From an optimization exercise on the open Yosys and OpenROAD flow, aimed at a short achievable clock period and few clock cycles; shortcuts taken in it are not production practice.
RTL that was checked went through simulation tests only; none was proved equivalent to the original.
Not every run is shown, and edits may drop behaviour that the tests do not exercise.
The RTL of runs 4 and 5 was laid out without a check of its function.
No activity file was given, so power comes from the tool's default toggle rates.

==> flow/design.v <==
module addr(in_a,in_b,out);
input[31:0] in_a,in_b;
output[31:0] out;
assign out = in_a+in_b;
endmodule
module alu(SrcA,SrcB,ALUResult,zero,ALUControl);
input[31:0] SrcA,SrcB;
input[3:0] ALUControl;
output zero;
output reg[31:0] ALUResult;
always @(*) begin
	case(ALUControl)
	0: ALUResult = SrcA+SrcB;
	1: ALUResult = SrcA-SrcB;
	2: ALUResult = SrcA&SrcB;
	3: ALUResult = SrcA|SrcB;
	4: ALUResult = SrcA<<SrcB[4:0];
	5: ALUResult = ($signed(SrcA)<$signed(SrcB));
	6: ALUResult = SrcA>>SrcB[4:0];
	7: ALUResult = SrcA>>>SrcB[4:0];
	8: ALUResult = SrcA^SrcB;
    9: ALUResult = (SrcB<SrcA)?1:0;
    default: ALUResult = 0;
    endcase
end
assign zero = ((SrcA-SrcB)==0)?1:0;
endmodule
module alu_decoder(ALUOp,funct,ALUControl);
input[1:0] ALUOp;
input[4:0] funct;  
output reg[3:0] ALUControl;
always @(*) begin
	case(ALUOp)
	0: ALUControl = 4'b0000;  
	1: ALUControl = 4'b0001;  
	2: begin
		case(funct[2:0]) 
		0:ALUControl=(funct[4]&funct[3])?4'b0001:4'b0000;  
		1:ALUControl=4'b0100;
		2:ALUControl=4'b0101;
		3:ALUControl=4'b1001;
		4:ALUControl=4'b1000;
		5:ALUControl=funct[4]?4'b0111:4'b0110;
		6:ALUControl=4'b0011;
		7:ALUControl=4'b0010;
		default:ALUControl=0;
		endcase
	end
	default:ALUControl=0;
	endcase
end
endmodule
module main_decoder(opcode,funct3,Branch,Jump,ResultSrc,MemWrite,ALUSrc,ImmSrc,MemStrobe,RegWrite,ALUOp);
input[6:0] opcode;
input[2:0] funct3;
output reg Branch,Jump,MemWrite,ALUSrc,RegWrite;
output reg[1:0] ResultSrc,ImmSrc,ALUOp,MemStrobe;
always @(*) begin
    MemStrobe = 2'b00;
	case(opcode)
    7'b0000011:begin
        {RegWrite,ImmSrc,ALUSrc,MemWrite,ResultSrc,Branch,ALUOp,Jump} = 11'b1_00_1_0_01_0_00_0;  
        case(funct3)
        0: MemStrobe = 2'b01;
        1: MemStrobe = 2'b10;
        default: MemStrobe = 2'b11;
        endcase
    end
    7'b0100011:begin
        {RegWrite,ImmSrc,ALUSrc,MemWrite,ResultSrc,Branch,ALUOp,Jump} = 11'b0_01_1_1_00_0_00_0;  
         case(funct3)
        0: MemStrobe = 2'b01;
        1: MemStrobe = 2'b10;
        default: MemStrobe = 2'b11;
        endcase
    end
    7'b0110011:{RegWrite,ImmSrc,ALUSrc,MemWrite,ResultSrc,Branch,ALUOp,Jump} = 11'b1_00_0_0_00_0_10_0;  
    7'b1100011:{RegWrite,ImmSrc,ALUSrc,MemWrite,ResultSrc,Branch,ALUOp,Jump} = 11'b0_10_0_0_00_1_01_0;  
    7'b0010011:{RegWrite,ImmSrc,ALUSrc,MemWrite,ResultSrc,Branch,ALUOp,Jump} = 11'b1_00_1_0_00_0_10_0;  
    7'b1101111:{RegWrite,ImmSrc,ALUSrc,MemWrite,ResultSrc,Branch,ALUOp,Jump} = 11'b1_11_0_0_10_0_00_1;  
    default:{RegWrite,ImmSrc,ALUSrc,MemWrite,ResultSrc,Branch,ALUOp,Jump} = 0;
    endcase
end
endmodule
module control_unit(opcode,funct,RegWrite,ResultSrc,MemWrite,Jump,Branch,ALUControl,ALUSrc,ImmSrc,MemStrobe);
input[6:0] opcode;
input[4:0] funct;
output RegWrite,MemWrite,Jump,Branch,ALUSrc;
output[1:0] ResultSrc,ImmSrc,MemStrobe;
output[3:0] ALUControl;
wire[1:0] ALUOp;
main_decoder main_dec(opcode,funct[2:0],Branch,Jump,ResultSrc,MemWrite,ALUSrc,ImmSrc,MemStrobe,RegWrite,ALUOp);
alu_decoder alu_dec(ALUOp,funct,ALUControl);
endmodule
module hazard_unit(Rs1E,Rs2E,Rs1D,Rs2D,RdE,RdM,RdW,RegWriteM,RegWriteW,ResultSrc0,PCSrcE,FlushE,FlushD,StallD,StallF,ForwardAE,ForwardBE);
input[4:0] Rs1E,Rs2E,Rs1D,Rs2D,RdE,RdM,RdW;
input RegWriteM,RegWriteW,ResultSrc0,PCSrcE;
output reg[1:0] ForwardAE,ForwardBE;
output reg FlushE,FlushD,StallD,StallF;
reg lwStall;
always @(*) begin
	if((Rs1E==RdM) && RegWriteM && (Rs1E!=0)) ForwardAE=2'b10;
	else if((Rs1E==RdW) && RegWriteW && (Rs1E!=0)) ForwardAE=2'b01;
	else ForwardAE=2'b00;
	if((Rs2E==RdM) && RegWriteM && (Rs2E!=0)) ForwardBE=2'b10;
	else if((Rs2E==RdW) && RegWriteW && (Rs2E!=0)) ForwardBE=2'b01;
	else ForwardBE=2'b00;
	lwStall = ((Rs1D==RdE)||(Rs2D==RdE)) && ResultSrc0;
    {FlushE,FlushD,StallD,StallF} = {lwStall|PCSrcE,PCSrcE,lwStall,lwStall};
end
endmodule
module imm_extend(imm,ImmSrc,ImmExt);
input[24:0] imm;
input[1:0] ImmSrc;
output reg[31:0] ImmExt;
always @(*) begin
	case(ImmSrc)
	0: ImmExt = {{20{imm[24]}},imm[24:13]};  
	1: ImmExt = {{20{imm[24]}},imm[24:18],imm[4:0]};  
	2: ImmExt = {{20{imm[24]}},imm[0],imm[23:18],imm[4:1],1'b0};  
	3: ImmExt = {{12{imm[24]}},imm[12:5],imm[13],imm[23:14],1'b0};  
	default: ImmExt=0;
	endcase
end
endmodule
module pc(pc_current,pc_nxt,clk,rst,StallF);
input clk,rst,StallF;
input[31:0] pc_current;
output reg[31:0] pc_nxt;
always @(posedge clk or posedge rst) begin
	if (rst) pc_nxt<=0;
	else if(StallF==0) pc_nxt<=pc_current;	
end
endmodule
module register_file(clk,A1,A2,A3,WD3,RD1,RD2,rst,WE);
input clk,rst,WE;
input[4:0] A1,A2,A3;
input[31:0] WD3;
output[31:0] RD1,RD2;
reg[31:0] reg_file[1:31];
always @(negedge clk) begin
	if (WE && A3!=0) reg_file[A3]<=WD3;
end
assign RD1 = (A1==0) ? 32'd0 : reg_file[A1];
assign RD2 = (A2==0) ? 32'd0 : reg_file[A2];
endmodule
module IF_DEC_Reg(InstrF,InstrD,PCF,PCD,PCPlus4F,PCPlus4D,clk,rst,StallD,FlushD);
input[31:0] InstrF,PCF,PCPlus4F;
input clk,rst,StallD,FlushD;
output reg[31:0] InstrD,PCD,PCPlus4D;
always @(posedge clk or posedge rst) begin
	if (rst) begin
        InstrD<=0;
        PCD<=0;
        PCPlus4D<=0;
	end
	else if (FlushD) begin
        InstrD<=0;
        PCD<=0;
        PCPlus4D<=0;
	end
	else if(StallD==0) begin
		InstrD<=InstrF;
		PCD<=PCF;
		PCPlus4D<=PCPlus4F;
	end
end
endmodule
module DEC_EX_Reg(
	input clk,rst,RegWriteD,MemWriteD,JumpD,BranchD,ALUSrcD,FlushE,
    input[1:0] ResultSrcD,ImmSrcD,MemStrobeD,
    input[3:0] ALUControlD,
    input[31:0] RD1D,RD2D,PCD,ImmExtD,PCPlus4D,
    input[4:0] RdD,Rs1D,Rs2D,
    output reg RegWriteE,MemWriteE,JumpE,BranchE,ALUSrcE,
    output reg[1:0] ResultSrcE,ImmSrcE,MemStrobeE,
    output reg[3:0] ALUControlE,
    output reg[31:0] RD1E,RD2E,PCE,ImmExtE,PCPlus4E,
	output reg[4:0] RdE,Rs1E,Rs2E
	);
always @(posedge clk or posedge rst) begin
	if (rst) begin
		RegWriteE<=0;
		MemWriteE<=0;
		JumpE<=0;
		BranchE<=0;
		ALUSrcE<=0;
		ResultSrcE<=0;
		ImmSrcE<=0;
		MemStrobeE<=0;
		ALUControlE<=0;
		RD1E<=0;
		RD2E<=0;
		PCE<=0;
		ImmExtE<=0;
		PCPlus4E<=0;
		RdE<=0;
		Rs1E<=0;
		Rs2E<=0;
	end
	else if (FlushE) begin
		RegWriteE<=0;
		MemWriteE<=0;
		JumpE<=0;
		BranchE<=0;
		ALUSrcE<=0;
		ResultSrcE<=0;
		ImmSrcE<=0;
		MemStrobeE<=0;
		ALUControlE<=0;
		RD1E<=0;
		RD2E<=0;
		PCE<=0;
		ImmExtE<=0;
		PCPlus4E<=0;
		RdE<=0;
		Rs1E<=0;
		Rs2E<=0;
	end
	else begin
		RegWriteE<=RegWriteD;
		MemWriteE<=MemWriteD;
		JumpE<=JumpD;
		BranchE<=BranchD;
		ALUSrcE<=ALUSrcD;
		ResultSrcE<=ResultSrcD;
		ImmSrcE<=ImmSrcD;
		MemStrobeE<=MemStrobeD;
		ALUControlE<=ALUControlD;
		RD1E<=RD1D;
		RD2E<=RD2D;
		PCE<=PCD;
		ImmExtE<=ImmExtD;
		PCPlus4E<=PCPlus4D;
		RdE<=RdD;
		Rs1E<=Rs1D;
		Rs2E<=Rs2D;
	end
end
endmodule
module EX_MEM_Reg(
	input clk,rst,RegWriteE,MemWriteE,
	input[1:0] ResultSrcE,MemStrobeE,
	input[31:0] ALUResultE,WriteDataE,
	input[4:0] RdE,
	input[31:0] PCPlus4E,
	output reg RegWriteM,MemWriteM,
	output reg[1:0] ResultSrcM,MemStrobeM,
	output reg[31:0] ALUResultM,WriteDataM,PCPlus4M,
	output reg[4:0] RdM
	);
always @(posedge clk or posedge rst) begin
	if (rst) begin
		RegWriteM<=0;
		MemWriteM<=0;
		ResultSrcM<=0;
		MemStrobeM<=0;
		ALUResultM<=0;
		WriteDataM<=0;
		RdM<=0;
		PCPlus4M<=0;
	end
	else begin
		RegWriteM<=RegWriteE;
		MemWriteM<=MemWriteE;
		ResultSrcM<=ResultSrcE;
		MemStrobeM<=MemStrobeE;
		ALUResultM<=ALUResultE;
		WriteDataM<=WriteDataE;
		RdM<=RdE;
		PCPlus4M<=PCPlus4E;
	end
end
endmodule
module MEM_WB_Reg(
	input clk,rst,RegWriteM,
	input[1:0] ResultSrcM,
	input[4:0] RdM,
	input[31:0] ALUResultM,ReadDataM,PCPlus4M,
	output reg RegWriteW,
	output reg[1:0] ResultSrcW,
	output reg[4:0] RdW,
	output reg[31:0] ALUResultW,ReadDataW,PCPlus4W
	);
always @(posedge clk or posedge rst) begin
	if (rst) begin
		RegWriteW<=0;
		ResultSrcW<=0;
		RdW<=0;
		ALUResultW<=0;
		ReadDataW<=0;
		PCPlus4W<=0;
	end
	else begin
		RegWriteW<=RegWriteM;
		ResultSrcW<=ResultSrcM;
		RdW<=RdM;
		ALUResultW<=ALUResultM;
		ReadDataW<=ReadDataM;
		PCPlus4W<=PCPlus4M;
	end
end
endmodule
module RV32I(clk,rst,imem_addr,imem_data,dmem_addr,dmem_wdata,dmem_we,dmem_strobe,dmem_rdata);
input clk,rst;
output[31:0] imem_addr;
input[31:0] imem_data;
output[31:0] dmem_addr,dmem_wdata;
output dmem_we;
output[1:0] dmem_strobe;
input[31:0] dmem_rdata;
wire[31:0] pc_current,pc_nxt,ImmExtD,ImmExtE,ALUResultE,ALUResultM,ALUResultW,PCTargetE,WriteDataM,ReadDataM,ReadDataW;
wire[31:0] PCPlus4F,InstF,InstD,PCD,PCPlus4D,RD1D,RD2D,RD1E,RD2E,PCE,PCPlus4E,PCPlus4M,PCPlus4W,SrcBE1,SrcBE2,SrcAE,ResultW;
wire ZeroE,PCSrcE,BranchCond,FlushE,FlushD,StallD,StallF;
wire RegWriteD,MemWriteD,JumpD,BranchD,ALUSrcD;
wire RegWriteE,MemWriteE,JumpE,BranchE,ALUSrcE;
wire RegWriteM,MemWriteM;
wire RegWriteW;
wire[4:0] RdE,RdM,RdW,Rs1E,Rs2E;
wire[1:0] ResultSrcD,ImmSrcD,MemStrobeD,ResultSrcE,ResultSrcM,ResultSrcW,ImmSrcE,MemStrobeE,MemStrobeM,ForwardAE,ForwardBE;
wire[3:0] ALUControlD,ALUControlE;
hazard_unit HU(
	Rs1E,Rs2E,InstD[19:15],InstD[24:20],
	RdE,RdM,RdW,RegWriteM,RegWriteW,ResultSrcE[0],
	PCSrcE,FlushE,FlushD,StallD,StallF,ForwardAE,ForwardBE);
pc PC(pc_current,pc_nxt,clk,rst,StallF);
assign imem_addr = pc_nxt;
assign InstF = imem_data;
IF_DEC_Reg FD_Reg(InstF,InstD,pc_nxt,PCD,PCPlus4F,PCPlus4D,clk,rst,StallD,FlushD);
addr PCPlus4(pc_nxt,4,PCPlus4F);
control_unit CU(
	InstD[6:0],{InstD[30],InstD[5],InstD[14:12]},
	RegWriteD,ResultSrcD,MemWriteD,JumpD,BranchD,ALUControlD,ALUSrcD,ImmSrcD,MemStrobeD
	);
register_file RF(clk,InstD[19:15],InstD[24:20],RdW,ResultW,RD1D,RD2D,rst,RegWriteW);
imm_extend ImmExt(InstD[31:7],ImmSrcD,ImmExtD);
DEC_EX_Reg DE_Reg(
	 clk,rst,RegWriteD,MemWriteD,JumpD,BranchD,ALUSrcD,FlushE,
     ResultSrcD,ImmSrcD,MemStrobeD,
     ALUControlD,
     RD1D,RD2D,PCD,ImmExtD,PCPlus4D,
     InstD[11:7],InstD[19:15],InstD[24:20],
     RegWriteE,MemWriteE,JumpE,BranchE,ALUSrcE,
     ResultSrcE,ImmSrcE,MemStrobeE,
     ALUControlE,
     RD1E,RD2E,PCE,ImmExtE,PCPlus4E,
	 RdE,Rs1E,Rs2E
	);
assign SrcBE1 = (ForwardBE==2)?ALUResultM:(ForwardBE==1)?ResultW:RD2E;
assign SrcBE2 = ALUSrcE?ImmExtE:SrcBE1;
assign SrcAE = (ForwardAE==2)?ALUResultM:(ForwardAE==1)?ResultW:RD1E;
alu ALU(SrcAE,SrcBE2,ALUResultE,ZeroE,ALUControlE);
addr JMPADDER(PCE,ImmExtE,PCTargetE);
and(BranchCond,ZeroE,BranchE);
or(PCSrcE,JumpE,BranchCond);
assign pc_current = PCSrcE?PCTargetE:PCPlus4F;
EX_MEM_Reg EM_Reg(
	 clk,rst,RegWriteE,MemWriteE,
	 ResultSrcE,MemStrobeE,
	 ALUResultE,SrcBE1,RdE,PCPlus4E,
     RegWriteM,MemWriteM,
	 ResultSrcM,MemStrobeM,
	 ALUResultM,WriteDataM,PCPlus4M,
	 RdM
	);
assign dmem_addr = ALUResultM;
assign dmem_wdata = WriteDataM;
assign dmem_we = MemWriteM;
assign dmem_strobe = MemStrobeM;
assign ReadDataM = (MemStrobeM == 2'b01) ? {{24{dmem_rdata[7]}}, dmem_rdata[7:0]} :
                   (MemStrobeM == 2'b10) ? {{16{dmem_rdata[15]}}, dmem_rdata[15:0]} :
                   dmem_rdata;
MEM_WB_Reg MW_Reg(
	clk,rst,RegWriteM,
	ResultSrcM,
	RdM,
	ALUResultM,ReadDataM,PCPlus4M,
	RegWriteW,
	ResultSrcW,
	RdW,
	ALUResultW,ReadDataW,PCPlus4W
	);
assign ResultW = (ResultSrcW==0)?ALUResultW:(ResultSrcW==1)?ReadDataW:(ResultSrcW==2)?PCPlus4W:0;
endmodule
==> flow/run.sh <==
#!/bin/bash
# synth_recipe.tcl (not shown) runs the flow's synth.tcl, then flattens the netlist and writes it again
# the make line also repeats each setting of config.mk as NAME=value (left out here)
make -C /OpenROAD-flow-scripts/flow DESIGN_CONFIG=/design/flow/config.mk WORK_HOME=/design/flow/orfs CLKGATE_MAP_FILE= SYNTH_SCRIPT=/design/flow/synth_recipe.tcl finish
==> flow/config.mk <==
export PLATFORM = sky130hd
export DESIGN_NAME = RV32I
export DESIGN_NICKNAME = RV32I
export VERILOG_FILES = /design/flow/design.v
export SDC_FILE = /design/flow/constraint.sdc
export NUM_CORES = 4
export LEC_CHECK = 0
export CAP_MARGIN = 20
export CORE_MARGIN = 2
export CORE_UTILIZATION = 40
export SLEW_MARGIN = 20
==> flow/constraint.sdc <==
create_clock -name core_clock -period 9.0 [get_ports {clk}]
set_input_delay 1.8000 -clock core_clock [delete_from_list [all_inputs] [get_ports {clk}]]
set_output_delay 1.8000 -clock core_clock [all_outputs]
set_load 0.01 [all_outputs]
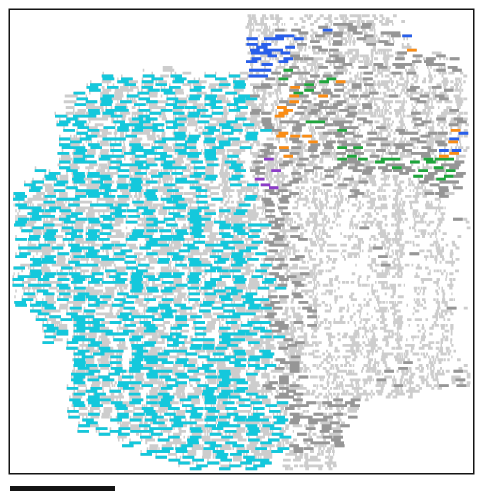
Run 1: register map, names as in the netlist
The bar under the picture is 100 um long. Other sequential cells in the stronger gray, the rest of the logic in the fainter gray.
Key: RF.reg_file = cyan [sequential cells 992]; FD_Reg.InstrD = blue [sequential cells 32]; DE_Reg.ImmExtE = orange [sequential cells 21]; DE_Reg.PCPlus4E = green [sequential cells 30]; MW_Reg.RdW = purple [sequential cells 5]
Another 423 sequential cells are not colored.
Seq. cell area: 0.04261 sq mm
fraction of area in registers: 46.90%
Flop+latch power: 9.16 mW

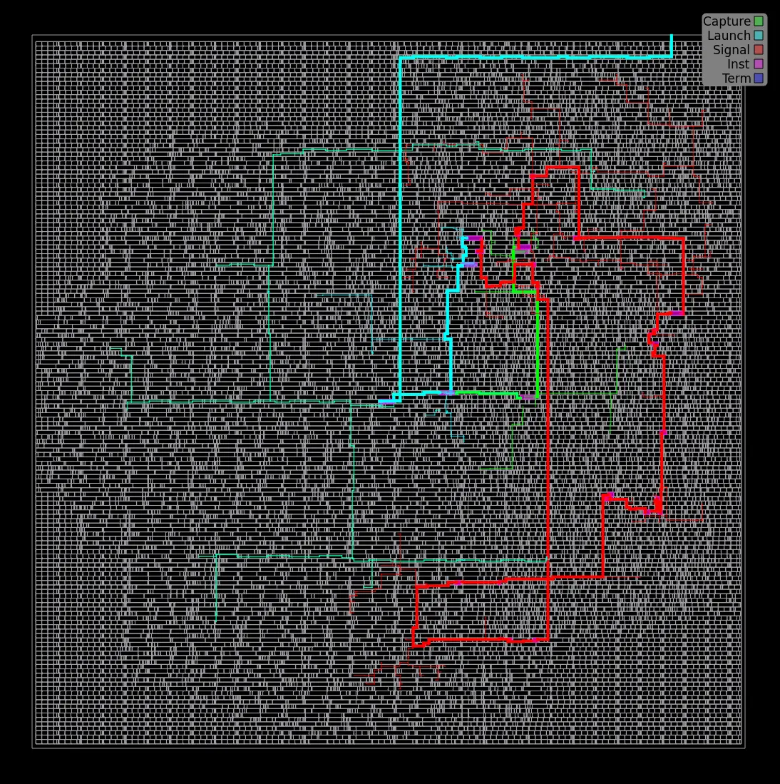
Run 1: the worst timing path
Final Util: 48.33%
final setup margin: 1.007 ns
final cell count without fillers: 9229

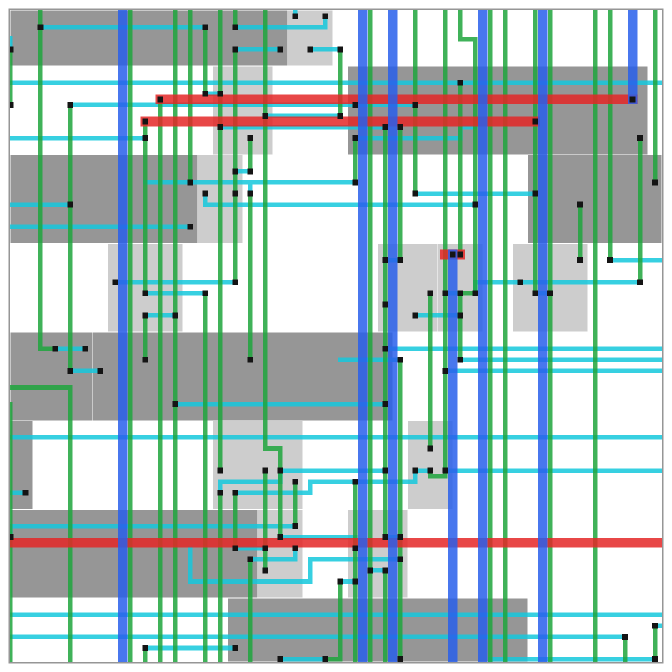
Run 1: layout detail
Window x 319 to 339, y 319 to 339 um. Cells in gray, sequential cells in the stronger gray; small squares are vias.
Key: met2 = green; met4 = blue; met3 = red; met1 = cyan
Sequential cells in the window: 6. Netlist names of flops here include FD_Reg.PCD (2), FD_Reg.PCPlus4D (2). Most frequent: dfrtp_1 (6), nand2_1 (4). 17 logic cells have their middle in the window.

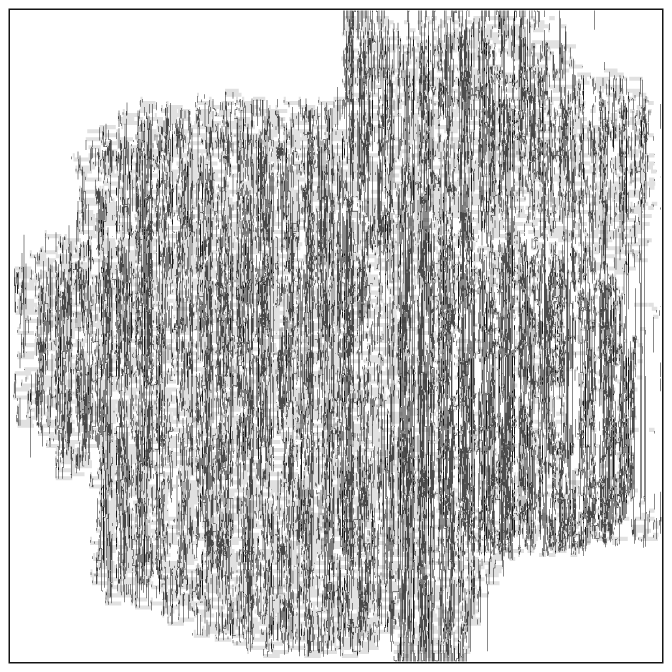
Run 1: the metal 2 layer
Cells faint in the background.
The layer carries 129 mm of wire. The longest straight run is 213 um. The layer holds 48% of the routed length. 5854 nets have wire on it. The wires run mostly vertical.

==> impl_metrics.csv, run 1 <==
group,metric,value,unit
floorplan,taps,2495,
global_routing,grtUsageMet2,43.81,%
cts,cts_setup_buffers,0,
floorplan,die_area,0.1930,sq mm
critical_path,cp.arrival,8.72,ns
global_routing,grt_pass1_wl,383400,um
power,switchingPower,7.834,mW
timing,fin_tns_setup,0,ns
synthesis,yosys_warnings,11,
synthesis,synth_top_family_by_area,"multiplexers",
finish,multi_input_area,0.03178,sq mm
drt,wl_met1,100500,um
drt,num_vias,54700,
finish,final_common_cell,"inv_1",
power,power,22.99,mW
power,pg_clk,9.03,mW
finish,diodes,21,
critical_path,regToRegStartpoint,"MW_Reg.ResultSrcW[0]",
global_routing,grt_use_met1,33.89,%
timing,tightest_slew,1.156,ns
synthesis,synthTopCellsByArea,"edfxtp_1 39%, mux4_2 17%, dfrtp_1 17%",
finish,buf_share,3.569,%
synthesis,synth_compound_area_share,8.757,%
timing,rsz0062_at_grt,"false",
drt,top_layer,"met5",
drt,vias_per_cell,5.926,
cts,cts_resized,0,
floorplan,coreArea,0.1880,sq mm
power,p_comb,4.81,mW
critical_path,crit_path_cell_trace,"nor2b_4 > buf_4 > nand2_1 > o21ai_2 > buf_4 > mux2i_1 > o21ai_0 > mux2i_1 > ha_1 > or4bb_1 > nor4_1 > o211ai_1 > and3_4 > a2111oi_1 > o21ai_0 > nand4_1 > o31ai_4 > nor2_4 > buf_4 > nand2_1 > nor3_1",
critical_path,cpPeakStageDelay,0.80,ns
power,switching_share,34.07,%
synthesis,netlist.area_leader.share,39.30,%
critical_path,crit_required,9.73,ns
outcome,outcome,"finished clean",
power,p_clk_share,39.3,%
global_routing,overflow,0,
finish,clock_area_share,10.58,%
global_routing,grt_max_degree,153,
timing,setup_violations,0,
global_routing,grt.busiest_layer,"met2",
finish,clkbuf_count,188,
synthesis,postSynthCellCount,5447,
critical_path,startpoint_type,"flop",
drt,postRouteAntennaNets,0,
synthesis,syn-num-nets,5647,
hold_path,hold_end,"EM_Reg.PCPlus4M[27]",
critical_path,startpoint,"MW_Reg.ResultSrcW[0]",
floorplan,die-height,439.3,um
place,io_buffers,164,
power,seqPwrFrac,39.8,%
hold_path,min_from,"DE_Reg.PCPlus4E[27]",
timing,finClkSkew,0.07383,ns
critical_path,critPathSlowestCell,"o21ai_0",
place,place_congestion,1.029,
critical_path,worstSetupPathType,"reg2reg",
synthesis,synth_common_cells,"992 x edfxtp_1, 581 x mux4_2, 511 x dfrtp_1, 428 x nand2_1, 387 x nor2_1",
hold_path,hold_depth,0,
global_routing,antenna_found_initial,12,
timing,max_freq,125.1,MHz
Testbench counts for the RTL of run 1, summed over its fixed seeds: cycles 75,667.
--- run 2 (changed files replaced; the others as in run 1) ---
==> flow/design.v <==
module RV32I(clk,rst,imem_addr,imem_data,dmem_addr,dmem_wdata,dmem_we,dmem_strobe,dmem_rdata);
input clk,rst;
output[31:0] imem_addr;
input[31:0] imem_data;
output[31:0] dmem_addr,dmem_wdata;
output dmem_we;
output[1:0] dmem_strobe;
input[31:0] dmem_rdata;
reg [31:0] pcF;
reg        vD;
reg [31:0] instD, pcD;
reg        vE, wenE, ldE, stE, brE;
reg [4:0]  rdE;
reg [1:0]  strbE;
reg [31:0] aE, bE, sdE, tgtE;
reg        fAM, fAW, fBM, fBW, fSM, fSW;
reg        sAdd, sSub, sSll, sSr, sSlt, sSltu, sXor, sOr, sAnd;
reg        wenM, ldM, weM;
reg [4:0]  rdM;
reg [1:0]  strbM;
reg [31:0] resM, sdM;
reg        wenW, ldW;
reg [4:0]  rdW;
reg [1:0]  strbW;
reg [31:0] exW, rawW;
reg [31:0] rf [1:31];
wire [31:0] ldext = (strbW == 2'b01) ? {{24{rawW[7]}}, rawW[7:0]} :
                    (strbW == 2'b10) ? {{16{rawW[15]}}, rawW[15:0]} : rawW;
wire [31:0] resW = ldW ? ldext : exW;
always @(posedge clk)
	if (wenW) rf[rdW] <= resW;
wire [6:0] opD = instD[6:0];
wire [2:0] f3D = instD[14:12];
wire [4:0] rs1D = instD[19:15];
wire [4:0] rs2D = instD[24:20];
wire [4:0] rdD = instD[11:7];
wire isOP  = (opD == 7'b0110011);
wire isOPI = (opD == 7'b0010011);
wire isLD  = (opD == 7'b0000011);
wire isST  = (opD == 7'b0100011);
wire isBR  = (opD == 7'b1100011);
wire isJAL = (opD == 7'b1101111);
wire brSame = isBR & (rs1D == rs2D);
wire brReal = isBR & ~brSame;
wire use1 = isOP | isOPI | isLD | isST | brReal;
wire use2 = isOP | isST | brReal;
wire [31:0] immI = {{20{instD[31]}}, instD[31:20]};
wire [31:0] immS = {{20{instD[31]}}, instD[31:25], instD[11:7]};
wire [31:0] immB = {{20{instD[31]}}, instD[7], instD[30:25], instD[11:8], 1'b0};
wire [31:0] immJ = {{12{instD[31]}}, instD[19:12], instD[20], instD[30:21], 1'b0};
wire [31:0] tgtD = pcD + (isJAL ? immJ : immB);
wire [31:0] linkD = pcD + 32'd4;
wire [31:0] rf1 = (rs1D == 5'd0) ? 32'd0 : rf[rs1D];
wire [31:0] rf2 = (rs2D == 5'd0) ? 32'd0 : rf[rs2D];
wire [31:0] rv1 = (wenW && rdW == rs1D) ? resW : rf1;
wire [31:0] rv2 = (wenW && rdW == rs2D) ? resW : rf2;
wire stall = vD & vE & ldE & wenE & ((use1 & (rs1D == rdE)) | (use2 & (rs2D == rdE)));
wire [31:0] A  = fAM ? resM : fAW ? resW : aE;
wire [31:0] B  = fBM ? resM : fBW ? resW : bE;
wire [31:0] SD = fSM ? resM : fSW ? resW : sdE;
wire [31:0] sum = A + (sSub ? ~B : B) + {31'd0, sSub};
wire [31:0] sll = A << B[4:0];
wire [31:0] sr  = A >> B[4:0];    
wire lt  = $signed(A) < $signed(B);
wire ltu = B < A;
wire eq  = (A == B);
wire [31:0] aluE = ({32{sAdd}} & sum) |
                   ({32{sSll}} & sll) |
                   ({32{sSr}}  & sr)  |
                   {31'd0, (sSlt & lt) | (sSltu & ltu)} |
                   ({32{sXor}} & (A ^ B)) |
                   ({32{sOr}}  & (A | B)) |
                   ({32{sAnd}} & (A & B));
wire takenE = vE & brE & eq;
wire redirD = vD & (isJAL | brSame);
assign imem_addr = pcF;
assign dmem_addr = resM;
assign dmem_wdata = sdM;
assign dmem_we = weM;
assign dmem_strobe = strbM;
always @(posedge clk or posedge rst) begin
	if (rst) begin
		pcF <= 32'd0;
		vD <= 1'b0;
		vE <= 1'b0;
		wenE <= 1'b0;
		ldE <= 1'b0;
		stE <= 1'b0;
		brE <= 1'b0;
		wenM <= 1'b0;
		ldM <= 1'b0;
		weM <= 1'b0;
		wenW <= 1'b0;
		ldW <= 1'b0;
	end else begin
		if (takenE) begin
			pcF <= tgtE;
			vD <= 1'b0;
		end else if (redirD) begin
			pcF <= tgtD;
			vD <= 1'b0;
		end else if (!stall) begin
			pcF <= pcF + 32'd4;
			vD <= 1'b1;
		end
		if (takenE || stall || !vD) begin
			vE <= 1'b0;
			wenE <= 1'b0;
			ldE <= 1'b0;
			stE <= 1'b0;
			brE <= 1'b0;
		end else begin
			vE <= 1'b1;
			wenE <= (isOP | isOPI | isLD | isJAL) & (rdD != 5'd0);
			ldE <= isLD;
			stE <= isST;
			brE <= brReal;
		end
		wenM <= wenE;
		ldM <= ldE;
		weM <= stE;
		wenW <= wenM;
		ldW <= ldM;
	end
end
always @(posedge clk) begin
	if (!stall) begin
		instD <= imem_data;
		pcD <= pcF;
	end
	rdE <= rdD;
	strbE <= (f3D == 3'd0) ? 2'b01 : (f3D == 3'd1) ? 2'b10 : 2'b11;
	tgtE <= tgtD;
	aE <= isJAL ? linkD : rv1;
	bE <= isJAL ? 32'd0 : (isOPI | isLD) ? immI : isST ? immS : rv2;
	sdE <= rv2;
	fAM <= use1 & wenE & (rdE == rs1D);
	fAW <= use1 & wenM & (rdM == rs1D);
	fBM <= use2 & ~isST & wenE & (rdE == rs2D);
	fBW <= use2 & ~isST & wenM & (rdM == rs2D);
	fSM <= isST & wenE & (rdE == rs2D);
	fSW <= isST & wenM & (rdM == rs2D);
	sAdd  <= isLD | isST | isJAL | ((isOP | isOPI) & (f3D == 3'd0));
	sSub  <= isOP & (f3D == 3'd0) & instD[30];
	sSll  <= (isOP | isOPI) & (f3D == 3'd1);
	sSr   <= (isOP | isOPI) & (f3D == 3'd5);
	sSlt  <= (isOP | isOPI) & (f3D == 3'd2);
	sSltu <= (isOP | isOPI) & (f3D == 3'd3);
	sXor  <= (isOP | isOPI) & (f3D == 3'd4);
	sOr   <= (isOP | isOPI) & (f3D == 3'd6);
	sAnd  <= (isOP | isOPI) & (f3D == 3'd7);
	rdM <= rdE;
	strbM <= strbE;
	resM <= aluE;
	sdM <= SD;
	rdW <= rdM;
	strbW <= strbM;
	exW <= resM;
	rawW <= dmem_rdata;
end
endmodule
==> flow/config.mk <==
export PLATFORM = sky130hd
export DESIGN_NAME = RV32I
export DESIGN_NICKNAME = RV32I
export VERILOG_FILES = /design/flow/design.v
export SDC_FILE = /design/flow/constraint.sdc
export NUM_CORES = 4
export LEC_CHECK = 0
export ABC_CLOCK_PERIOD_IN_PS = 2000
export CAP_MARGIN = 20
export CORE_MARGIN = 2
export CORE_UTILIZATION = 40
export SETUP_SLACK_MARGIN = 5
export SLEW_MARGIN = 20
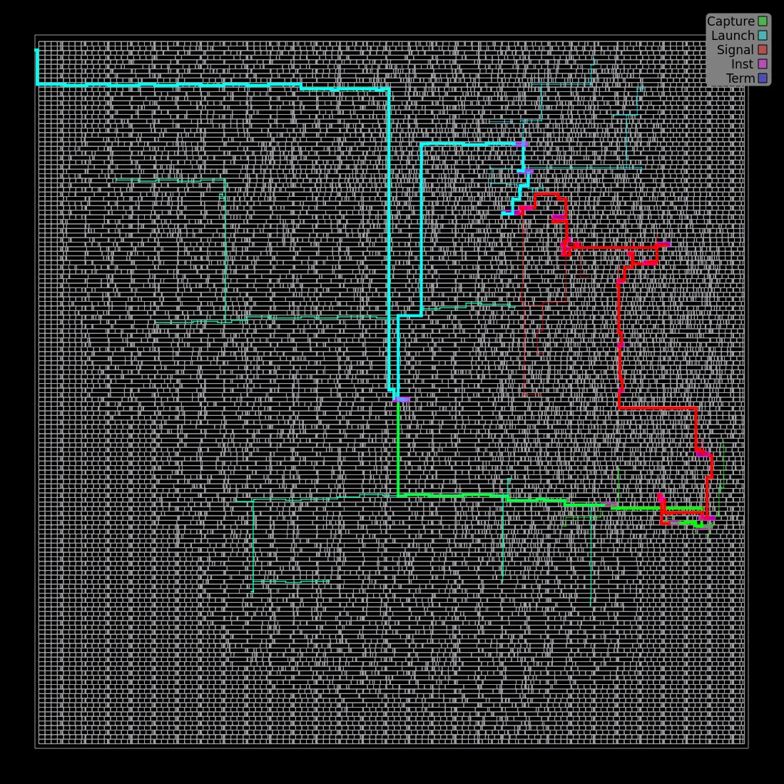
Run 2: the worst timing path
final cell count without fillers: 7847
final setup margin: 4.424 ns
setup tns final: 0 ns
Period minus WS final: 4.576 ns

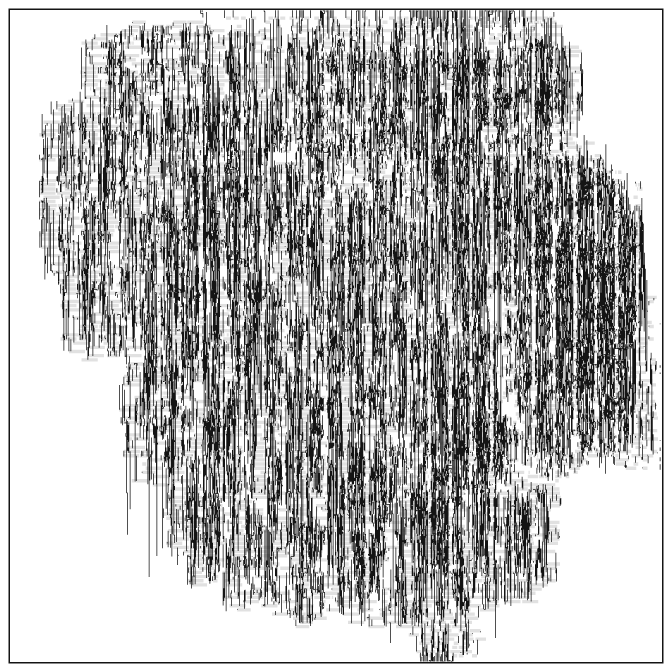
Run 2: the metal 2 layer
Cells faint in the background.
The wires run mostly vertical. The layer holds 46% of the routed length. The layer carries 114 mm of wire. The longest straight run is 147 um. 4838 nets have wire on it.

==> run 2 against run 1 <==
Against the previous run: setup slack gained 3.4 ns; utilization decreased by 0.40 points; non-clock buffer count up 118; area after synthesis shrank 6.2%; first-iteration DRC count grew 4.5%; combinational power shrank 39%; sequential power shrank 18%; fmax up 75%; critical path type unchanged.
==> impl_metrics.csv, run 2 <==
group,metric,value,unit
drt,wl_met1,97390,um
cts,cts.sinks,1401,
critical_path,critPathSlowestCell,"dfrtp_2",
power,seqPwrFrac,44.4,%
critical_path,startpoint_type,"flop",
cts,cts_tree,"built",
cts,cts_setup_buffers,104,
global_routing,grt_max_degree,84,
synthesis,postSynthCellCount,5084,
drt,num_vias,49270,
global_routing,grt_pass1_wl,348000,um
timing,timing_hold_violations_final,0,
critical_path,cpPeakStageDelay,0.46,ns
drt,top_layer,"met5",
finish,area_delta_synth_final,18.91,%
finish,clkbuf_count,199,
synthesis,syn-num-nets,5343,
timing,rsz0062_at_grt,"true",
critical_path,crit_path_cell_trace,"buf_12 > mux2i_4 > buf_4 > a21o_1 > a21oi_1 > mux2i_2 > nand2_2 > fa_2 > a211oi_4 > o21ai_2 > a311o_1 > a311o_1 > a31o_1 > a21o_1 > o31ai_4 > o221ai_4 > mux2i_1 > o211ai_1",
power,p_clk_share,38.3,%
power,switching_share,28.04,%
drt,postRouteAntennaNets,0,
synthesis,synth_compound_area_share,9.014,%
global_routing,track_usage,26.60,%
hold_path,min_from,"strbE[0]",
power,pg_clk,6.46,mW
cts,cts_resized,195,
global_routing,first_global_vias,47880,
synthesis,synth_fa_ha_area_share,3.419,%
synthesis,syn_area_per_cell,13.98,sq um
finish,diodes,0,
synthesis,ys_ff_latch,1401,
floorplan,coreArea,0.1763,sq mm
finish,utilization,47.93,%
synthesis,netlist.area_leader.share,44.62,%
outcome,outcome,"finished clean",
global_routing,grt_use_met1,36.25,%
drt,vias_per_cell,6.279,
power,p_comb,2.92,mW
synthesis,synth_top_family_by_area,"multiplexers",
hold_path,hold_depth,0,
place,place_congestion,1.002,
floorplan,die_area,0.1811,sq mm
global_routing,overflow,0,
cts,cts_buffers,155,
hold_path,hold_end,"strbM[0]",
place,io_buffers,164,
finish,drive_above_1_share,26.71,%
global_routing,grtUsageMet2,41.22,%
synthesis,synthTopCellsByArea,"edfxtp_1 45%, mux4_2 17%, dfxtp_1 8.5%",
finish,clock_area_share,6.156,%
synthesis,ys_seq_area_share,54.64,%
finish,largest_cell_class,"flip-flops and latches",
power,power,16.89,mW
critical_path,regToRegStartpoint,"ldW",
synthesis,yosys_warnings,1,
timing,max_freq,218.5,MHz
timing,setup_violations,0,
global_routing,antenna_found_initial,4,
synthesis,synth_common_cells,"1056 x edfxtp_1, 550 x mux4_2, 423 x nor2_1, 319 x nand2_1, 302 x dfxtp_1",
critical_path,crit_required,9.61,ns
floorplan,taps,2340,
critical_path,cp.arrival,5.18,ns
critical_path,worstSetupPathType,"reg2reg",
finish,buf_share,5.632,%
cts,insertion_delay,0.84,ns
timing,tightest_slew,1.208,ns
floorplan,initial_core_util,40.31,%
Testbench counts for the RTL of run 2, summed over its fixed seeds: cycles 71,167.
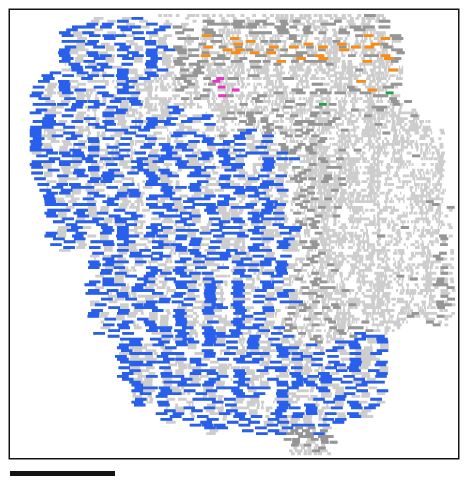
Run 2: register map, names as in the netlist
The bar under the picture is 100 um long. Other sequential cells in the stronger gray, the rest of the logic in the fainter gray.
fraction of area in registers: 46.02%
Seq. cell area: 0.03889 sq mm
Flop+latch power: 7.51 mW

Run 2, layout detail:
Window x 309 to 329, y 309 to 329 um. Cells in gray, sequential cells in the stronger gray; small squares are vias.
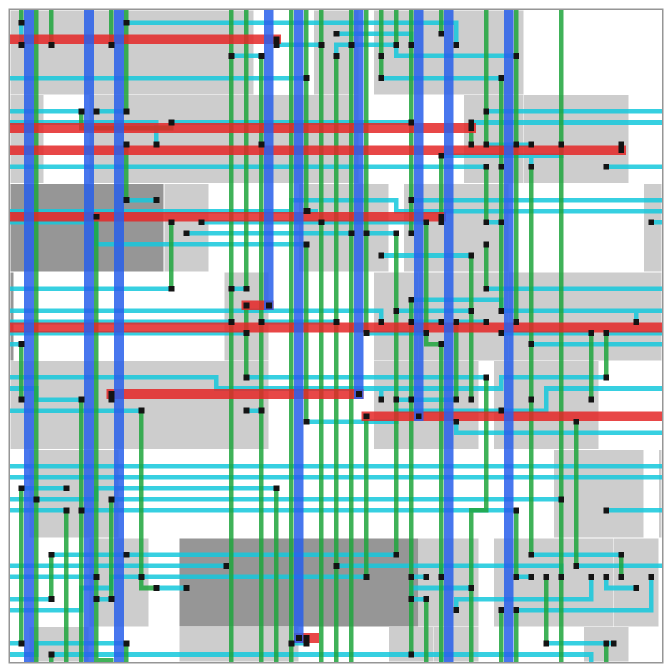

==> run 3: changes to the inputs <==
==> flow/config.mk (replaced) <==
export PLATFORM = sky130hd
export DESIGN_NAME = RV32I
export DESIGN_NICKNAME = RV32I
export VERILOG_FILES = /design/flow/design.v
export SDC_FILE = /design/flow/constraint.sdc
export NUM_CORES = 4
export LEC_CHECK = 0
export CAP_MARGIN = 20
export CORE_MARGIN = 2
export CORE_UTILIZATION = 40
export SLEW_MARGIN = 20
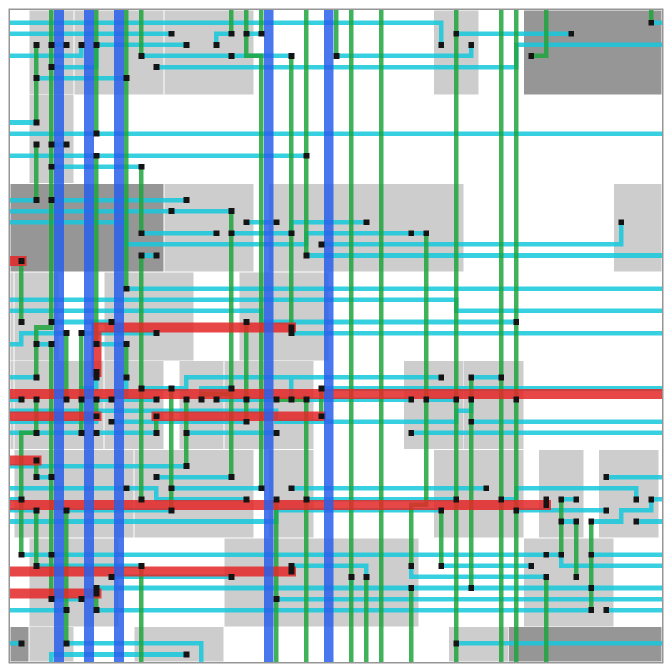
Run 3: layout detail
Window x 309 to 329, y 309 to 329 um. Cells in gray, sequential cells in the stronger gray; small squares are vias.
Key: met2 = green; met1 = cyan; met3 = red; met4 = blue
Most frequent: a211oi_1 (8), nor2_1 (7), a21oi_1 (4). 28 logic cells have their middle in the window. Sequential cells in the window: 2. Netlist names of flops here include bE (1), exW (1).

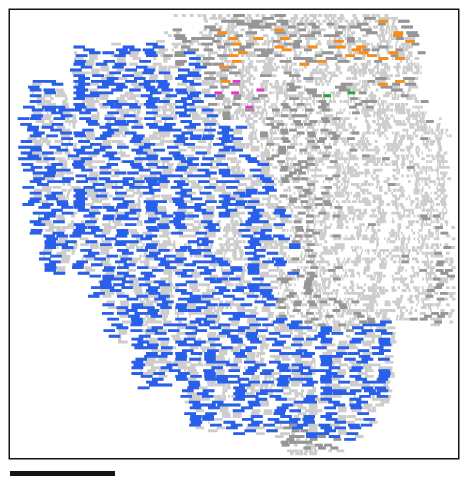
Run 3: register map, names as in the netlist
The bar under the picture is 100 um long. Other sequential cells in the stronger gray, the rest of the logic in the fainter gray.
Key: pcF = orange [sequential cells 32]; rf = blue [sequential cells 992]; strbM = green [sequential cells 2]; rdE = magenta [sequential cells 5, where top middle]
fraction of area in registers: 48.04%
Final Util: 45.90%

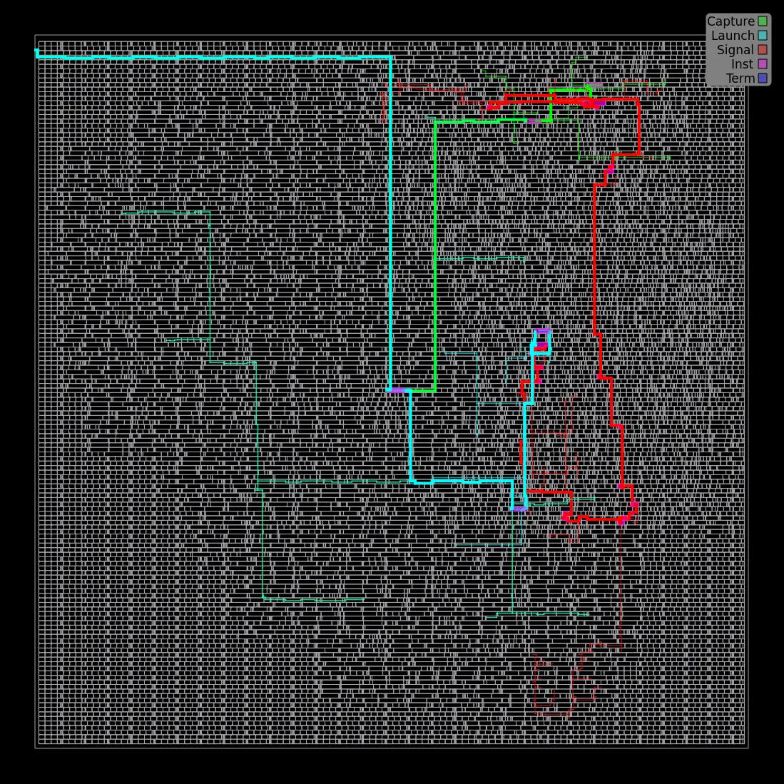
Run 3: the worst timing path
final setup margin: 3.036 ns
Period minus WS final: 5.964 ns
final cell count without fillers: 7658

==> run 3 against run 2 <==
Against the previous run: fmax decreased by 23%; combinational power fell by 11%; non-clock buffer count down 176; utilization shrank 2.0 points; total power down 2.3%; first-iteration DRC count shrank 6.8%; sequential power hardly changed; wire length is 4.9% lower; largest cell class unchanged; highest routed layer unchanged.
==> impl_metrics.csv, run 3 <==
group,metric,value,unit
synthesis,yosys_warnings,1,
finish,clkbuf_count,209,
power,power,16.49,mW
synthesis,synth_top_family_by_area,"multiplexers",
finish,inverters,113,
power,p_clk_share,38.8,%
synthesis,ys_seq_area_share,54.64,%
power,seqPwrFrac,45.5,%
floorplan,die_area,0.1811,sq mm
global_routing,overflow,0,
drt,wl_met1,92770,um
cts,cts_resized,0,
outcome,outcome,"finished clean",
global_routing,grtUsageMet2,40.55,%
synthesis,ys_ff_latch,1401,
synthesis,syn-num-nets,5343,
finish,n_fill_cell,15400,
cts,cts_tree,"built",
critical_path,cpPeakStageDelay,0.63,ns
critical_path,regToRegStartpoint,"strbW[0]",
drt,top_layer,"met5",
drt,routed_wl,234600,um
critical_path,cp.arrival,6.70,ns
power,p_comb,2.59,mW
floorplan,coreArea,0.1763,sq mm
critical_path,startpoint,"strbW[0]",
global_routing,grt_pass1_wl,333900,um
timing,tightest_slew,1.163,ns
synthesis,synth_mux_area_share,21.83,%
finish,clock_area_share,6.342,%
timing,setup_violations,0,
global_routing,grt_use_met1,34.16,%
synthesis,synth_fa_ha_area_share,3.419,%
cts,cts.sinks,1401,
global_routing,grt_util_met3,4.750,%
timing,fin_tns_setup,0,ns
global_routing,first_global_vias,46280,
synthesis,postSynthCellCount,5084,
timing,finClkSkew,0.06598,ns
hold_path,holdCritPathClass,"reg2reg",
drt,num_vias,47470,
finish,drive_above_1_share,20.50,%
power,pg_clk,6.40,mW
drt,postRouteAntennaNets,0,
floorplan,die_w,425.5,um
critical_path,crit_required,9.74,ns
critical_path,crit_family,"simple AND/OR/NAND/NOR gates",
critical_path,worstSetupPathType,"reg2reg",
finish,largest_cell_class,"flip-flops and latches",
floorplan,die-height,425.5,um
synthesis,synth_compound_area_share,9.014,%
timing,max_freq,167.7,MHz
timing,timing_hold_violations_final,0,
finish,multi_input_cells,3217,
global_routing,antenna_found_initial,3,
cts,cts_buffers,154,
critical_path,startpoint_type,"flop",
hold_path,hold_depth,0,
floorplan,taps,2340,
finish,buf_share,3.442,%
drt,drt_iter0_drc,5811,
cts,cts_setup_buffers,0,
floorplan,initial_core_util,40.31,%
critical_path,crit_path_cell_trace,"and3b_1 > nor3_4 > buf_4 > a21oi_2 > buf_4 > mux2i_1 > nor2_1 > a21oi_1 > inv_1 > ha_1 > or4_1 > nor2_1 > nand3_1 > nor4_2 > buf_4 > or3_1 > nand2_1 > nor3_1 > a221o_1",
critical_path,critPathSlowestCell,"or3_1",
synthesis,synth_common_cells,"1056 x edfxtp_1, 550 x mux4_2, 423 x nor2_1, 319 x nand2_1, 302 x dfxtp_1",
power,pg_seq,7.51,mW
finish,final_common_cell,"edfxtp_1",
finish,multi_input_area_share,38.01,%
timing,rsz0062_at_grt,"false",
finish,ff_latch_area,0.03888,sq mm
synthesis,synthTopCellsByArea,"edfxtp_1 45%, mux4_2 17%, dfxtp_1 8.5%",
hold_path,min_from,"ldM",
drt,vias_per_cell,6.198,
place,postPlaceCellArea,0.07571,sq mm
global_routing,grt.busiest_layer,"met2",
global_routing,grt_max_degree,135,
global_routing,track_usage,25.54,%
synthesis,syn_area_per_cell,13.98,sq um
hold_path,hold_end,"ldW",
finish,area_delta_synth_final,13.87,%
finish,regMostFlops,"rf",
place,place_congestion,0.9773,
place,io_buffers,164,
power,switchingPower,4.573,mW
critical_path,crit_path_end_kind,"flop",
power,switching_share,27.73,%
finish,diodes,5,
finish,multi_input_area,0.03076,sq mm
cts,insertion_delay,0.82,ns
synthesis,netlist.area_leader.share,44.62,%
Run 3, the metal 2 layer:
Cells faint in the background.
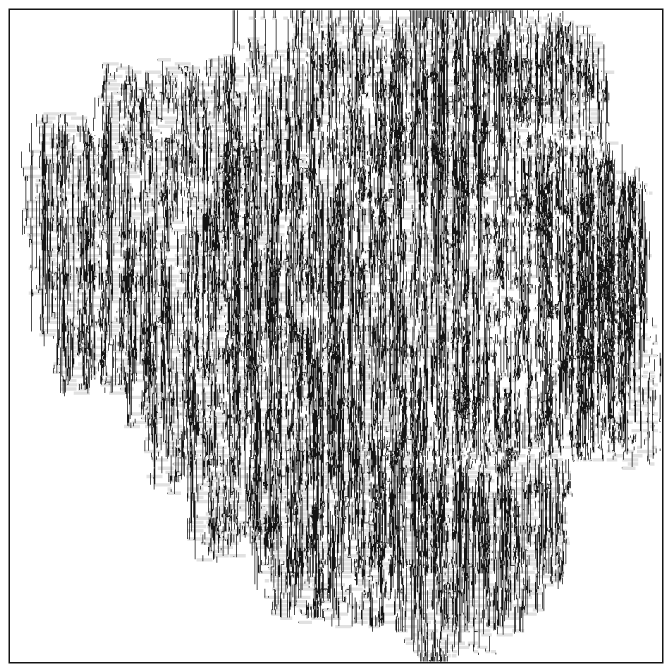

==> run 4: changes to the inputs <==
--- a/flow/design.v
+++ b/flow/design.v
@@ -19,14 +19,13 @@
 reg [4:0]  rdM;
 reg [1:0]  strbM;
 reg [31:0] resM, sdM;
-reg        wenW, ldW;
+reg        wenW;
 reg [4:0]  rdW;
-reg [1:0]  strbW;
-reg [31:0] exW, rawW;
+reg [31:0] resW;
 reg [31:0] rf [1:31];
-wire [31:0] ldext = (strbW == 2'b01) ? {{24{rawW[7]}}, rawW[7:0]} :
-                    (strbW == 2'b10) ? {{16{rawW[15]}}, rawW[15:0]} : rawW;
-wire [31:0] resW = ldW ? ldext : exW;
+wire [31:0] ldext = (strbM == 2'b01) ? {{24{dmem_rdata[7]}}, dmem_rdata[7:0]} :
+                    (strbM == 2'b10) ? {{16{dmem_rdata[15]}}, dmem_rdata[15:0]} : dmem_rdata;
+wire [31:0] resMW = ldM ? ldext : resM;
 always @(posedge clk)
 	if (wenW) rf[rdW] <= resW;
 wire [6:0] opD = instD[6:0];
@@ -47,8 +46,7 @@
 wire [31:0] immI = {{20{instD[31]}}, instD[31:20]};
 wire [31:0] immS = {{20{instD[31]}}, instD[31:25], instD[11:7]};
 wire [31:0] immB = {{20{instD[31]}}, instD[7], instD[30:25], instD[11:8], 1'b0};
-wire [31:0] immJ = {{12{instD[31]}}, instD[19:12], instD[20], instD[30:21], 1'b0};
-wire [31:0] tgtD = pcD + (isJAL ? immJ : immB);
+wire [31:0] tgtD = pcD + immB;
 wire [31:0] linkD = pcD + 32'd4;
 wire [31:0] rf1 = (rs1D == 5'd0) ? 32'd0 : rf[rs1D];
 wire [31:0] rf2 = (rs2D == 5'd0) ? 32'd0 : rf[rs2D];
@@ -63,7 +61,15 @@
 wire [31:0] sr  = A >> B[4:0];    
 wire lt  = $signed(A) < $signed(B);
 wire ltu = B < A;
-wire eq  = (A == B);
+wire eqMW = (resM == resW);
+wire eqMb = (resM == bE);
+wire eqWb = (resW == bE);
+wire eqaM = (aE == resM);
+wire eqaW = (aE == resW);
+wire eqab = (aE == bE);
+wire eq = fAM ? (fBM ? 1'b1 : fBW ? eqMW : eqMb) :
+          fAW ? (fBM ? eqMW : fBW ? 1'b1 : eqWb) :
+                (fBM ? eqaM : fBW ? eqaW : eqab);
 wire [31:0] aluE = ({32{sAdd}} & sum) |
                    ({32{sSll}} & sll) |
                    ({32{sSr}}  & sr)  |
@@ -72,8 +78,13 @@
                    ({32{sOr}}  & (A | B)) |
                    ({32{sAnd}} & (A & B));
 wire takenE = vE & brE & eq;
-wire redirD = vD & (isJAL | brSame);
 assign imem_addr = pcF;
+wire [31:0] instF = imem_data;
+wire isJALF = (instF[6:0] == 7'b1101111);
+wire redirF = isJALF | ((instF[6:0] == 7'b1100011) & (instF[19:15] == instF[24:20]));
+wire [31:0] tgtJF = pcF + {{12{instF[31]}}, instF[19:12], instF[20], instF[30:21], 1'b0};
+wire [31:0] tgtBF = pcF + {{20{instF[31]}}, instF[7], instF[30:25], instF[11:8], 1'b0};
+wire [31:0] tgtF = instF[2] ? tgtJF : tgtBF;
 assign dmem_addr = resM;
 assign dmem_wdata = sdM;
 assign dmem_we = weM;
@@ -91,16 +102,12 @@
 		ldM <= 1'b0;
 		weM <= 1'b0;
 		wenW <= 1'b0;
-		ldW <= 1'b0;
 	end else begin
 		if (takenE) begin
 			pcF <= tgtE;
 			vD <= 1'b0;
-		end else if (redirD) begin
-			pcF <= tgtD;
-			vD <= 1'b0;
 		end else if (!stall) begin
-			pcF <= pcF + 32'd4;
+			pcF <= redirF ? tgtF : pcF + 32'd4;
 			vD <= 1'b1;
 		end
 		if (takenE || stall || !vD) begin
@@ -120,7 +127,6 @@
 		ldM <= ldE;
 		weM <= stE;
 		wenW <= wenM;
-		ldW <= ldM;
 	end
 end
 always @(posedge clk) begin
@@ -154,8 +160,6 @@
 	resM <= aluE;
 	sdM <= SD;
 	rdW <= rdM;
-	strbW <= strbM;
-	exW <= resM;
-	rawW <= dmem_rdata;
+	resW <= resMW;
 end
 endmodule
--- a/flow/config.mk
+++ b/flow/config.mk
@@ -5,7 +5,9 @@
 export SDC_FILE = /design/flow/constraint.sdc
 export NUM_CORES = 4
 export LEC_CHECK = 0
+export ABC_CLOCK_PERIOD_IN_PS = 2000
 export CAP_MARGIN = 20
 export CORE_MARGIN = 2
 export CORE_UTILIZATION = 40
+export SETUP_SLACK_MARGIN = 5
 export SLEW_MARGIN = 20
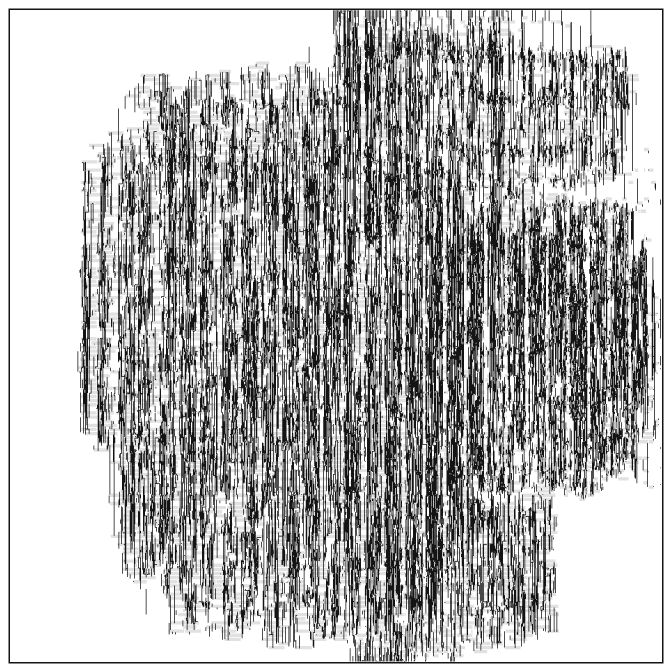
Run 4: the metal 2 layer
Cells faint in the background.
vias post-DR: 50090
met2 usage: 42.58%

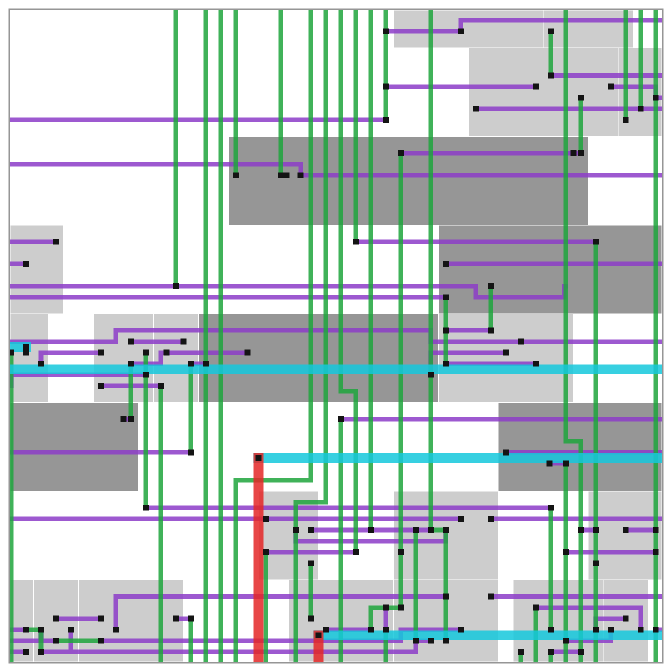
Run 4: layout detail
Window x 313 to 333, y 313 to 333 um. Cells in gray, sequential cells in the stronger gray; small squares are vias.

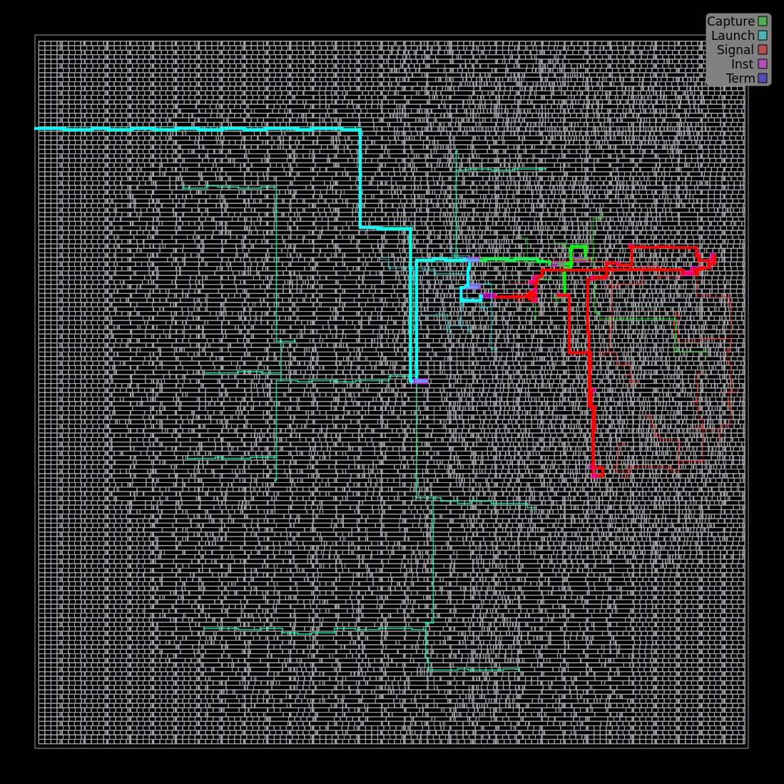
Run 4: the worst timing path
final cell count without fillers: 8012
Final Util: 46.36%
final setup margin: 4.943 ns
Period minus WS final: 4.057 ns

==> run 4 against run 3 <==
Against the previous run: critical endpoint is now resM[0]; via count rose by 5.5%; largest power group unchanged; final cell count increased by 4.6%; largest cell class unchanged; still clean; sequential share of layout area shrank 2.5 points.
==> impl_metrics.csv, run 4 <==
group,metric,value,unit
outcome,outcome,"finished clean",
synthesis,async_flop_share,3.075,%
power,leakage,29.06,nW
finish,design_area,0.08388,sq mm
critical_path,cp.depth,16,
finish,multi_input_area_share,40.12,%
global_routing,grt.busiest_layer,"met2",
drt,dr_wl_met3,20500,um
synthesis,synthTopCellsByArea,"edfxtp_1 44%, mux4_2 17%, dfxtp_1 7.4%",
critical_path,startpoint_type,"flop",
critical_path,worst-path-buf-inv,3,
power,p_comb,3.62,mW
global_routing,grt_max_degree,146,
synthesis,synth_xor_area_share,3.618,%
synthesis,postSynthCellCount,5416,
power,switching_share,29.28,%
finish,clock_area_share,5.767,%
finish,diodes,9,
critical_path,critPathSlowestCell,"o21bai_1",
power,pg_clk,6.15,mW
power,top_power_group,"registers",
timing,maxSlewViolCount,0,
floorplan,initial_core_util,40.27,%
synthesis,yosys_warnings,1,
finish,inverters,125,
power,seqPwrFrac,43.0,%
critical_path,crit_family,"compound AO/OA/AOI/OAI gates",
power,p_int,12.14,mW
run,max_cap_violations,0,
drt,wl_per_cell,31.39,um
drt,postRouteAntennaNets,0,
critical_path,crit_path_end_kind,"flop",
power,pg_seq,7.39,mW
floorplan,die_w,430.8,um
place,place_congestion,0.9818,
drt,route.met2.wl,119500,um
synthesis,ys_seq_area_share,52.32,%
place,postPlaceCellArea,0.07732,sq mm
global_routing,track_usage,26.59,%
synthesis,synth_top_area_cell,"edfxtp_1",
finish,drive_above_1_share,22.40,%
finish,n_sequential_cell,1366,
cts,cts-root-buf,"clkbuf_16",
synthesis,synth_common_cells,"1056 x edfxtp_1, 559 x mux4_2, 368 x nand2_1, 361 x nor2_1, 347 x a21oi_1",
synthesis,syn-num-nets,5705,
cts,insertion_delay,0.81,ns
drt,routed_wl,251500,um
critical_path,crit_required,9.60,ns
cts,cts.sinks,1366,
cts,cts_max_path_buffers,3,
cts,cts-htree-levels,4,
finish,clkbuf_count,193,
drt,drt_iter0_drc,6143,
critical_path,worstSetupPathType,"reg2reg",
floorplan,taps,2370,
timing,hold_ws,0.3253,ns
global_routing,overflow,0,
cts,cts_setup_buffers,28,
critical_path,critPathCapture,"resM[0]",
finish,sh_seq_area,45.55,%
timing,timing_hold_violations_final,0,
synthesis,synth.cell_area,0.07287,sq mm
global_routing,first_global_vias,48950,
finish,area_delta_synth_final,15.11,%
drt,wl_met1,96340,um
critical_path,reg2reg_to,"resM[0]",
hold_path,holdCritPathClass,"reg2reg",
timing,setup_violations,0,
power,power,17.17,mW
floorplan,pin_count,165,
global_routing,antenna_found_initial,11,
finish,regMostFlops,"rf",
cts,cts_buffers,148,
synthesis,synthDistinctLibCells,77,
global_routing,grt_pass1_wl,356100,um
timing,post-route-period-util,45.07,%
place,dp_cells,7664,
timing,relSlewSlack,8.284,%
cts,clk_pin_slew,0.06,ns
drt,vias_per_cell,6.252,
hold_path,min_from,"strbE[1]",
synthesis,netlist.area_leader.share,43.52,%
synthesis,synth_compound_area_share,9.080,%
finish,ff_latch_area,0.03821,sq mm
drt,post-route-drc-count,0,
critical_path,path_max_fanout,69,
global_routing,grt_use_met1,34.57,%
floorplan,die-height,430.8,um
synthesis,synth_mux_area_share,21.85,%
finish,nNonClkBuffers,367,
finish,largest_cell_class,"flip-flops and latches",
critical_path,crit_path_cell_trace,"buf_4 > buf_4 > mux2i_1 > o21a_2 > buf_12 > ha_1 > o21bai_1 > a21oi_1 > nor2_1 > o211ai_1 > a21oi_1 > nor2_1 > o21bai_1 > a221o_1 > mux2i_1 > o221ai_1",
finish,multi_input_cells,3510,
timing,rsz0062_at_grt,"true",
finish,buf_share,4.426,%
critical_path,regToRegStartpoint,"fBW",
hold_path,hold_depth,0,
drt,top_layer,"met4",
timing,finClkSkew,0.03065,ns
synthesis,syn_area_per_cell,13.45,sq um
synthesis,synth_most_common_cell,"edfxtp_1",
critical_path,startpoint,"fBW",
hold_path,hold_end,"strbM[1]",
timing,max_freq,246.5,MHz
critical_path,rrSetupSlack,4.94,ns
place,io_buffers,164,
synthesis,synth_top_family_by_area,"multiplexers",
floorplan,coreArea,0.1809,sq mm
finish,largest_register_ff_count,992,
place,place_ws,3.123,ns
cts,cts_resized,162,
drt,drtPass1Iterations,6,
finish,final_common_cell,"edfxtp_1",
critical_path,cp.arrival,4.65,ns
finish,multi_input_area,0.03365,sq mm
critical_path,cpPeakStageDelay,0.40,ns
power,switchingPower,5.028,mW
synthesis,synth_fa_ha_area_share,3.860,%
place,place_hpwl,163100,um
floorplan,rows,156,
floorplan,die_area,0.1856,sq mm
synthesis,synth-edff-count,1056,
cts,cts_tree,"built",
finish,nets,5807,
synthesis,ys_ff_latch,1366,
power,peakVddDrop,216.8,uV
synthesis,ys.flop_type,"edfxtp_1",
cts,cts_hold_buf,0,
power,p_per_area,204.7,mW/mm^2
timing,fin_tns_setup,0,ns
global_routing,grt_util_met3,4.506,%
finish,n_fill_cell,15740,
timing,tightest_slew,1.361,ns
critical_path,reg2reg_depth,16,
power,p_clk_share,35.8,%
synthesis,synthSimpleGateAreaFrac,6.389,%
finish,mostFrequentLayoutCells,"1056 x edfxtp_1, 559 x mux4_2, 368 x nand2_1, 326 x nor2_1, 321 x a21oi_1",
power,combinationalPowerShare,21.1,%
Run 4, register map, names as in the netlist:
The bar under the picture is 100 um long. Other sequential cells in the stronger gray, the rest of the logic in the fainter gray.
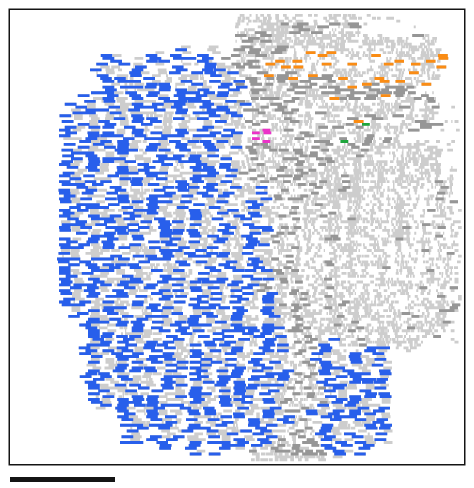

==> run 5: a larger rewrite; changed files in full <==
removed: flow/run.sh
==> flow/design.v <==
module ksadd(a,b,cin,s,cout);
input[31:0] a,b;
input cin;
output[31:0] s;
output cout;
wire[31:0] g[0:5];
wire[31:0] p[0:5];
assign g[0] = (a & b) | {31'd0, (a[0] ^ b[0]) & cin};
assign p[0] = a ^ b;
genvar l, i;
generate
	for (l = 0; l < 5; l = l + 1) begin : lvl
		for (i = 0; i < 32; i = i + 1) begin : bitpos
			if (i >= (1 << l)) begin : comb
				assign g[l+1][i] = g[l][i] | (p[l][i] & g[l][i-(1<<l)]);
				assign p[l+1][i] = p[l][i] & p[l][i-(1<<l)];
			end else begin : pass
				assign g[l+1][i] = g[l][i];
				assign p[l+1][i] = p[l][i];
			end
		end
	end
endgenerate
assign s = p[0] ^ {g[5][30:0], cin};
assign cout = g[5][31];
endmodule
module RV32I(clk,rst,imem_addr,imem_data,dmem_addr,dmem_wdata,dmem_we,dmem_strobe,dmem_rdata);
input clk,rst;
output[31:0] imem_addr;
input[31:0] imem_data;
output[31:0] dmem_addr,dmem_wdata;
output dmem_we;
output[1:0] dmem_strobe;
input[31:0] dmem_rdata;
reg [31:0] pcF;
reg        vD;
reg [31:0] instD, pcD;
reg        vE, wenE, ldE, stE, brE;
reg [4:0]  rdE;
reg [1:0]  strbE;
reg [31:0] aE, bE, sdE, tgtE;
reg        fAM, fBM, fSM;
reg        sAdd, sSub, sSll, sSr, sSlt, sSltu, sXor, sOr, sAnd;
reg        wenM, ldM, weM;
reg [4:0]  rdM;
reg [1:0]  strbM;
reg [31:0] resM, sdM;
reg        wenW;
reg [4:0]  rdW;
reg [31:0] resW;
reg [31:0] rf [1:31];
assign dmem_addr = resM;
assign dmem_wdata = sdM;
assign dmem_we = weM;
assign dmem_strobe = strbM;
wire [31:0] ldext = (strbM == 2'b01) ? {{24{dmem_rdata[7]}}, dmem_rdata[7:0]} :
                    (strbM == 2'b10) ? {{16{dmem_rdata[15]}}, dmem_rdata[15:0]} : dmem_rdata;
wire [31:0] resMW = ldM ? ldext : resM;
always @(posedge clk)
	if (wenW) rf[rdW] <= resW;
wire [6:0] opD = instD[6:0];
wire [2:0] f3D = instD[14:12];
wire [4:0] rs1D = instD[19:15];
wire [4:0] rs2D = instD[24:20];
wire [4:0] rdD = instD[11:7];
wire isOP  = (opD == 7'b0110011);
wire isOPI = (opD == 7'b0010011);
wire isLD  = (opD == 7'b0000011);
wire isST  = (opD == 7'b0100011);
wire isBR  = (opD == 7'b1100011);
wire isJAL = (opD == 7'b1101111);
wire brReal = isBR & (rs1D != rs2D);
wire use1 = isOP | isOPI | isLD | isST | brReal;
wire use2 = isOP | isST | brReal;
wire [31:0] immI = {{20{instD[31]}}, instD[31:20]};
wire [31:0] immS = {{20{instD[31]}}, instD[31:25], instD[11:7]};
wire [31:0] immB = {{20{instD[31]}}, instD[7], instD[30:25], instD[11:8], 1'b0};
wire [31:0] tgtD, linkD;
ksadd addTgtD(pcD, immB, 1'b0, tgtD, );
ksadd addLinkD(pcD, 32'd4, 1'b0, linkD, );
wire [31:0] rf1 = (rs1D == 5'd0) ? 32'd0 : rf[rs1D];
wire [31:0] rf2 = (rs2D == 5'd0) ? 32'd0 : rf[rs2D];
wire [31:0] rv1 = (wenM && rdM == rs1D) ? resMW : (wenW && rdW == rs1D) ? resW : rf1;
wire [31:0] rv2 = (wenM && rdM == rs2D) ? resMW : (wenW && rdW == rs2D) ? resW : rf2;
wire stall = vD & vE & ldE & wenE & ((use1 & (rs1D == rdE)) | (use2 & (rs2D == rdE)));
wire [31:0] A  = fAM ? resM : aE;
wire [31:0] B  = fBM ? resM : bE;
wire [31:0] SD = fSM ? resM : sdE;
wire [31:0] sum;
ksadd addE(A, sSub ? ~B : B, sSub, sum, );
wire geS, geU;
ksadd cmpS({~A[31], A[30:0]}, {B[31], ~B[30:0]}, 1'b1, , geS);   
ksadd cmpU(B, ~A, 1'b1, , geU);                                   
wire lt  = ~geS;
wire ltu = ~geU;    
wire [31:0] sll = A << B[4:0];
wire [31:0] sr  = A >> B[4:0];    
wire [31:0] aluE = ({32{sAdd}} & sum) |
                   ({32{sSll}} & sll) |
                   ({32{sSr}}  & sr)  |
                   {31'd0, (sSlt & lt) | (sSltu & ltu)} |
                   ({32{sXor}} & (A ^ B)) |
                   ({32{sOr}}  & (A | B)) |
                   ({32{sAnd}} & (A & B));
wire eqMb = (resM == bE);
wire eqaM = (aE == resM);
wire eqab = (aE == bE);
wire eq = fAM ? (fBM | eqMb) : (fBM ? eqaM : eqab);
wire takenE = vE & brE & eq;
assign imem_addr = pcF;
wire [31:0] instF = imem_data;
wire redirF = (instF[6:0] == 7'b1101111) |
              ((instF[6:0] == 7'b1100011) & (instF[19:15] == instF[24:20]));
wire [31:0] tgtJF, tgtBF, pcF4;
ksadd addJF(pcF, {{12{instF[31]}}, instF[19:12], instF[20], instF[30:21], 1'b0}, 1'b0, tgtJF, );
ksadd addBF(pcF, {{20{instF[31]}}, instF[7], instF[30:25], instF[11:8], 1'b0}, 1'b0, tgtBF, );
ksadd addF4(pcF, 32'd4, 1'b0, pcF4, );
wire [31:0] tgtF = instF[2] ? tgtJF : tgtBF;
always @(posedge clk or posedge rst) begin
	if (rst) begin
		pcF <= 32'd0;
		vD <= 1'b0;
		vE <= 1'b0;
		wenE <= 1'b0;
		ldE <= 1'b0;
		stE <= 1'b0;
		brE <= 1'b0;
		wenM <= 1'b0;
		ldM <= 1'b0;
		weM <= 1'b0;
		wenW <= 1'b0;
	end else begin
		if (takenE) begin
			pcF <= tgtE;
			vD <= 1'b0;
		end else if (!stall) begin
			pcF <= redirF ? tgtF : pcF4;
			vD <= 1'b1;
		end
		if (takenE || stall || !vD) begin
			vE <= 1'b0;
			wenE <= 1'b0;
			ldE <= 1'b0;
			stE <= 1'b0;
			brE <= 1'b0;
		end else begin
			vE <= 1'b1;
			wenE <= (isOP | isOPI | isLD | isJAL) & (rdD != 5'd0);
			ldE <= isLD;
			stE <= isST;
			brE <= brReal;
		end
		wenM <= wenE;
		ldM <= ldE;
		weM <= stE;
		wenW <= wenM;
	end
end
always @(posedge clk) begin
	if (!stall) begin
		instD <= imem_data;
		pcD <= pcF;
	end
	rdE <= rdD;
	strbE <= (f3D == 3'd0) ? 2'b01 : (f3D == 3'd1) ? 2'b10 : 2'b11;
	tgtE <= tgtD;
	aE <= isJAL ? linkD : rv1;
	bE <= isJAL ? 32'd0 : (isOPI | isLD) ? immI : isST ? immS : rv2;
	sdE <= rv2;
	fAM <= use1 & wenE & (rdE == rs1D);
	fBM <= use2 & ~isST & wenE & (rdE == rs2D);
	fSM <= isST & wenE & (rdE == rs2D);
	sAdd  <= isLD | isST | isJAL | ((isOP | isOPI) & (f3D == 3'd0));
	sSub  <= isOP & (f3D == 3'd0) & instD[30];
	sSll  <= (isOP | isOPI) & (f3D == 3'd1);
	sSr   <= (isOP | isOPI) & (f3D == 3'd5);
	sSlt  <= (isOP | isOPI) & (f3D == 3'd2);
	sSltu <= (isOP | isOPI) & (f3D == 3'd3);
	sXor  <= (isOP | isOPI) & (f3D == 3'd4);
	sOr   <= (isOP | isOPI) & (f3D == 3'd6);
	sAnd  <= (isOP | isOPI) & (f3D == 3'd7);
	rdM <= rdE;
	strbM <= strbE;
	resM <= aluE;
	sdM <= SD;
	rdW <= rdM;
	resW <= resMW;
end
endmodule
==> flow/flow/run.sh <==
#!/bin/bash
set -euo pipefail
export SETUP_SLACK_MARGIN=6.5
bash standard.sh > standard_flow.log 2>&1
==> flow/standard.sh <==
#!/bin/bash
# synth_recipe.tcl (not shown) runs the flow's synth.tcl, then flattens the netlist and writes it again
# the make line also repeats each setting of config.mk as NAME=value (left out here)
make -C /OpenROAD-flow-scripts/flow DESIGN_CONFIG=/design/flow/config.mk WORK_HOME=/design/flow/orfs CLKGATE_MAP_FILE= SYNTH_SCRIPT=/design/flow/synth_recipe.tcl "${@:-finish}"
==> flow/config.mk <==
export PLATFORM = sky130hd
export DESIGN_NAME = RV32I
export DESIGN_NICKNAME = RV32I
export VERILOG_FILES = /design/flow/design.v
export SDC_FILE = /design/flow/constraint.sdc
export NUM_CORES = 4
export LEC_CHECK = 0
export ABC_CLOCK_PERIOD_IN_PS = 2000
export CAP_MARGIN = 20
export CORE_MARGIN = 2
export CORE_UTILIZATION = 40
export SLEW_MARGIN = 20
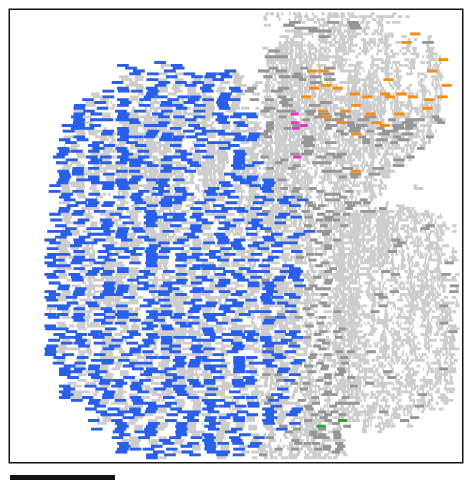
Run 5: register map, names as in the netlist
The bar under the picture is 100 um long. Other sequential cells in the stronger gray, the rest of the logic in the fainter gray.
Key: strbM = green [sequential cells 2]; rdE = magenta [sequential cells 5]; rf = blue [sequential cells 992]; pcF = orange [sequential cells 32, where top right]
Another 332 sequential cells are not colored.

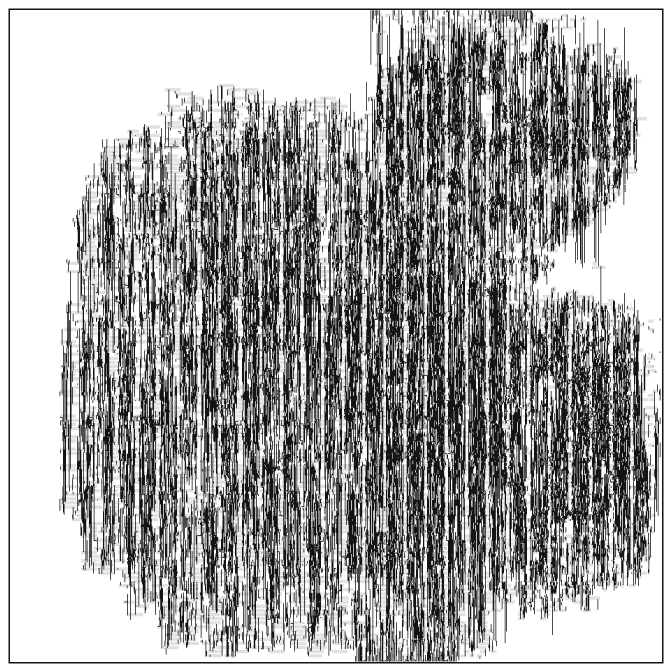
Run 5: the metal 2 layer
Cells faint in the background.
The wires run mostly vertical. The layer carries 139 mm of wire. The longest straight run is 103 um. 5780 nets have wire on it.
Post-Route WL: 293300 um
met2 usage: 49.97%

==> run 5 against run 4 <==
Against the previous run: clock power hardly changed; total power rose by 12%; clock skew grew 0.0075 ns; wire length rose by 17%; sequential share of layout area down 6.0 points; area after synthesis decreased by 0.73%; critical path type is now in2reg; die area shrank 0.73%; utilization grew 7.4 points.
==> impl_metrics.csv, run 5 <==
group,metric,value,unit
floorplan,die-height,429.3,um
hold_path,hold_depth,0,
power,p_comb,5.55,mW
drt,num_vias,55740,
timing,hold_ws,0.3651,ns
finish,largest_register_ff_count,992,
global_routing,antenna_found_initial,11,
power,p_clk_share,32.1,%
power,peakVddDrop,218.7,uV
power,p_int,13.06,mW
floorplan,die_w,429.3,um
global_routing,grt_pass1_wl,403900,um
synthesis,ys_ff_latch,1363,
critical_path,worst-path-buf-inv,1,
critical_path,path_max_fanout,6,
finish,final_cells,8651,
global_routing,first_global_vias,53760,
finish,clock_area_share,4.977,%
critical_path,regToRegStartpoint,"fAM",
synthesis,synth_top_family_by_area,"multiplexers",
synthesis,synth_xor_area_share,2.930,%
finish,multi_input_cells,3495,
critical_path,startpoint_type,"input pin",
timing,timing_hold_violations_final,0,
finish,regMostFlops,"rf",
synthesis,synth.cell_area,0.07234,sq mm
global_routing,grt_max_degree,68,
synthesis,ys.flop_type,"edfxtp_1",
power,switching_share,31.80,%
global_routing,grt_use_met1,36.87,%
cts,cts_buffers,149,
power,combinationalPowerShare,29.0,%
finish,largest_cell_class,"flip-flops and latches",
synthesis,synth_mux_area_share,21.35,%
hold_path,hold_end,"weM",
critical_path,cp.depth,12,
power,pg_seq,7.44,mW
power,switchingPower,6.088,mW
finish,multi_input_area_share,38.49,%
synthesis,synthTopCellsByArea,"edfxtp_1 44%, mux4_2 17%, dfxtp_1 7.3%",
timing,min_period,3.699,ns
synthesis,async_flop_share,3.081,%
cts,cts_setup_buffers,445,
cts,cts-root-buf,"clkbuf_16",
synthesis,synth_common_cells,"1056 x edfxtp_1, 554 x mux4_2, 420 x nor2_1, 344 x a21oi_1, 321 x nand2_1",
synthesis,synth_top_area_cell,"edfxtp_1",
place,dp_cells,7626,
critical_path,reg2reg_to,"resM[26]",
timing,fin_tns_setup,0,ns
global_routing,overflow,0,
finish,n_fill_cell,14230,
finish,drive_above_1_share,42.60,%
floorplan,taps,2370,
place,place_congestion,0.9739,
power,pg_clk,6.15,mW
power,power,19.14,mW
drt,drt_iter0_drc,7778,
critical_path,critPathCapture,"pcF[29]",
critical_path,crit_family,"compound AO/OA/AOI/OAI gates",
drt,wl_met1,100100,um
finish,mostFrequentLayoutCells,"1056 x edfxtp_1, 554 x mux4_2, 465 x buf_4, 344 x nor2_1, 289 x nand2_1",
place,io_buffers,164,
finish,sh_seq_area,39.59,%
floorplan,pin_count,165,
cts,clk_pin_slew,0.06,ns
synthesis,ys_seq_area_share,52.62,%
run,max_cap_violations,0,
critical_path,crit_required,9.72,ns
power,top_power_group,"registers",
drt,post-route-drc-count,0,
cts,cts_tree,"built",
finish,design_area,0.09689,sq mm
outcome,outcome,"finished clean",
synthesis,yosys_warnings,2,
finish,n_sequential_cell,1363,
drt,vias_per_cell,6.443,
finish,multi_input_area,0.03729,sq mm
synthesis,synthDistinctLibCells,82,
finish,nets,6459,
timing,setup_violations,0,
place,place_hpwl,163500,um
cts,cts_max_path_buffers,3,
place,place_ws,3.478,ns
critical_path,reg2reg_depth,15,
synthesis,syn-num-nets,5648,
drt,drtPass1Iterations,8,
synthesis,synth-edff-count,1056,
finish,ff_latch_area,0.03836,sq mm
synthesis,synth_most_common_cell,"edfxtp_1",
cts,cts-htree-levels,4,
synthesis,synthSimpleGateAreaFrac,6.500,%
floorplan,die_area,0.1843,sq mm
synthesis,synth_fa_ha_area_share,4.124,%
critical_path,crit_path_end_kind,"flop",
drt,wl_per_cell,33.91,um
cts,cts.sinks,1363,
critical_path,worstSetupPathType,"in2reg",
drt,route.met2.wl,139300,um
critical_path,cp.arrival,4.42,ns
synthesis,syn_area_per_cell,13.53,sq um
timing,timing.final.ws_setup,5.301,ns
drt,top_layer,"met5",
synthesis,netlist.area_leader.share,43.84,%
finish,final_common_cell,"edfxtp_1",
finish,area_delta_synth_final,33.95,%
global_routing,grt.busiest_layer,"met2",
finish,nNonClkBuffers,1012,
floorplan,rows,156,
finish,utilization,53.78,%
power,p_per_area,197.6,mW/mm^2
timing,rsz0062_at_grt,"true",
cts,insertion_delay,0.82,ns
finish,buf_share,13.25,%
critical_path,critPathSlowestCell,"a2111oi_2",
timing,max_freq,270.3,MHz
drt,postRouteAntennaNets,0,
hold_path,min_from,"stE",
critical_path,cpPeakStageDelay,0.37,ns
floorplan,coreArea,0.1802,sq mm
critical_path,rrSetupSlack,5.37,ns
synthesis,synth_compound_area_share,9.788,%
critical_path,crit_path_cell_trace,"clkdlybuf4s15_2 > ha_4 > a21o_1 > a21o_1 > a21o_1 > nand3_1 > o2111ai_1 > a41oi_4 > o31ai_4 > a2111oi_2 > a31oi_1 > a31o_2",
hold_path,holdCritPathClass,"reg2reg",
timing,post-route-period-util,41.10,%
timing,maxSlewViolCount,0,
place,postPlaceCellArea,0.07759,sq mm
critical_path,startpoint,"imem_data[16]",
floorplan,initial_core_util,40.15,%
drt,dr_wl_met3,28090,um
critical_path,cpMostUsedCell,"a21o_1",
timing,tightest_slew,1.276,ns
finish,diodes,9,
timing,relSlewSlack,14.84,%
power,seqPwrFrac,38.9,%
finish,clkbuf_count,190,
finish,inverters,136,
global_routing,track_usage,30.70,%
power,leakage,34.95,nW
synthesis,postSynthCellCount,5346,
cts,cts_hold_buf,0,
timing,finClkSkew,0.03811,ns
global_routing,grt_util_met3,5.876,%
cts,cts_resized,1462,
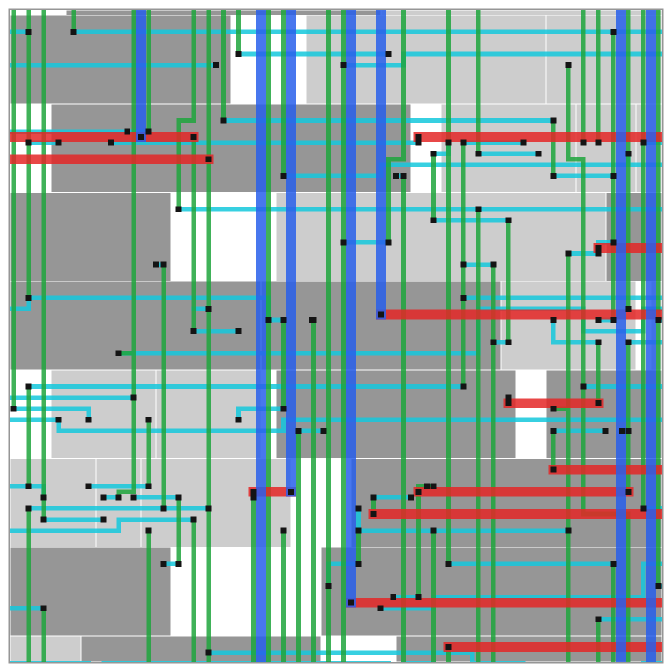
Run 5: layout detail
Window x 312 to 332, y 312 to 332 um. Cells in gray, sequential cells in the stronger gray; small squares are vias.

Run 5, the worst timing path:
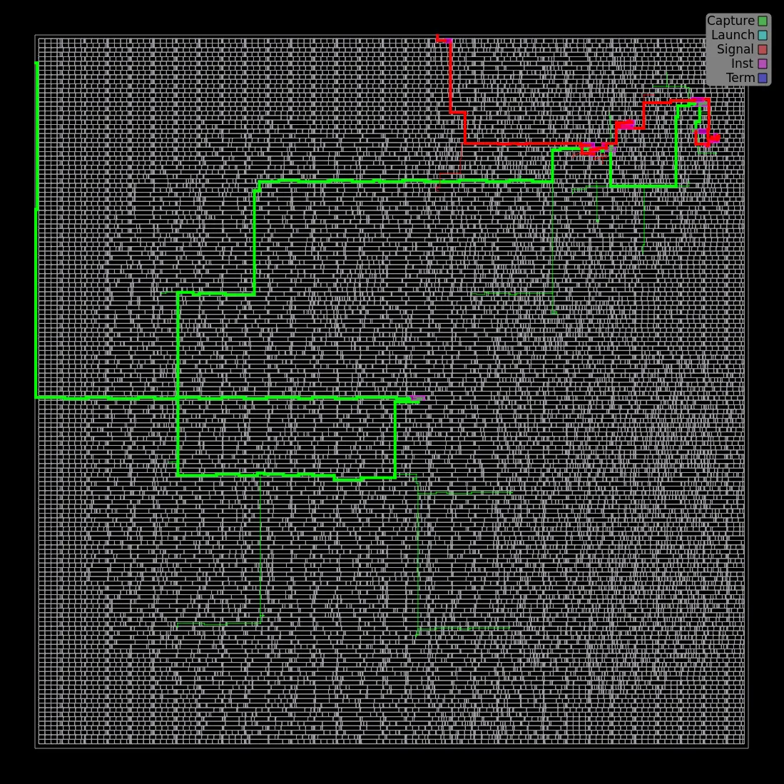

==> run 6: changes to the inputs <==
--- a/flow/design.v
+++ b/flow/design.v
@@ -32,14 +32,15 @@
 output dmem_we;
 output[1:0] dmem_strobe;
 input[31:0] dmem_rdata;
-reg [31:0] pcF;
+reg [9:0]  pcLo;
+reg [21:0] hiBase, hiInc;
+reg        hiC;
 reg        vD;
 reg [31:0] instD, pcD;
 reg        vE, wenE, ldE, stE, brE;
 reg [4:0]  rdE;
 reg [1:0]  strbE;
 reg [31:0] aE, bE, sdE, tgtE;
-reg        fAM, fBM, fSM;
 reg        sAdd, sSub, sSll, sSr, sSlt, sSltu, sXor, sOr, sAnd;
 reg        wenM, ldM, weM;
 reg [4:0]  rdM;
@@ -83,9 +84,8 @@
 wire [31:0] rv1 = (wenM && rdM == rs1D) ? resMW : (wenW && rdW == rs1D) ? resW : rf1;
 wire [31:0] rv2 = (wenM && rdM == rs2D) ? resMW : (wenW && rdW == rs2D) ? resW : rf2;
 wire stall = vD & vE & ldE & wenE & ((use1 & (rs1D == rdE)) | (use2 & (rs2D == rdE)));
-wire [31:0] A  = fAM ? resM : aE;
-wire [31:0] B  = fBM ? resM : bE;
-wire [31:0] SD = fSM ? resM : sdE;
+wire [31:0] A  = aE;
+wire [31:0] B  = bE;
 wire [31:0] sum;
 ksadd addE(A, sSub ? ~B : B, sSub, sum, );
 wire geS, geU;
@@ -102,23 +102,29 @@
                    ({32{sXor}} & (A ^ B)) |
                    ({32{sOr}}  & (A | B)) |
                    ({32{sAnd}} & (A & B));
-wire eqMb = (resM == bE);
-wire eqaM = (aE == resM);
-wire eqab = (aE == bE);
-wire eq = fAM ? (fBM | eqMb) : (fBM ? eqaM : eqab);
+wire eq = (A == B);
 wire takenE = vE & brE & eq;
-assign imem_addr = pcF;
+wire [31:0] hiSum;
+ksadd addHi({10'd0, hiBase}, {10'd0, hiInc}, hiC, hiSum, );
+wire [21:0] hiTrue = hiSum[21:0];
+wire [31:0] pcF = {hiTrue, pcLo};
+assign imem_addr = {hiBase, pcLo};
 wire [31:0] instF = imem_data;
 wire redirF = (instF[6:0] == 7'b1101111) |
               ((instF[6:0] == 7'b1100011) & (instF[19:15] == instF[24:20]));
-wire [31:0] tgtJF, tgtBF, pcF4;
-ksadd addJF(pcF, {{12{instF[31]}}, instF[19:12], instF[20], instF[30:21], 1'b0}, 1'b0, tgtJF, );
-ksadd addBF(pcF, {{20{instF[31]}}, instF[7], instF[30:25], instF[11:8], 1'b0}, 1'b0, tgtBF, );
-ksadd addF4(pcF, 32'd4, 1'b0, pcF4, );
-wire [31:0] tgtF = instF[2] ? tgtJF : tgtBF;
+wire [31:0] immJF = {{12{instF[31]}}, instF[19:12], instF[20], instF[30:21], 1'b0};
+wire [31:0] immBF = {{20{instF[31]}}, instF[7], instF[30:25], instF[11:8], 1'b0};
+wire [10:0] loJF = {1'b0, pcLo} + {1'b0, immJF[9:0]};
+wire [10:0] loBF = {1'b0, pcLo} + {1'b0, immBF[9:0]};
+wire [10:0] lo4F = {1'b0, pcLo} + 11'd4;
+wire [10:0] loF  = redirF ? (instF[2] ? loJF : loBF) : lo4F;
+wire [21:0] incF = redirF ? (instF[2] ? immJF[31:10] : immBF[31:10]) : 22'd0;
 always @(posedge clk or posedge rst) begin
 	if (rst) begin
-		pcF <= 32'd0;
+		pcLo <= 10'd0;
+		hiBase <= 22'd0;
+		hiInc <= 22'd0;
+		hiC <= 1'b0;
 		vD <= 1'b0;
 		vE <= 1'b0;
 		wenE <= 1'b0;
@@ -131,10 +137,16 @@
 		wenW <= 1'b0;
 	end else begin
 		if (takenE) begin
-			pcF <= tgtE;
+			pcLo <= tgtE[9:0];
+			hiBase <= tgtE[31:10];
+			hiInc <= 22'd0;
+			hiC <= 1'b0;
 			vD <= 1'b0;
 		end else if (!stall) begin
-			pcF <= redirF ? tgtF : pcF4;
+			pcLo <= loF[9:0];
+			hiBase <= hiTrue;
+			hiInc <= incF;
+			hiC <= loF[10];
 			vD <= 1'b1;
 		end
 		if (takenE || stall || !vD) begin
@@ -164,12 +176,10 @@
 	rdE <= rdD;
 	strbE <= (f3D == 3'd0) ? 2'b01 : (f3D == 3'd1) ? 2'b10 : 2'b11;
 	tgtE <= tgtD;
-	aE <= isJAL ? linkD : rv1;
-	bE <= isJAL ? 32'd0 : (isOPI | isLD) ? immI : isST ? immS : rv2;
-	sdE <= rv2;
-	fAM <= use1 & wenE & (rdE == rs1D);
-	fBM <= use2 & ~isST & wenE & (rdE == rs2D);
-	fSM <= isST & wenE & (rdE == rs2D);
+	aE <= (use1 & wenE & (rdE == rs1D)) ? aluE : isJAL ? linkD : rv1;
+	bE <= (use2 & ~isST & wenE & (rdE == rs2D)) ? aluE :
+	      isJAL ? 32'd0 : (isOPI | isLD) ? immI : isST ? immS : rv2;
+	sdE <= (isST & wenE & (rdE == rs2D)) ? aluE : rv2;
 	sAdd  <= isLD | isST | isJAL | ((isOP | isOPI) & (f3D == 3'd0));
 	sSub  <= isOP & (f3D == 3'd0) & instD[30];
 	sSll  <= (isOP | isOPI) & (f3D == 3'd1);
@@ -182,7 +192,7 @@
 	rdM <= rdE;
 	strbM <= strbE;
 	resM <= aluE;
-	sdM <= SD;
+	sdM <= sdE;
 	rdW <= rdM;
 	resW <= resMW;
 end
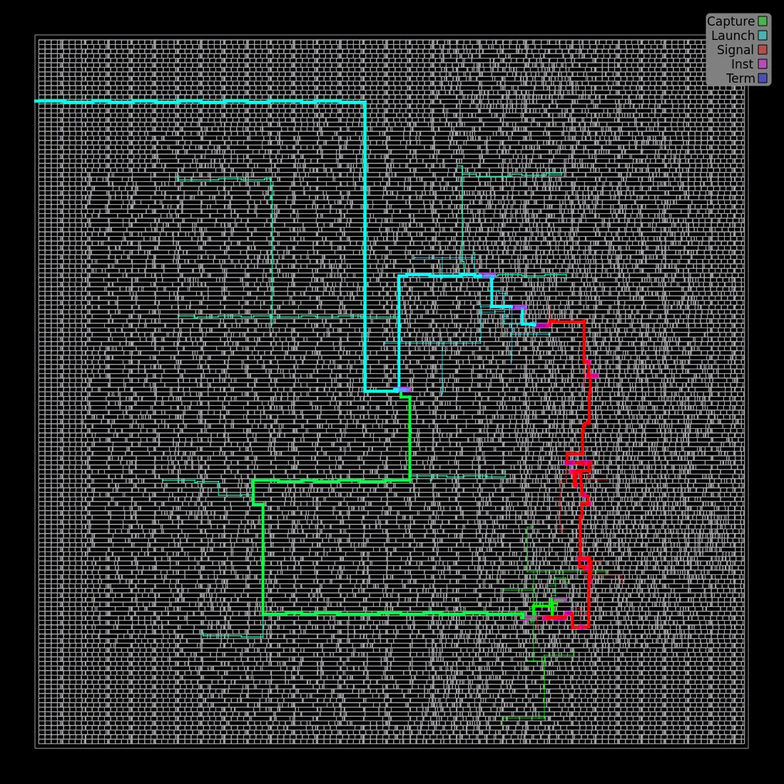
Run 6: the worst timing path
final setup margin: 5.524 ns
Period minus WS final: 3.476 ns
Final Util: 51.93%

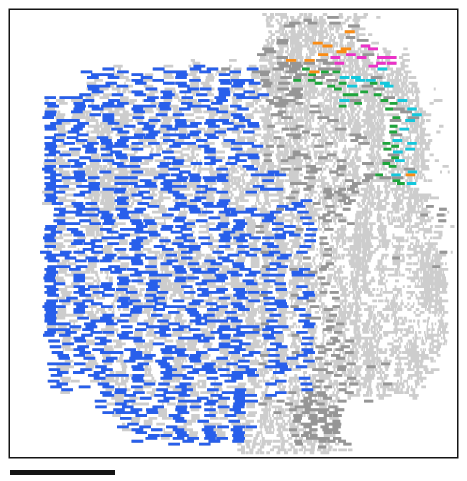
Run 6: register map, names as in the netlist
The bar under the picture is 100 um long. Other sequential cells in the stronger gray, the rest of the logic in the fainter gray.
Key: rf = blue [sequential cells 992]; hiBase = cyan [sequential cells 22, where top right]; tgtE = green [sequential cells 32, where top right]; pcLo = orange [sequential cells 10]; hiInc = magenta [sequential cells 11, where top right]
Seq. cell area: 0.03864 sq mm
Flop+latch power: 7.52 mW
fraction of area in registers: 42.29%

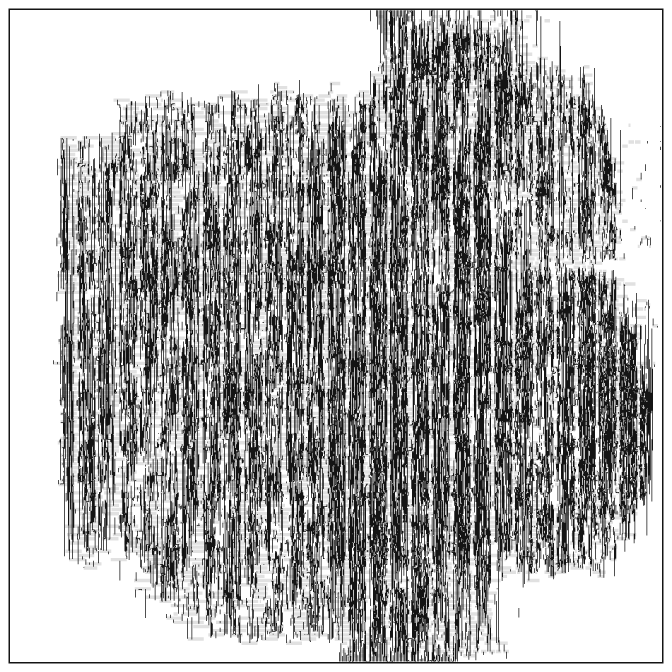
Run 6: the metal 2 layer
Cells faint in the background.
The layer carries 129 mm of wire. The layer holds 47% of the routed length. The wires run mostly vertical. 5204 nets have wire on it.
met2 usage: 47.43%
Post-Route WL: 273000 um
vias post-DR: 51810

==> run 6 against run 5 <==
Against the previous run: still clean; first-iteration DRC count is 13% lower; total power shrank 5.5%; setup slack improved by 0.22 ns; final cell count decreased by 6.5%; synthesized cell count down 6.5%; sequential power up 1%; sequential share of layout area up 2.7 points; clock-buffer cell count rose by 14; critical path type is now reg2reg; largest cell class unchanged; highest routed layer unchanged.
==> impl_metrics.csv, run 6 <==
group,metric,value,unit
outcome,outcome,"finished clean",
power,p_int,12.71,mW
finish,nets,5921,
timing,rsz0062_at_grt,"true",
drt,drt_iter0_drc,6739,
finish,largest_cell_class,"flip-flops and latches",
power,leakage,33.35,nW
hold_path,hold_depth,0,
critical_path,regToRegStartpoint,"sSub",
drt,top_layer,"met5",
synthesis,postSynthCellCount,4998,
timing,fin_tns_setup,0,ns
floorplan,rows,154,
global_routing,grt_util_met3,6.094,%
drt,route.met2.wl,129300,um
hold_path,hold_end,"sdM[17]",
timing,finClkSkew,0.03489,ns
finish,drive_above_1_share,40.61,%
finish,final_cells,8088,
place,place_hpwl,150300,um
timing,timing_hold_violations_final,0,
cts,insertion_delay,0.82,ns
global_routing,grt.busiest_layer,"met2",
place,postPlaceCellArea,0.07578,sq mm
synthesis,async_flop_share,3.936,%
power,top_power_group,"registers",
critical_path,crit_family,"compound AO/OA/AOI/OAI gates",
synthesis,synth_most_common_cell,"edfxtp_1",
critical_path,reg2reg_depth,16,
finish,buf_share,10.74,%
drt,post-route-drc-count,0,
synthesis,synth_xor_area_share,2.105,%
place,dp_cells,7259,
synthesis,synth-edff-count,1056,
power,seqPwrFrac,41.6,%
critical_path,cp.depth,16,
drt,vias_per_cell,6.406,
finish,nNonClkBuffers,801,
synthesis,synth_mux_area_share,21.69,%
finish,n_sequential_cell,1372,
critical_path,path_max_fanout,6,
critical_path,crit_required,9.67,ns
cts,cts_resized,1277,
drt,wl_per_cell,33.76,um
place,place_congestion,0.9439,
floorplan,die_area,0.1802,sq mm
finish,diodes,1,
timing,maxSlewViolCount,0,
global_routing,first_global_vias,50270,
finish,mostFrequentLayoutCells,"1056 x edfxtp_1, 591 x mux4_2, 365 x buf_4, 351 x nor2_1, 233 x nand2_1",
global_routing,overflow,0,
synthesis,synth.cell_area,0.07075,sq mm
critical_path,cpPeakStageDelay,0.37,ns
hold_path,holdCritPathClass,"reg2reg",
synthesis,netlist.area_leader.share,44.82,%
power,p_per_area,198.1,mW/mm^2
synthesis,synth_fa_ha_area_share,4.121,%
timing,tightest_slew,1.154,ns
finish,clkbuf_count,204,
finish,multi_input_cells,3147,
finish,clock_area_share,5.203,%
drt,drtPass1Iterations,7,
power,switchingPower,5.395,mW
timing,relSlewSlack,22.95,%
cts,cts-htree-levels,4,
timing,hold_ws,0.3281,ns
cts,cts-root-buf,"clkbuf_16",
synthesis,synthDistinctLibCells,87,
floorplan,die-height,424.6,um
finish,regMostFlops,"rf",
finish,inverters,154,
floorplan,die_w,424.6,um
floorplan,pin_count,165,
critical_path,crit_path_end_kind,"flop",
global_routing,antenna_found_initial,4,
power,switching_share,29.80,%
finish,final_common_cell,"edfxtp_1",
synthesis,synth_top_area_cell,"edfxtp_1",
synthesis,synth_common_cells,"1056 x edfxtp_1, 591 x mux4_2, 419 x nor2_1, 327 x a21oi_1, 265 x nand2_1",
power,power,18.10,mW
place,io_buffers,164,
timing,post-route-period-util,38.62,%
synthesis,ys.flop_type,"edfxtp_1",
global_routing,track_usage,29.37,%
finish,area_delta_synth_final,29.14,%
synthesis,yosys_warnings,2,
global_routing,grt_max_degree,67,
synthesis,syn-num-nets,5294,
cts,cts_buffers,149,
critical_path,startpoint_type,"flop",
critical_path,worstSetupPathType,"reg2reg",
synthesis,synth_top_family_by_area,"multiplexers",
timing,max_freq,287.7,MHz
critical_path,critPathSlowestCell,"dfxtp_4",
finish,design_area,0.09136,sq mm
finish,largest_register_ff_count,992,
critical_path,reg2reg_to,"bE[30]",
cts,cts_hold_buf,0,
finish,multi_input_area_share,37.77,%
critical_path,rrSetupSlack,5.52,ns
critical_path,startpoint,"sSub",
floorplan,initial_core_util,40.21,%
synthesis,syn_area_per_cell,14.15,sq um
synthesis,synthSimpleGateAreaFrac,5.640,%
synthesis,synth_compound_area_share,9.342,%
global_routing,grt_pass1_wl,376600,um
timing,setup_violations,0,
run,max_cap_violations,0,
power,p_clk_share,33.6,%
critical_path,cp.arrival,4.14,ns
cts,cts_tree,"built",
synthesis,ys_seq_area_share,54.15,%
cts,clk_pin_slew,0.07,ns
finish,multi_input_area,0.03450,sq mm
cts,cts_max_path_buffers,3,
floorplan,coreArea,0.1759,sq mm
synthesis,synthTopCellsByArea,"edfxtp_1 45%, mux4_2 19%, dfxtp_1 7.4%",
power,peakVddDrop,147.7,uV
cts,cts.sinks,1372,
critical_path,worst-path-buf-inv,4,
power,pg_clk,6.08,mW
Testbench counts for the RTL of run 6, summed over its fixed seeds: cycles 66,879.
Run 6, layout detail:
Window x 308 to 328, y 308 to 328 um. Cells in gray, sequential cells in the stronger gray; small squares are vias.
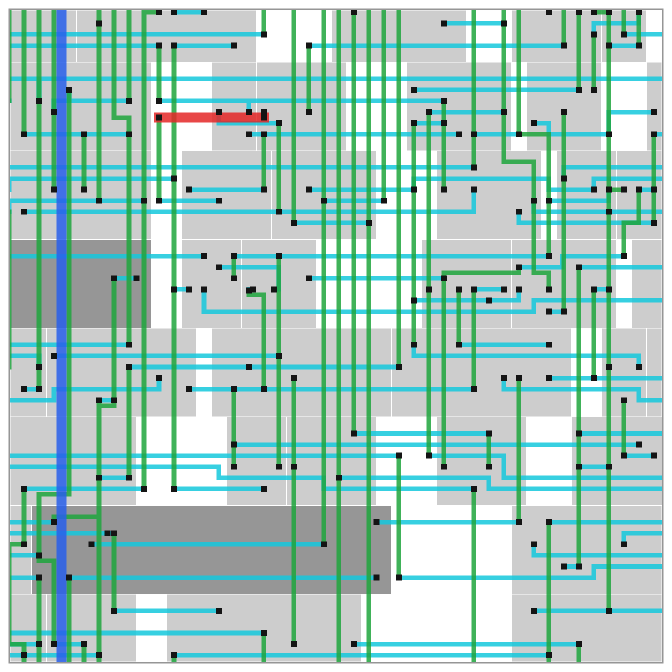

==> run 7: changes to the inputs <==
--- a/flow/design.v
+++ b/flow/design.v
@@ -71,6 +71,7 @@
 wire isBR  = (opD == 7'b1100011);
 wire isJAL = (opD == 7'b1101111);
 wire brReal = isBR & (rs1D != rs2D);
+wire subD = isOP & (f3D == 3'd0) & instD[30];
 wire use1 = isOP | isOPI | isLD | isST | brReal;
 wire use2 = isOP | isST | brReal;
 wire [31:0] immI = {{20{instD[31]}}, instD[31:20]};
@@ -87,7 +88,7 @@
 wire [31:0] A  = aE;
 wire [31:0] B  = bE;
 wire [31:0] sum;
-ksadd addE(A, sSub ? ~B : B, sSub, sum, );
+ksadd addE(A, B, sSub, sum, );    
 wire geS, geU;
 ksadd cmpS({~A[31], A[30:0]}, {B[31], ~B[30:0]}, 1'b1, , geS);   
 ksadd cmpU(B, ~A, 1'b1, , geU);                                   
@@ -114,9 +115,13 @@
               ((instF[6:0] == 7'b1100011) & (instF[19:15] == instF[24:20]));
 wire [31:0] immJF = {{12{instF[31]}}, instF[19:12], instF[20], instF[30:21], 1'b0};
 wire [31:0] immBF = {{20{instF[31]}}, instF[7], instF[30:25], instF[11:8], 1'b0};
-wire [10:0] loJF = {1'b0, pcLo} + {1'b0, immJF[9:0]};
-wire [10:0] loBF = {1'b0, pcLo} + {1'b0, immBF[9:0]};
-wire [10:0] lo4F = {1'b0, pcLo} + 11'd4;
+wire [31:0] sJF, sBF, s4F;
+ksadd addJF({22'd0, pcLo}, {22'd0, immJF[9:0]}, 1'b0, sJF, );
+ksadd addBF({22'd0, pcLo}, {22'd0, immBF[9:0]}, 1'b0, sBF, );
+ksadd addF4({22'd0, pcLo}, 32'd4, 1'b0, s4F, );
+wire [10:0] loJF = sJF[10:0];
+wire [10:0] loBF = sBF[10:0];
+wire [10:0] lo4F = s4F[10:0];
 wire [10:0] loF  = redirF ? (instF[2] ? loJF : loBF) : lo4F;
 wire [21:0] incF = redirF ? (instF[2] ? immJF[31:10] : immBF[31:10]) : 22'd0;
 always @(posedge clk or posedge rst) begin
@@ -177,11 +182,11 @@
 	strbE <= (f3D == 3'd0) ? 2'b01 : (f3D == 3'd1) ? 2'b10 : 2'b11;
 	tgtE <= tgtD;
 	aE <= (use1 & wenE & (rdE == rs1D)) ? aluE : isJAL ? linkD : rv1;
-	bE <= (use2 & ~isST & wenE & (rdE == rs2D)) ? aluE :
-	      isJAL ? 32'd0 : (isOPI | isLD) ? immI : isST ? immS : rv2;
+	bE <= ((use2 & ~isST & wenE & (rdE == rs2D)) ? aluE :
+	       isJAL ? 32'd0 : (isOPI | isLD) ? immI : isST ? immS : rv2) ^ {32{subD}};
 	sdE <= (isST & wenE & (rdE == rs2D)) ? aluE : rv2;
 	sAdd  <= isLD | isST | isJAL | ((isOP | isOPI) & (f3D == 3'd0));
-	sSub  <= isOP & (f3D == 3'd0) & instD[30];
+	sSub  <= subD;
 	sSll  <= (isOP | isOPI) & (f3D == 3'd1);
 	sSr   <= (isOP | isOPI) & (f3D == 3'd5);
 	sSlt  <= (isOP | isOPI) & (f3D == 3'd2);
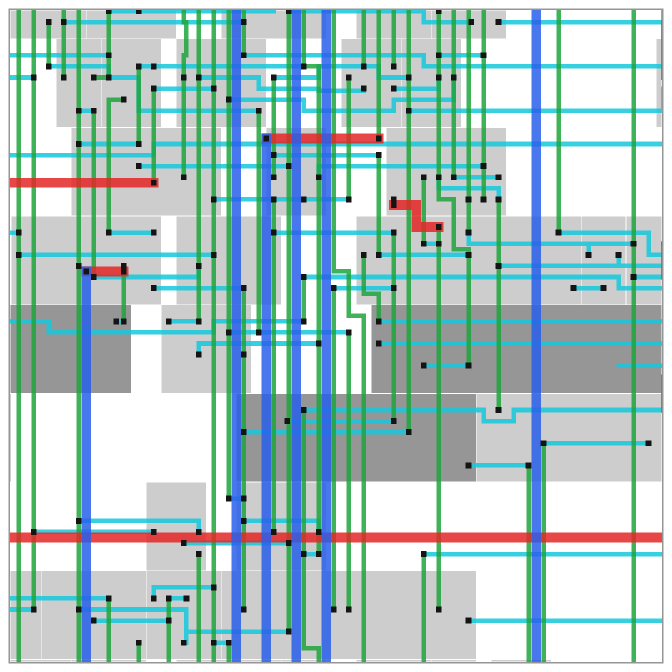
Run 7: layout detail
Window x 310 to 330, y 310 to 330 um. Cells in gray, sequential cells in the stronger gray; small squares are vias.
Key: met4 = blue; met2 = green; met1 = cyan; met3 = red
Most frequent: a21oi_1 (2), nand2_1 (2), ha_1 (2). Sequential cells in the window: 2. 21 logic cells have their middle in the window. Netlist names of flops here include tgtE (1), vD (1).

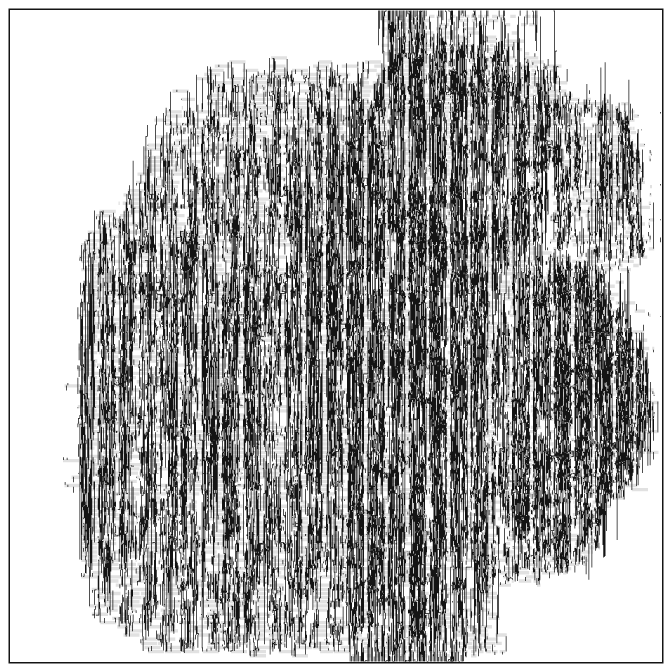
Run 7: the metal 2 layer
Cells faint in the background.
The layer carries 132 mm of wire. The layer holds 47% of the routed length. 5342 nets have wire on it.

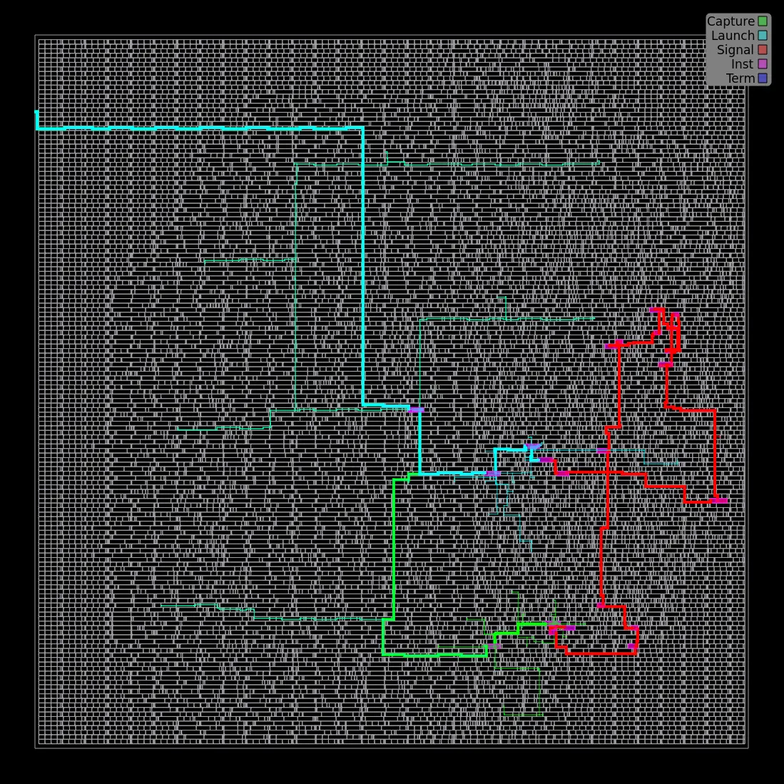
Run 7: the worst timing path
Period minus WS final: 3.467 ns
final setup margin: 5.534 ns
Final Util: 51.72%
final cell count without fillers: 8238

==> run 7 against run 6 <==
Against the previous run: register-to-register slack barely moved; utilization fell by 0.21 points; clock skew rose by 0.0054 ns; area after synthesis rose by 1.2%; via count rose by 2.6%; highest routed layer unchanged.
==> impl_metrics.csv, run 7 <==
group,metric,value,unit
outcome,outcome,"finished clean",
finish,nets,6030,
power,peakVddDrop,199.0,uV
global_routing,grt.busiest_layer,"met2",
synthesis,yosys_warnings,2,
synthesis,syn_area_per_cell,13.98,sq um
power,switching_share,30.17,%
power,combinationalPowerShare,23.9,%
cts,cts_setup_buffers,393,
place,dp_cells,7388,
global_routing,first_global_vias,51620,
synthesis,synth_xor_area_share,2.042,%
floorplan,taps,2355,
cts,cts_max_path_buffers,3,
timing,maxSlewViolCount,0,
timing,rsz0062_at_grt,"true",
synthesis,ys_ff_latch,1372,
critical_path,critPathCapture,"bE[27]",
critical_path,worst-path-buf-inv,6,
hold_path,hold_end,"sdM[25]",
synthesis,ys_seq_area_share,53.49,%
hold_path,holdCritPathClass,"reg2reg",
power,p_comb,4.22,mW
synthesis,synth-edff-count,1056,
drt,route.met2.wl,131800,um
power,p_int,12.32,mW
run,max_cap_violations,0,
cts,cts_hold_buf,0,
timing,tightest_slew,1.185,ns
floorplan,initial_core_util,40.18,%
synthesis,ys.flop_type,"edfxtp_1",
timing,post-route-period-util,38.52,%
power,pg_clk,5.91,mW
critical_path,startpoint,"bE[0]",
synthesis,synth_most_common_cell,"edfxtp_1",
finish,final_common_cell,"edfxtp_1",
critical_path,regToRegStartpoint,"bE[0]",
synthesis,synth_common_cells,"1056 x edfxtp_1, 535 x mux4_2, 341 x nor2_1, 298 x a21oi_1, 267 x nand2_1",
finish,multi_input_area_share,38.35,%
cts,cts_buffers,148,
global_routing,grt_max_degree,66,
floorplan,coreArea,0.1782,sq mm
critical_path,critPathSlowestCell,"or4_4",
synthesis,synthTopCellsByArea,"edfxtp_1 44%, mux4_2 17%, dfxtp_1 7.3%",
power,leakage,33.67,nW
drt,postRouteAntennaNets,0,
power,switchingPower,5.323,mW
critical_path,crit_required,9.68,ns
global_routing,grt_util_met3,6.443,%
finish,design_area,0.09218,sq mm
cts,cts.sinks,1372,
drt,dr_wl_met3,25980,um
hold_path,min_from,"sdE[25]",
synthesis,synth_mux_area_share,21.82,%
cts,clk_pin_slew,0.06,ns
cts,insertion_delay,0.83,ns
timing,relSlewSlack,20.91,%
global_routing,antenna_found_initial,4,
global_routing,grt_use_met1,37.00,%
drt,num_vias,53170,
finish,n_fill_cell,14420,
power,p_per_area,191.4,mW/mm^2
floorplan,die-height,427.1,um
finish,drive_above_1_share,41.81,%
power,power,17.64,mW
power,seqPwrFrac,42.5,%
cts,cts_tree,"built",
finish,largest_register_ff_count,992,
drt,wl_met1,101000,um
power,p_clk_share,33.5,%
finish,multi_input_area,0.03536,sq mm
global_routing,track_usage,30.25,%
cts,cts-htree-levels,4,
finish,largest_cell_class,"flip-flops and latches",
critical_path,cp.arrival,4.15,ns
drt,top_layer,"met5",
Testbench counts for the RTL of run 7, summed over its fixed seeds: cycles 66,879.
Run 7, register map, names as in the netlist:
The bar under the picture is 100 um long. Other sequential cells in the stronger gray, the rest of the logic in the fainter gray.
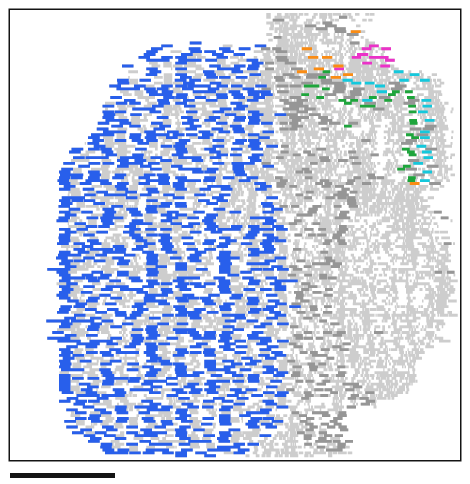

==> run 8: changes to the inputs <==
--- a/flow/design.v
+++ b/flow/design.v
@@ -41,6 +41,7 @@
 reg [4:0]  rdE;
 reg [1:0]  strbE;
 reg [31:0] aE, bE, sdE, tgtE;
+reg [31:0] aXn, bXn;    
 reg        sAdd, sSub, sSll, sSr, sSlt, sSltu, sXor, sOr, sAnd;
 reg        wenM, ldM, weM;
 reg [4:0]  rdM;
@@ -84,11 +85,14 @@
 wire [31:0] rf2 = (rs2D == 5'd0) ? 32'd0 : rf[rs2D];
 wire [31:0] rv1 = (wenM && rdM == rs1D) ? resMW : (wenW && rdW == rs1D) ? resW : rf1;
 wire [31:0] rv2 = (wenM && rdM == rs2D) ? resMW : (wenW && rdW == rs2D) ? resW : rf2;
+wire [31:0] aNext = (use1 & wenE & (rdE == rs1D)) ? aluE : isJAL ? linkD : rv1;
+wire [31:0] bNext = ((use2 & ~isST & wenE & (rdE == rs2D)) ? aluE :
+                     isJAL ? 32'd0 : (isOPI | isLD) ? immI : isST ? immS : rv2) ^ {32{subD}};
 wire stall = vD & vE & ldE & wenE & ((use1 & (rs1D == rdE)) | (use2 & (rs2D == rdE)));
-wire [31:0] A  = aE;
-wire [31:0] B  = bE;
+wire [31:0] A  = ~aXn;
+wire [31:0] B  = ~bXn;
 wire [31:0] sum;
-ksadd addE(A, B, sSub, sum, );    
+ksadd addE(aE, bE, sSub, sum, );    
 wire geS, geU;
 ksadd cmpS({~A[31], A[30:0]}, {B[31], ~B[30:0]}, 1'b1, , geS);   
 ksadd cmpU(B, ~A, 1'b1, , geU);                                   
@@ -181,9 +185,10 @@
 	rdE <= rdD;
 	strbE <= (f3D == 3'd0) ? 2'b01 : (f3D == 3'd1) ? 2'b10 : 2'b11;
 	tgtE <= tgtD;
-	aE <= (use1 & wenE & (rdE == rs1D)) ? aluE : isJAL ? linkD : rv1;
-	bE <= ((use2 & ~isST & wenE & (rdE == rs2D)) ? aluE :
-	       isJAL ? 32'd0 : (isOPI | isLD) ? immI : isST ? immS : rv2) ^ {32{subD}};
+	aE <= aNext;
+	bE <= bNext;
+	aXn <= ~aNext;
+	bXn <= ~bNext;
 	sdE <= (isST & wenE & (rdE == rs2D)) ? aluE : rv2;
 	sAdd  <= isLD | isST | isJAL | ((isOP | isOPI) & (f3D == 3'd0));
 	sSub  <= subD;
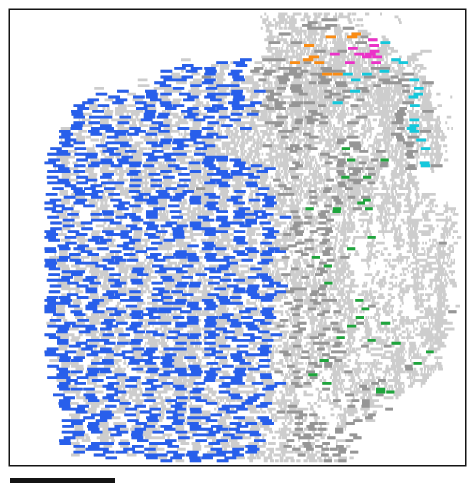
Run 8: register map, names as in the netlist
The bar under the picture is 100 um long. Other sequential cells in the stronger gray, the rest of the logic in the fainter gray.
Final Util: 53.05%
Seq. cell area: 0.03988 sq mm
fraction of area in registers: 41.16%

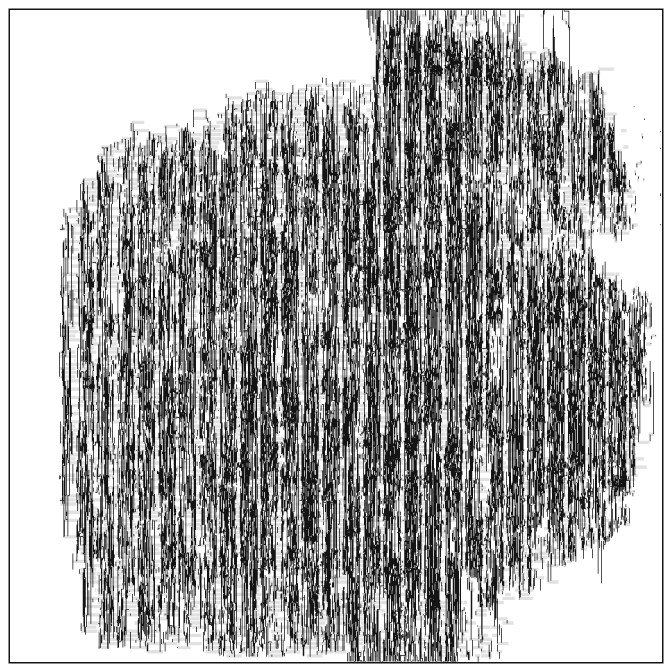
Run 8: the metal 2 layer
Cells faint in the background.
vias post-DR: 55410
met2 usage: 49.33%
Post-Route WL: 296600 um

==> run 8 against run 7 <==
Against the previous run: total power up 3.8%; sequential power rose by 3.9%; sequential share of layout area is 0.82 points lower; via count increased by 4.2%; register-to-register slack gained 0.24 ns.
==> impl_metrics.csv, run 8 <==
group,metric,value,unit
global_routing,track_usage,30.88,%
finish,largest_cell_class,"flip-flops and latches",
finish,area_delta_synth_final,32.14,%
synthesis,yosys_warnings,2,
finish,buf_share,12.22,%
floorplan,rows,157,
critical_path,critPathSlowestCell,"dfxtp_4",
critical_path,crit_required,7.20,ns
synthesis,synth_fa_ha_area_share,3.996,%
finish,diodes,3,
finish,clkbuf_count,205,
hold_path,min_from,"sdE[24]",
synthesis,synthSimpleGateAreaFrac,6.311,%
synthesis,syn_area_per_cell,13.72,sq um
hold_path,hold_end,"sdM[24]",
hold_path,hold_depth,0,
cts,cts-htree-levels,4,
finish,nNonClkBuffers,955,
synthesis,postSynthCellCount,5347,
power,switchingPower,5.501,mW
cts,clk_pin_slew,0.07,ns
place,io_buffers,164,
global_routing,grt_max_degree,79,
timing,timing_hold_violations_final,0,
power,p_int,12.82,mW
synthesis,netlist.area_leader.share,43.24,%
critical_path,critPathCapture,"dmem_strobe[1]",
synthesis,synth_top_area_cell,"edfxtp_1",
cts,cts_hold_buf,0,
finish,multi_input_area,0.03673,sq mm
critical_path,cp.depth,1,
place,dp_cells,7680,
timing,min_period,3.248,ns
synthesis,async_flop_share,3.760,%
synthesis,synth_compound_area_share,9.926,%
critical_path,crit_path_cell_trace,"buf_6",
timing,setup_violations,0,
cts,cts_resized,1674,
finish,multi_input_cells,3414,
synthesis,syn-num-nets,5643,
timing,timing.final.ws_setup,5.752,ns
floorplan,die-height,432.2,um
drt,route.met2.wl,139200,um
run,max_cap_violations,0,
synthesis,ys_seq_area_share,53.98,%
place,place_ws,4.432,ns
critical_path,reg2reg_to,"bE[8]",
cts,insertion_delay,0.84,ns
finish,inverters,156,
timing,relSlewSlack,25.24,%
synthesis,synth-edff-count,1056,
drt,wl_met1,105600,um
synthesis,synth_common_cells,"1056 x edfxtp_1, 526 x mux4_2, 372 x nor2_1, 347 x nand2_1, 326 x dfxtp_1",
critical_path,cpPeakStageDelay,0.49,ns
critical_path,worstSetupPathType,"reg2out",
timing,maxSlewViolCount,0,
finish,n_sequential_cell,1436,
cts,cts_buffers,153,
cts,cts_setup_buffers,430,
finish,largest_register_ff_count,992,
finish,multi_input_area_share,37.90,%
critical_path,startpoint,"strbM[1]",
synthesis,ys.flop_type,"edfxtp_1",
floorplan,die_area,0.1868,sq mm
floorplan,die_w,432.2,um
finish,drive_above_1_share,41.43,%
synthesis,synth_mux_area_share,20.37,%
power,p_comb,4.35,mW
outcome,outcome,"finished clean",
synthesis,synthTopCellsByArea,"edfxtp_1 43%, mux4_2 16%, dfxtp_1 8.9%",
hold_path,holdCritPathClass,"reg2reg",
finish,n_fill_cell,14700,
finish,mostFrequentLayoutCells,"1056 x edfxtp_1, 526 x mux4_2, 430 x buf_4, 308 x nand2_1, 269 x nor2_1",
timing,post-route-period-util,36.09,%
finish,regMostFlops,"rf",
power,pg_seq,7.80,mW
timing,fin_tns_setup,0,ns
critical_path,crit_path_end_kind,"output port",
synthesis,synth.cell_area,0.07334,sq mm
drt,vias_per_cell,6.426,
floorplan,coreArea,0.1827,sq mm
floorplan,taps,2385,
critical_path,path_max_fanout,2,
cts,cts_max_path_buffers,3,
drt,dr_wl_met3,28480,um
cts,cts.sinks,1436,
critical_path,cp.arrival,1.45,ns
critical_path,regToRegStartpoint,"instD[21]",
synthesis,synth_most_common_cell,"edfxtp_1",
power,leakage,35.48,nW
power,pg_clk,6.18,mW
synthesis,synth_xor_area_share,2.365,%
critical_path,startpoint_type,"flop",
critical_path,reg2reg_depth,15,
cts,cts-root-buf,"clkbuf_16",
power,peakVddDrop,126.7,uV
global_routing,overflow,0,
critical_path,crit_family,"flip-flops",
place,place_hpwl,167700,um
synthesis,ys_ff_latch,1436,
timing,hold_ws,0.3124,ns
finish,final_common_cell,"edfxtp_1",
critical_path,rrSetupSlack,5.77,ns
floorplan,pin_count,165,
global_routing,grt_use_met1,37.76,%
place,place_congestion,1.014,
drt,wl_per_cell,34.39,um
global_routing,grt_pass1_wl,408800,um
drt,postRouteAntennaNets,0,
power,power,18.32,mW
place,postPlaceCellArea,0.07824,sq mm
finish,design_area,0.09691,sq mm
global_routing,grt_util_met3,6.717,%
Testbench counts for the RTL of run 8, summed over its fixed seeds: cycles 66,879.
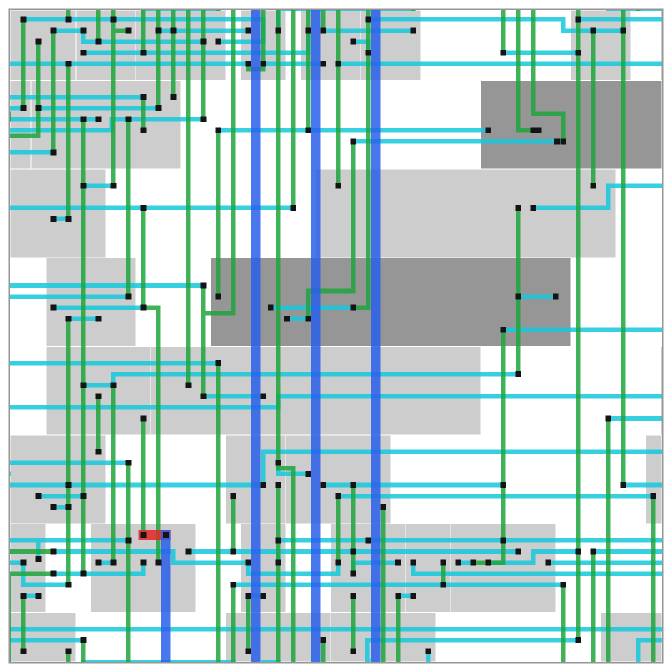
Run 8: layout detail
Window x 314 to 334, y 314 to 334 um. Cells in gray, sequential cells in the stronger gray; small squares are vias.
Key: met1 = cyan; met3 = red; met4 = blue; met2 = green
28 logic cells have their middle in the window. Most frequent: and4_1 (3), xor2_1 (3), a21oi_1 (3). Sequential cells in the window: 2. Netlist names of flops here include pcD (2).

==> afterwards: timing with drivers on the ports <==
Ports are ideal in the flow. The routed layouts listed here were re-timed in OpenROAD.
Step 1 sets driving cells, clkbuf_16 on the clock port and buf_2 on the other inputs (assumed; they add their load-dependent delay and slew).
Step 2 moves the port delays by t, midway between the first and last clock arrival at a register: inputs arrive t later, outputs are due t later. That takes back most of the time a late clock gives input paths.
Three values: ideal, step 1, step 2; two values: the first two.
| run | t (ns) | slack for setup (ns) | worst data-port slew with drivers (ns) |
|---|---|---|---|
| run 2 | 0.893 | 4.424 / 4.424 / 4.424 | 0.05 |
| run 3 | 0.880 | 3.036 / 3.036 / 3.036 | 0.16 |
| run 4 | 0.883 | 4.943 / 4.895 / 4.183 | 0.20 |
| run 5 | 0.893 | 5.301 / 5.347 / 4.454 | 0.07 |
| run 6 | 0.885 | 5.524 / 5.524 / 4.995 | 0.07 |
| run 7 | 0.901 | 5.534 / 5.534 / 4.718 | 0.06 |
| run 8 | 0.898 | 5.752 / 5.671 / 4.982 | 0.07 |
After both steps every run listed still meets setup and hold. The setup slack of run 5, which loses most, moves by +0.046 ns with the drivers and by -0.847 ns with both steps.
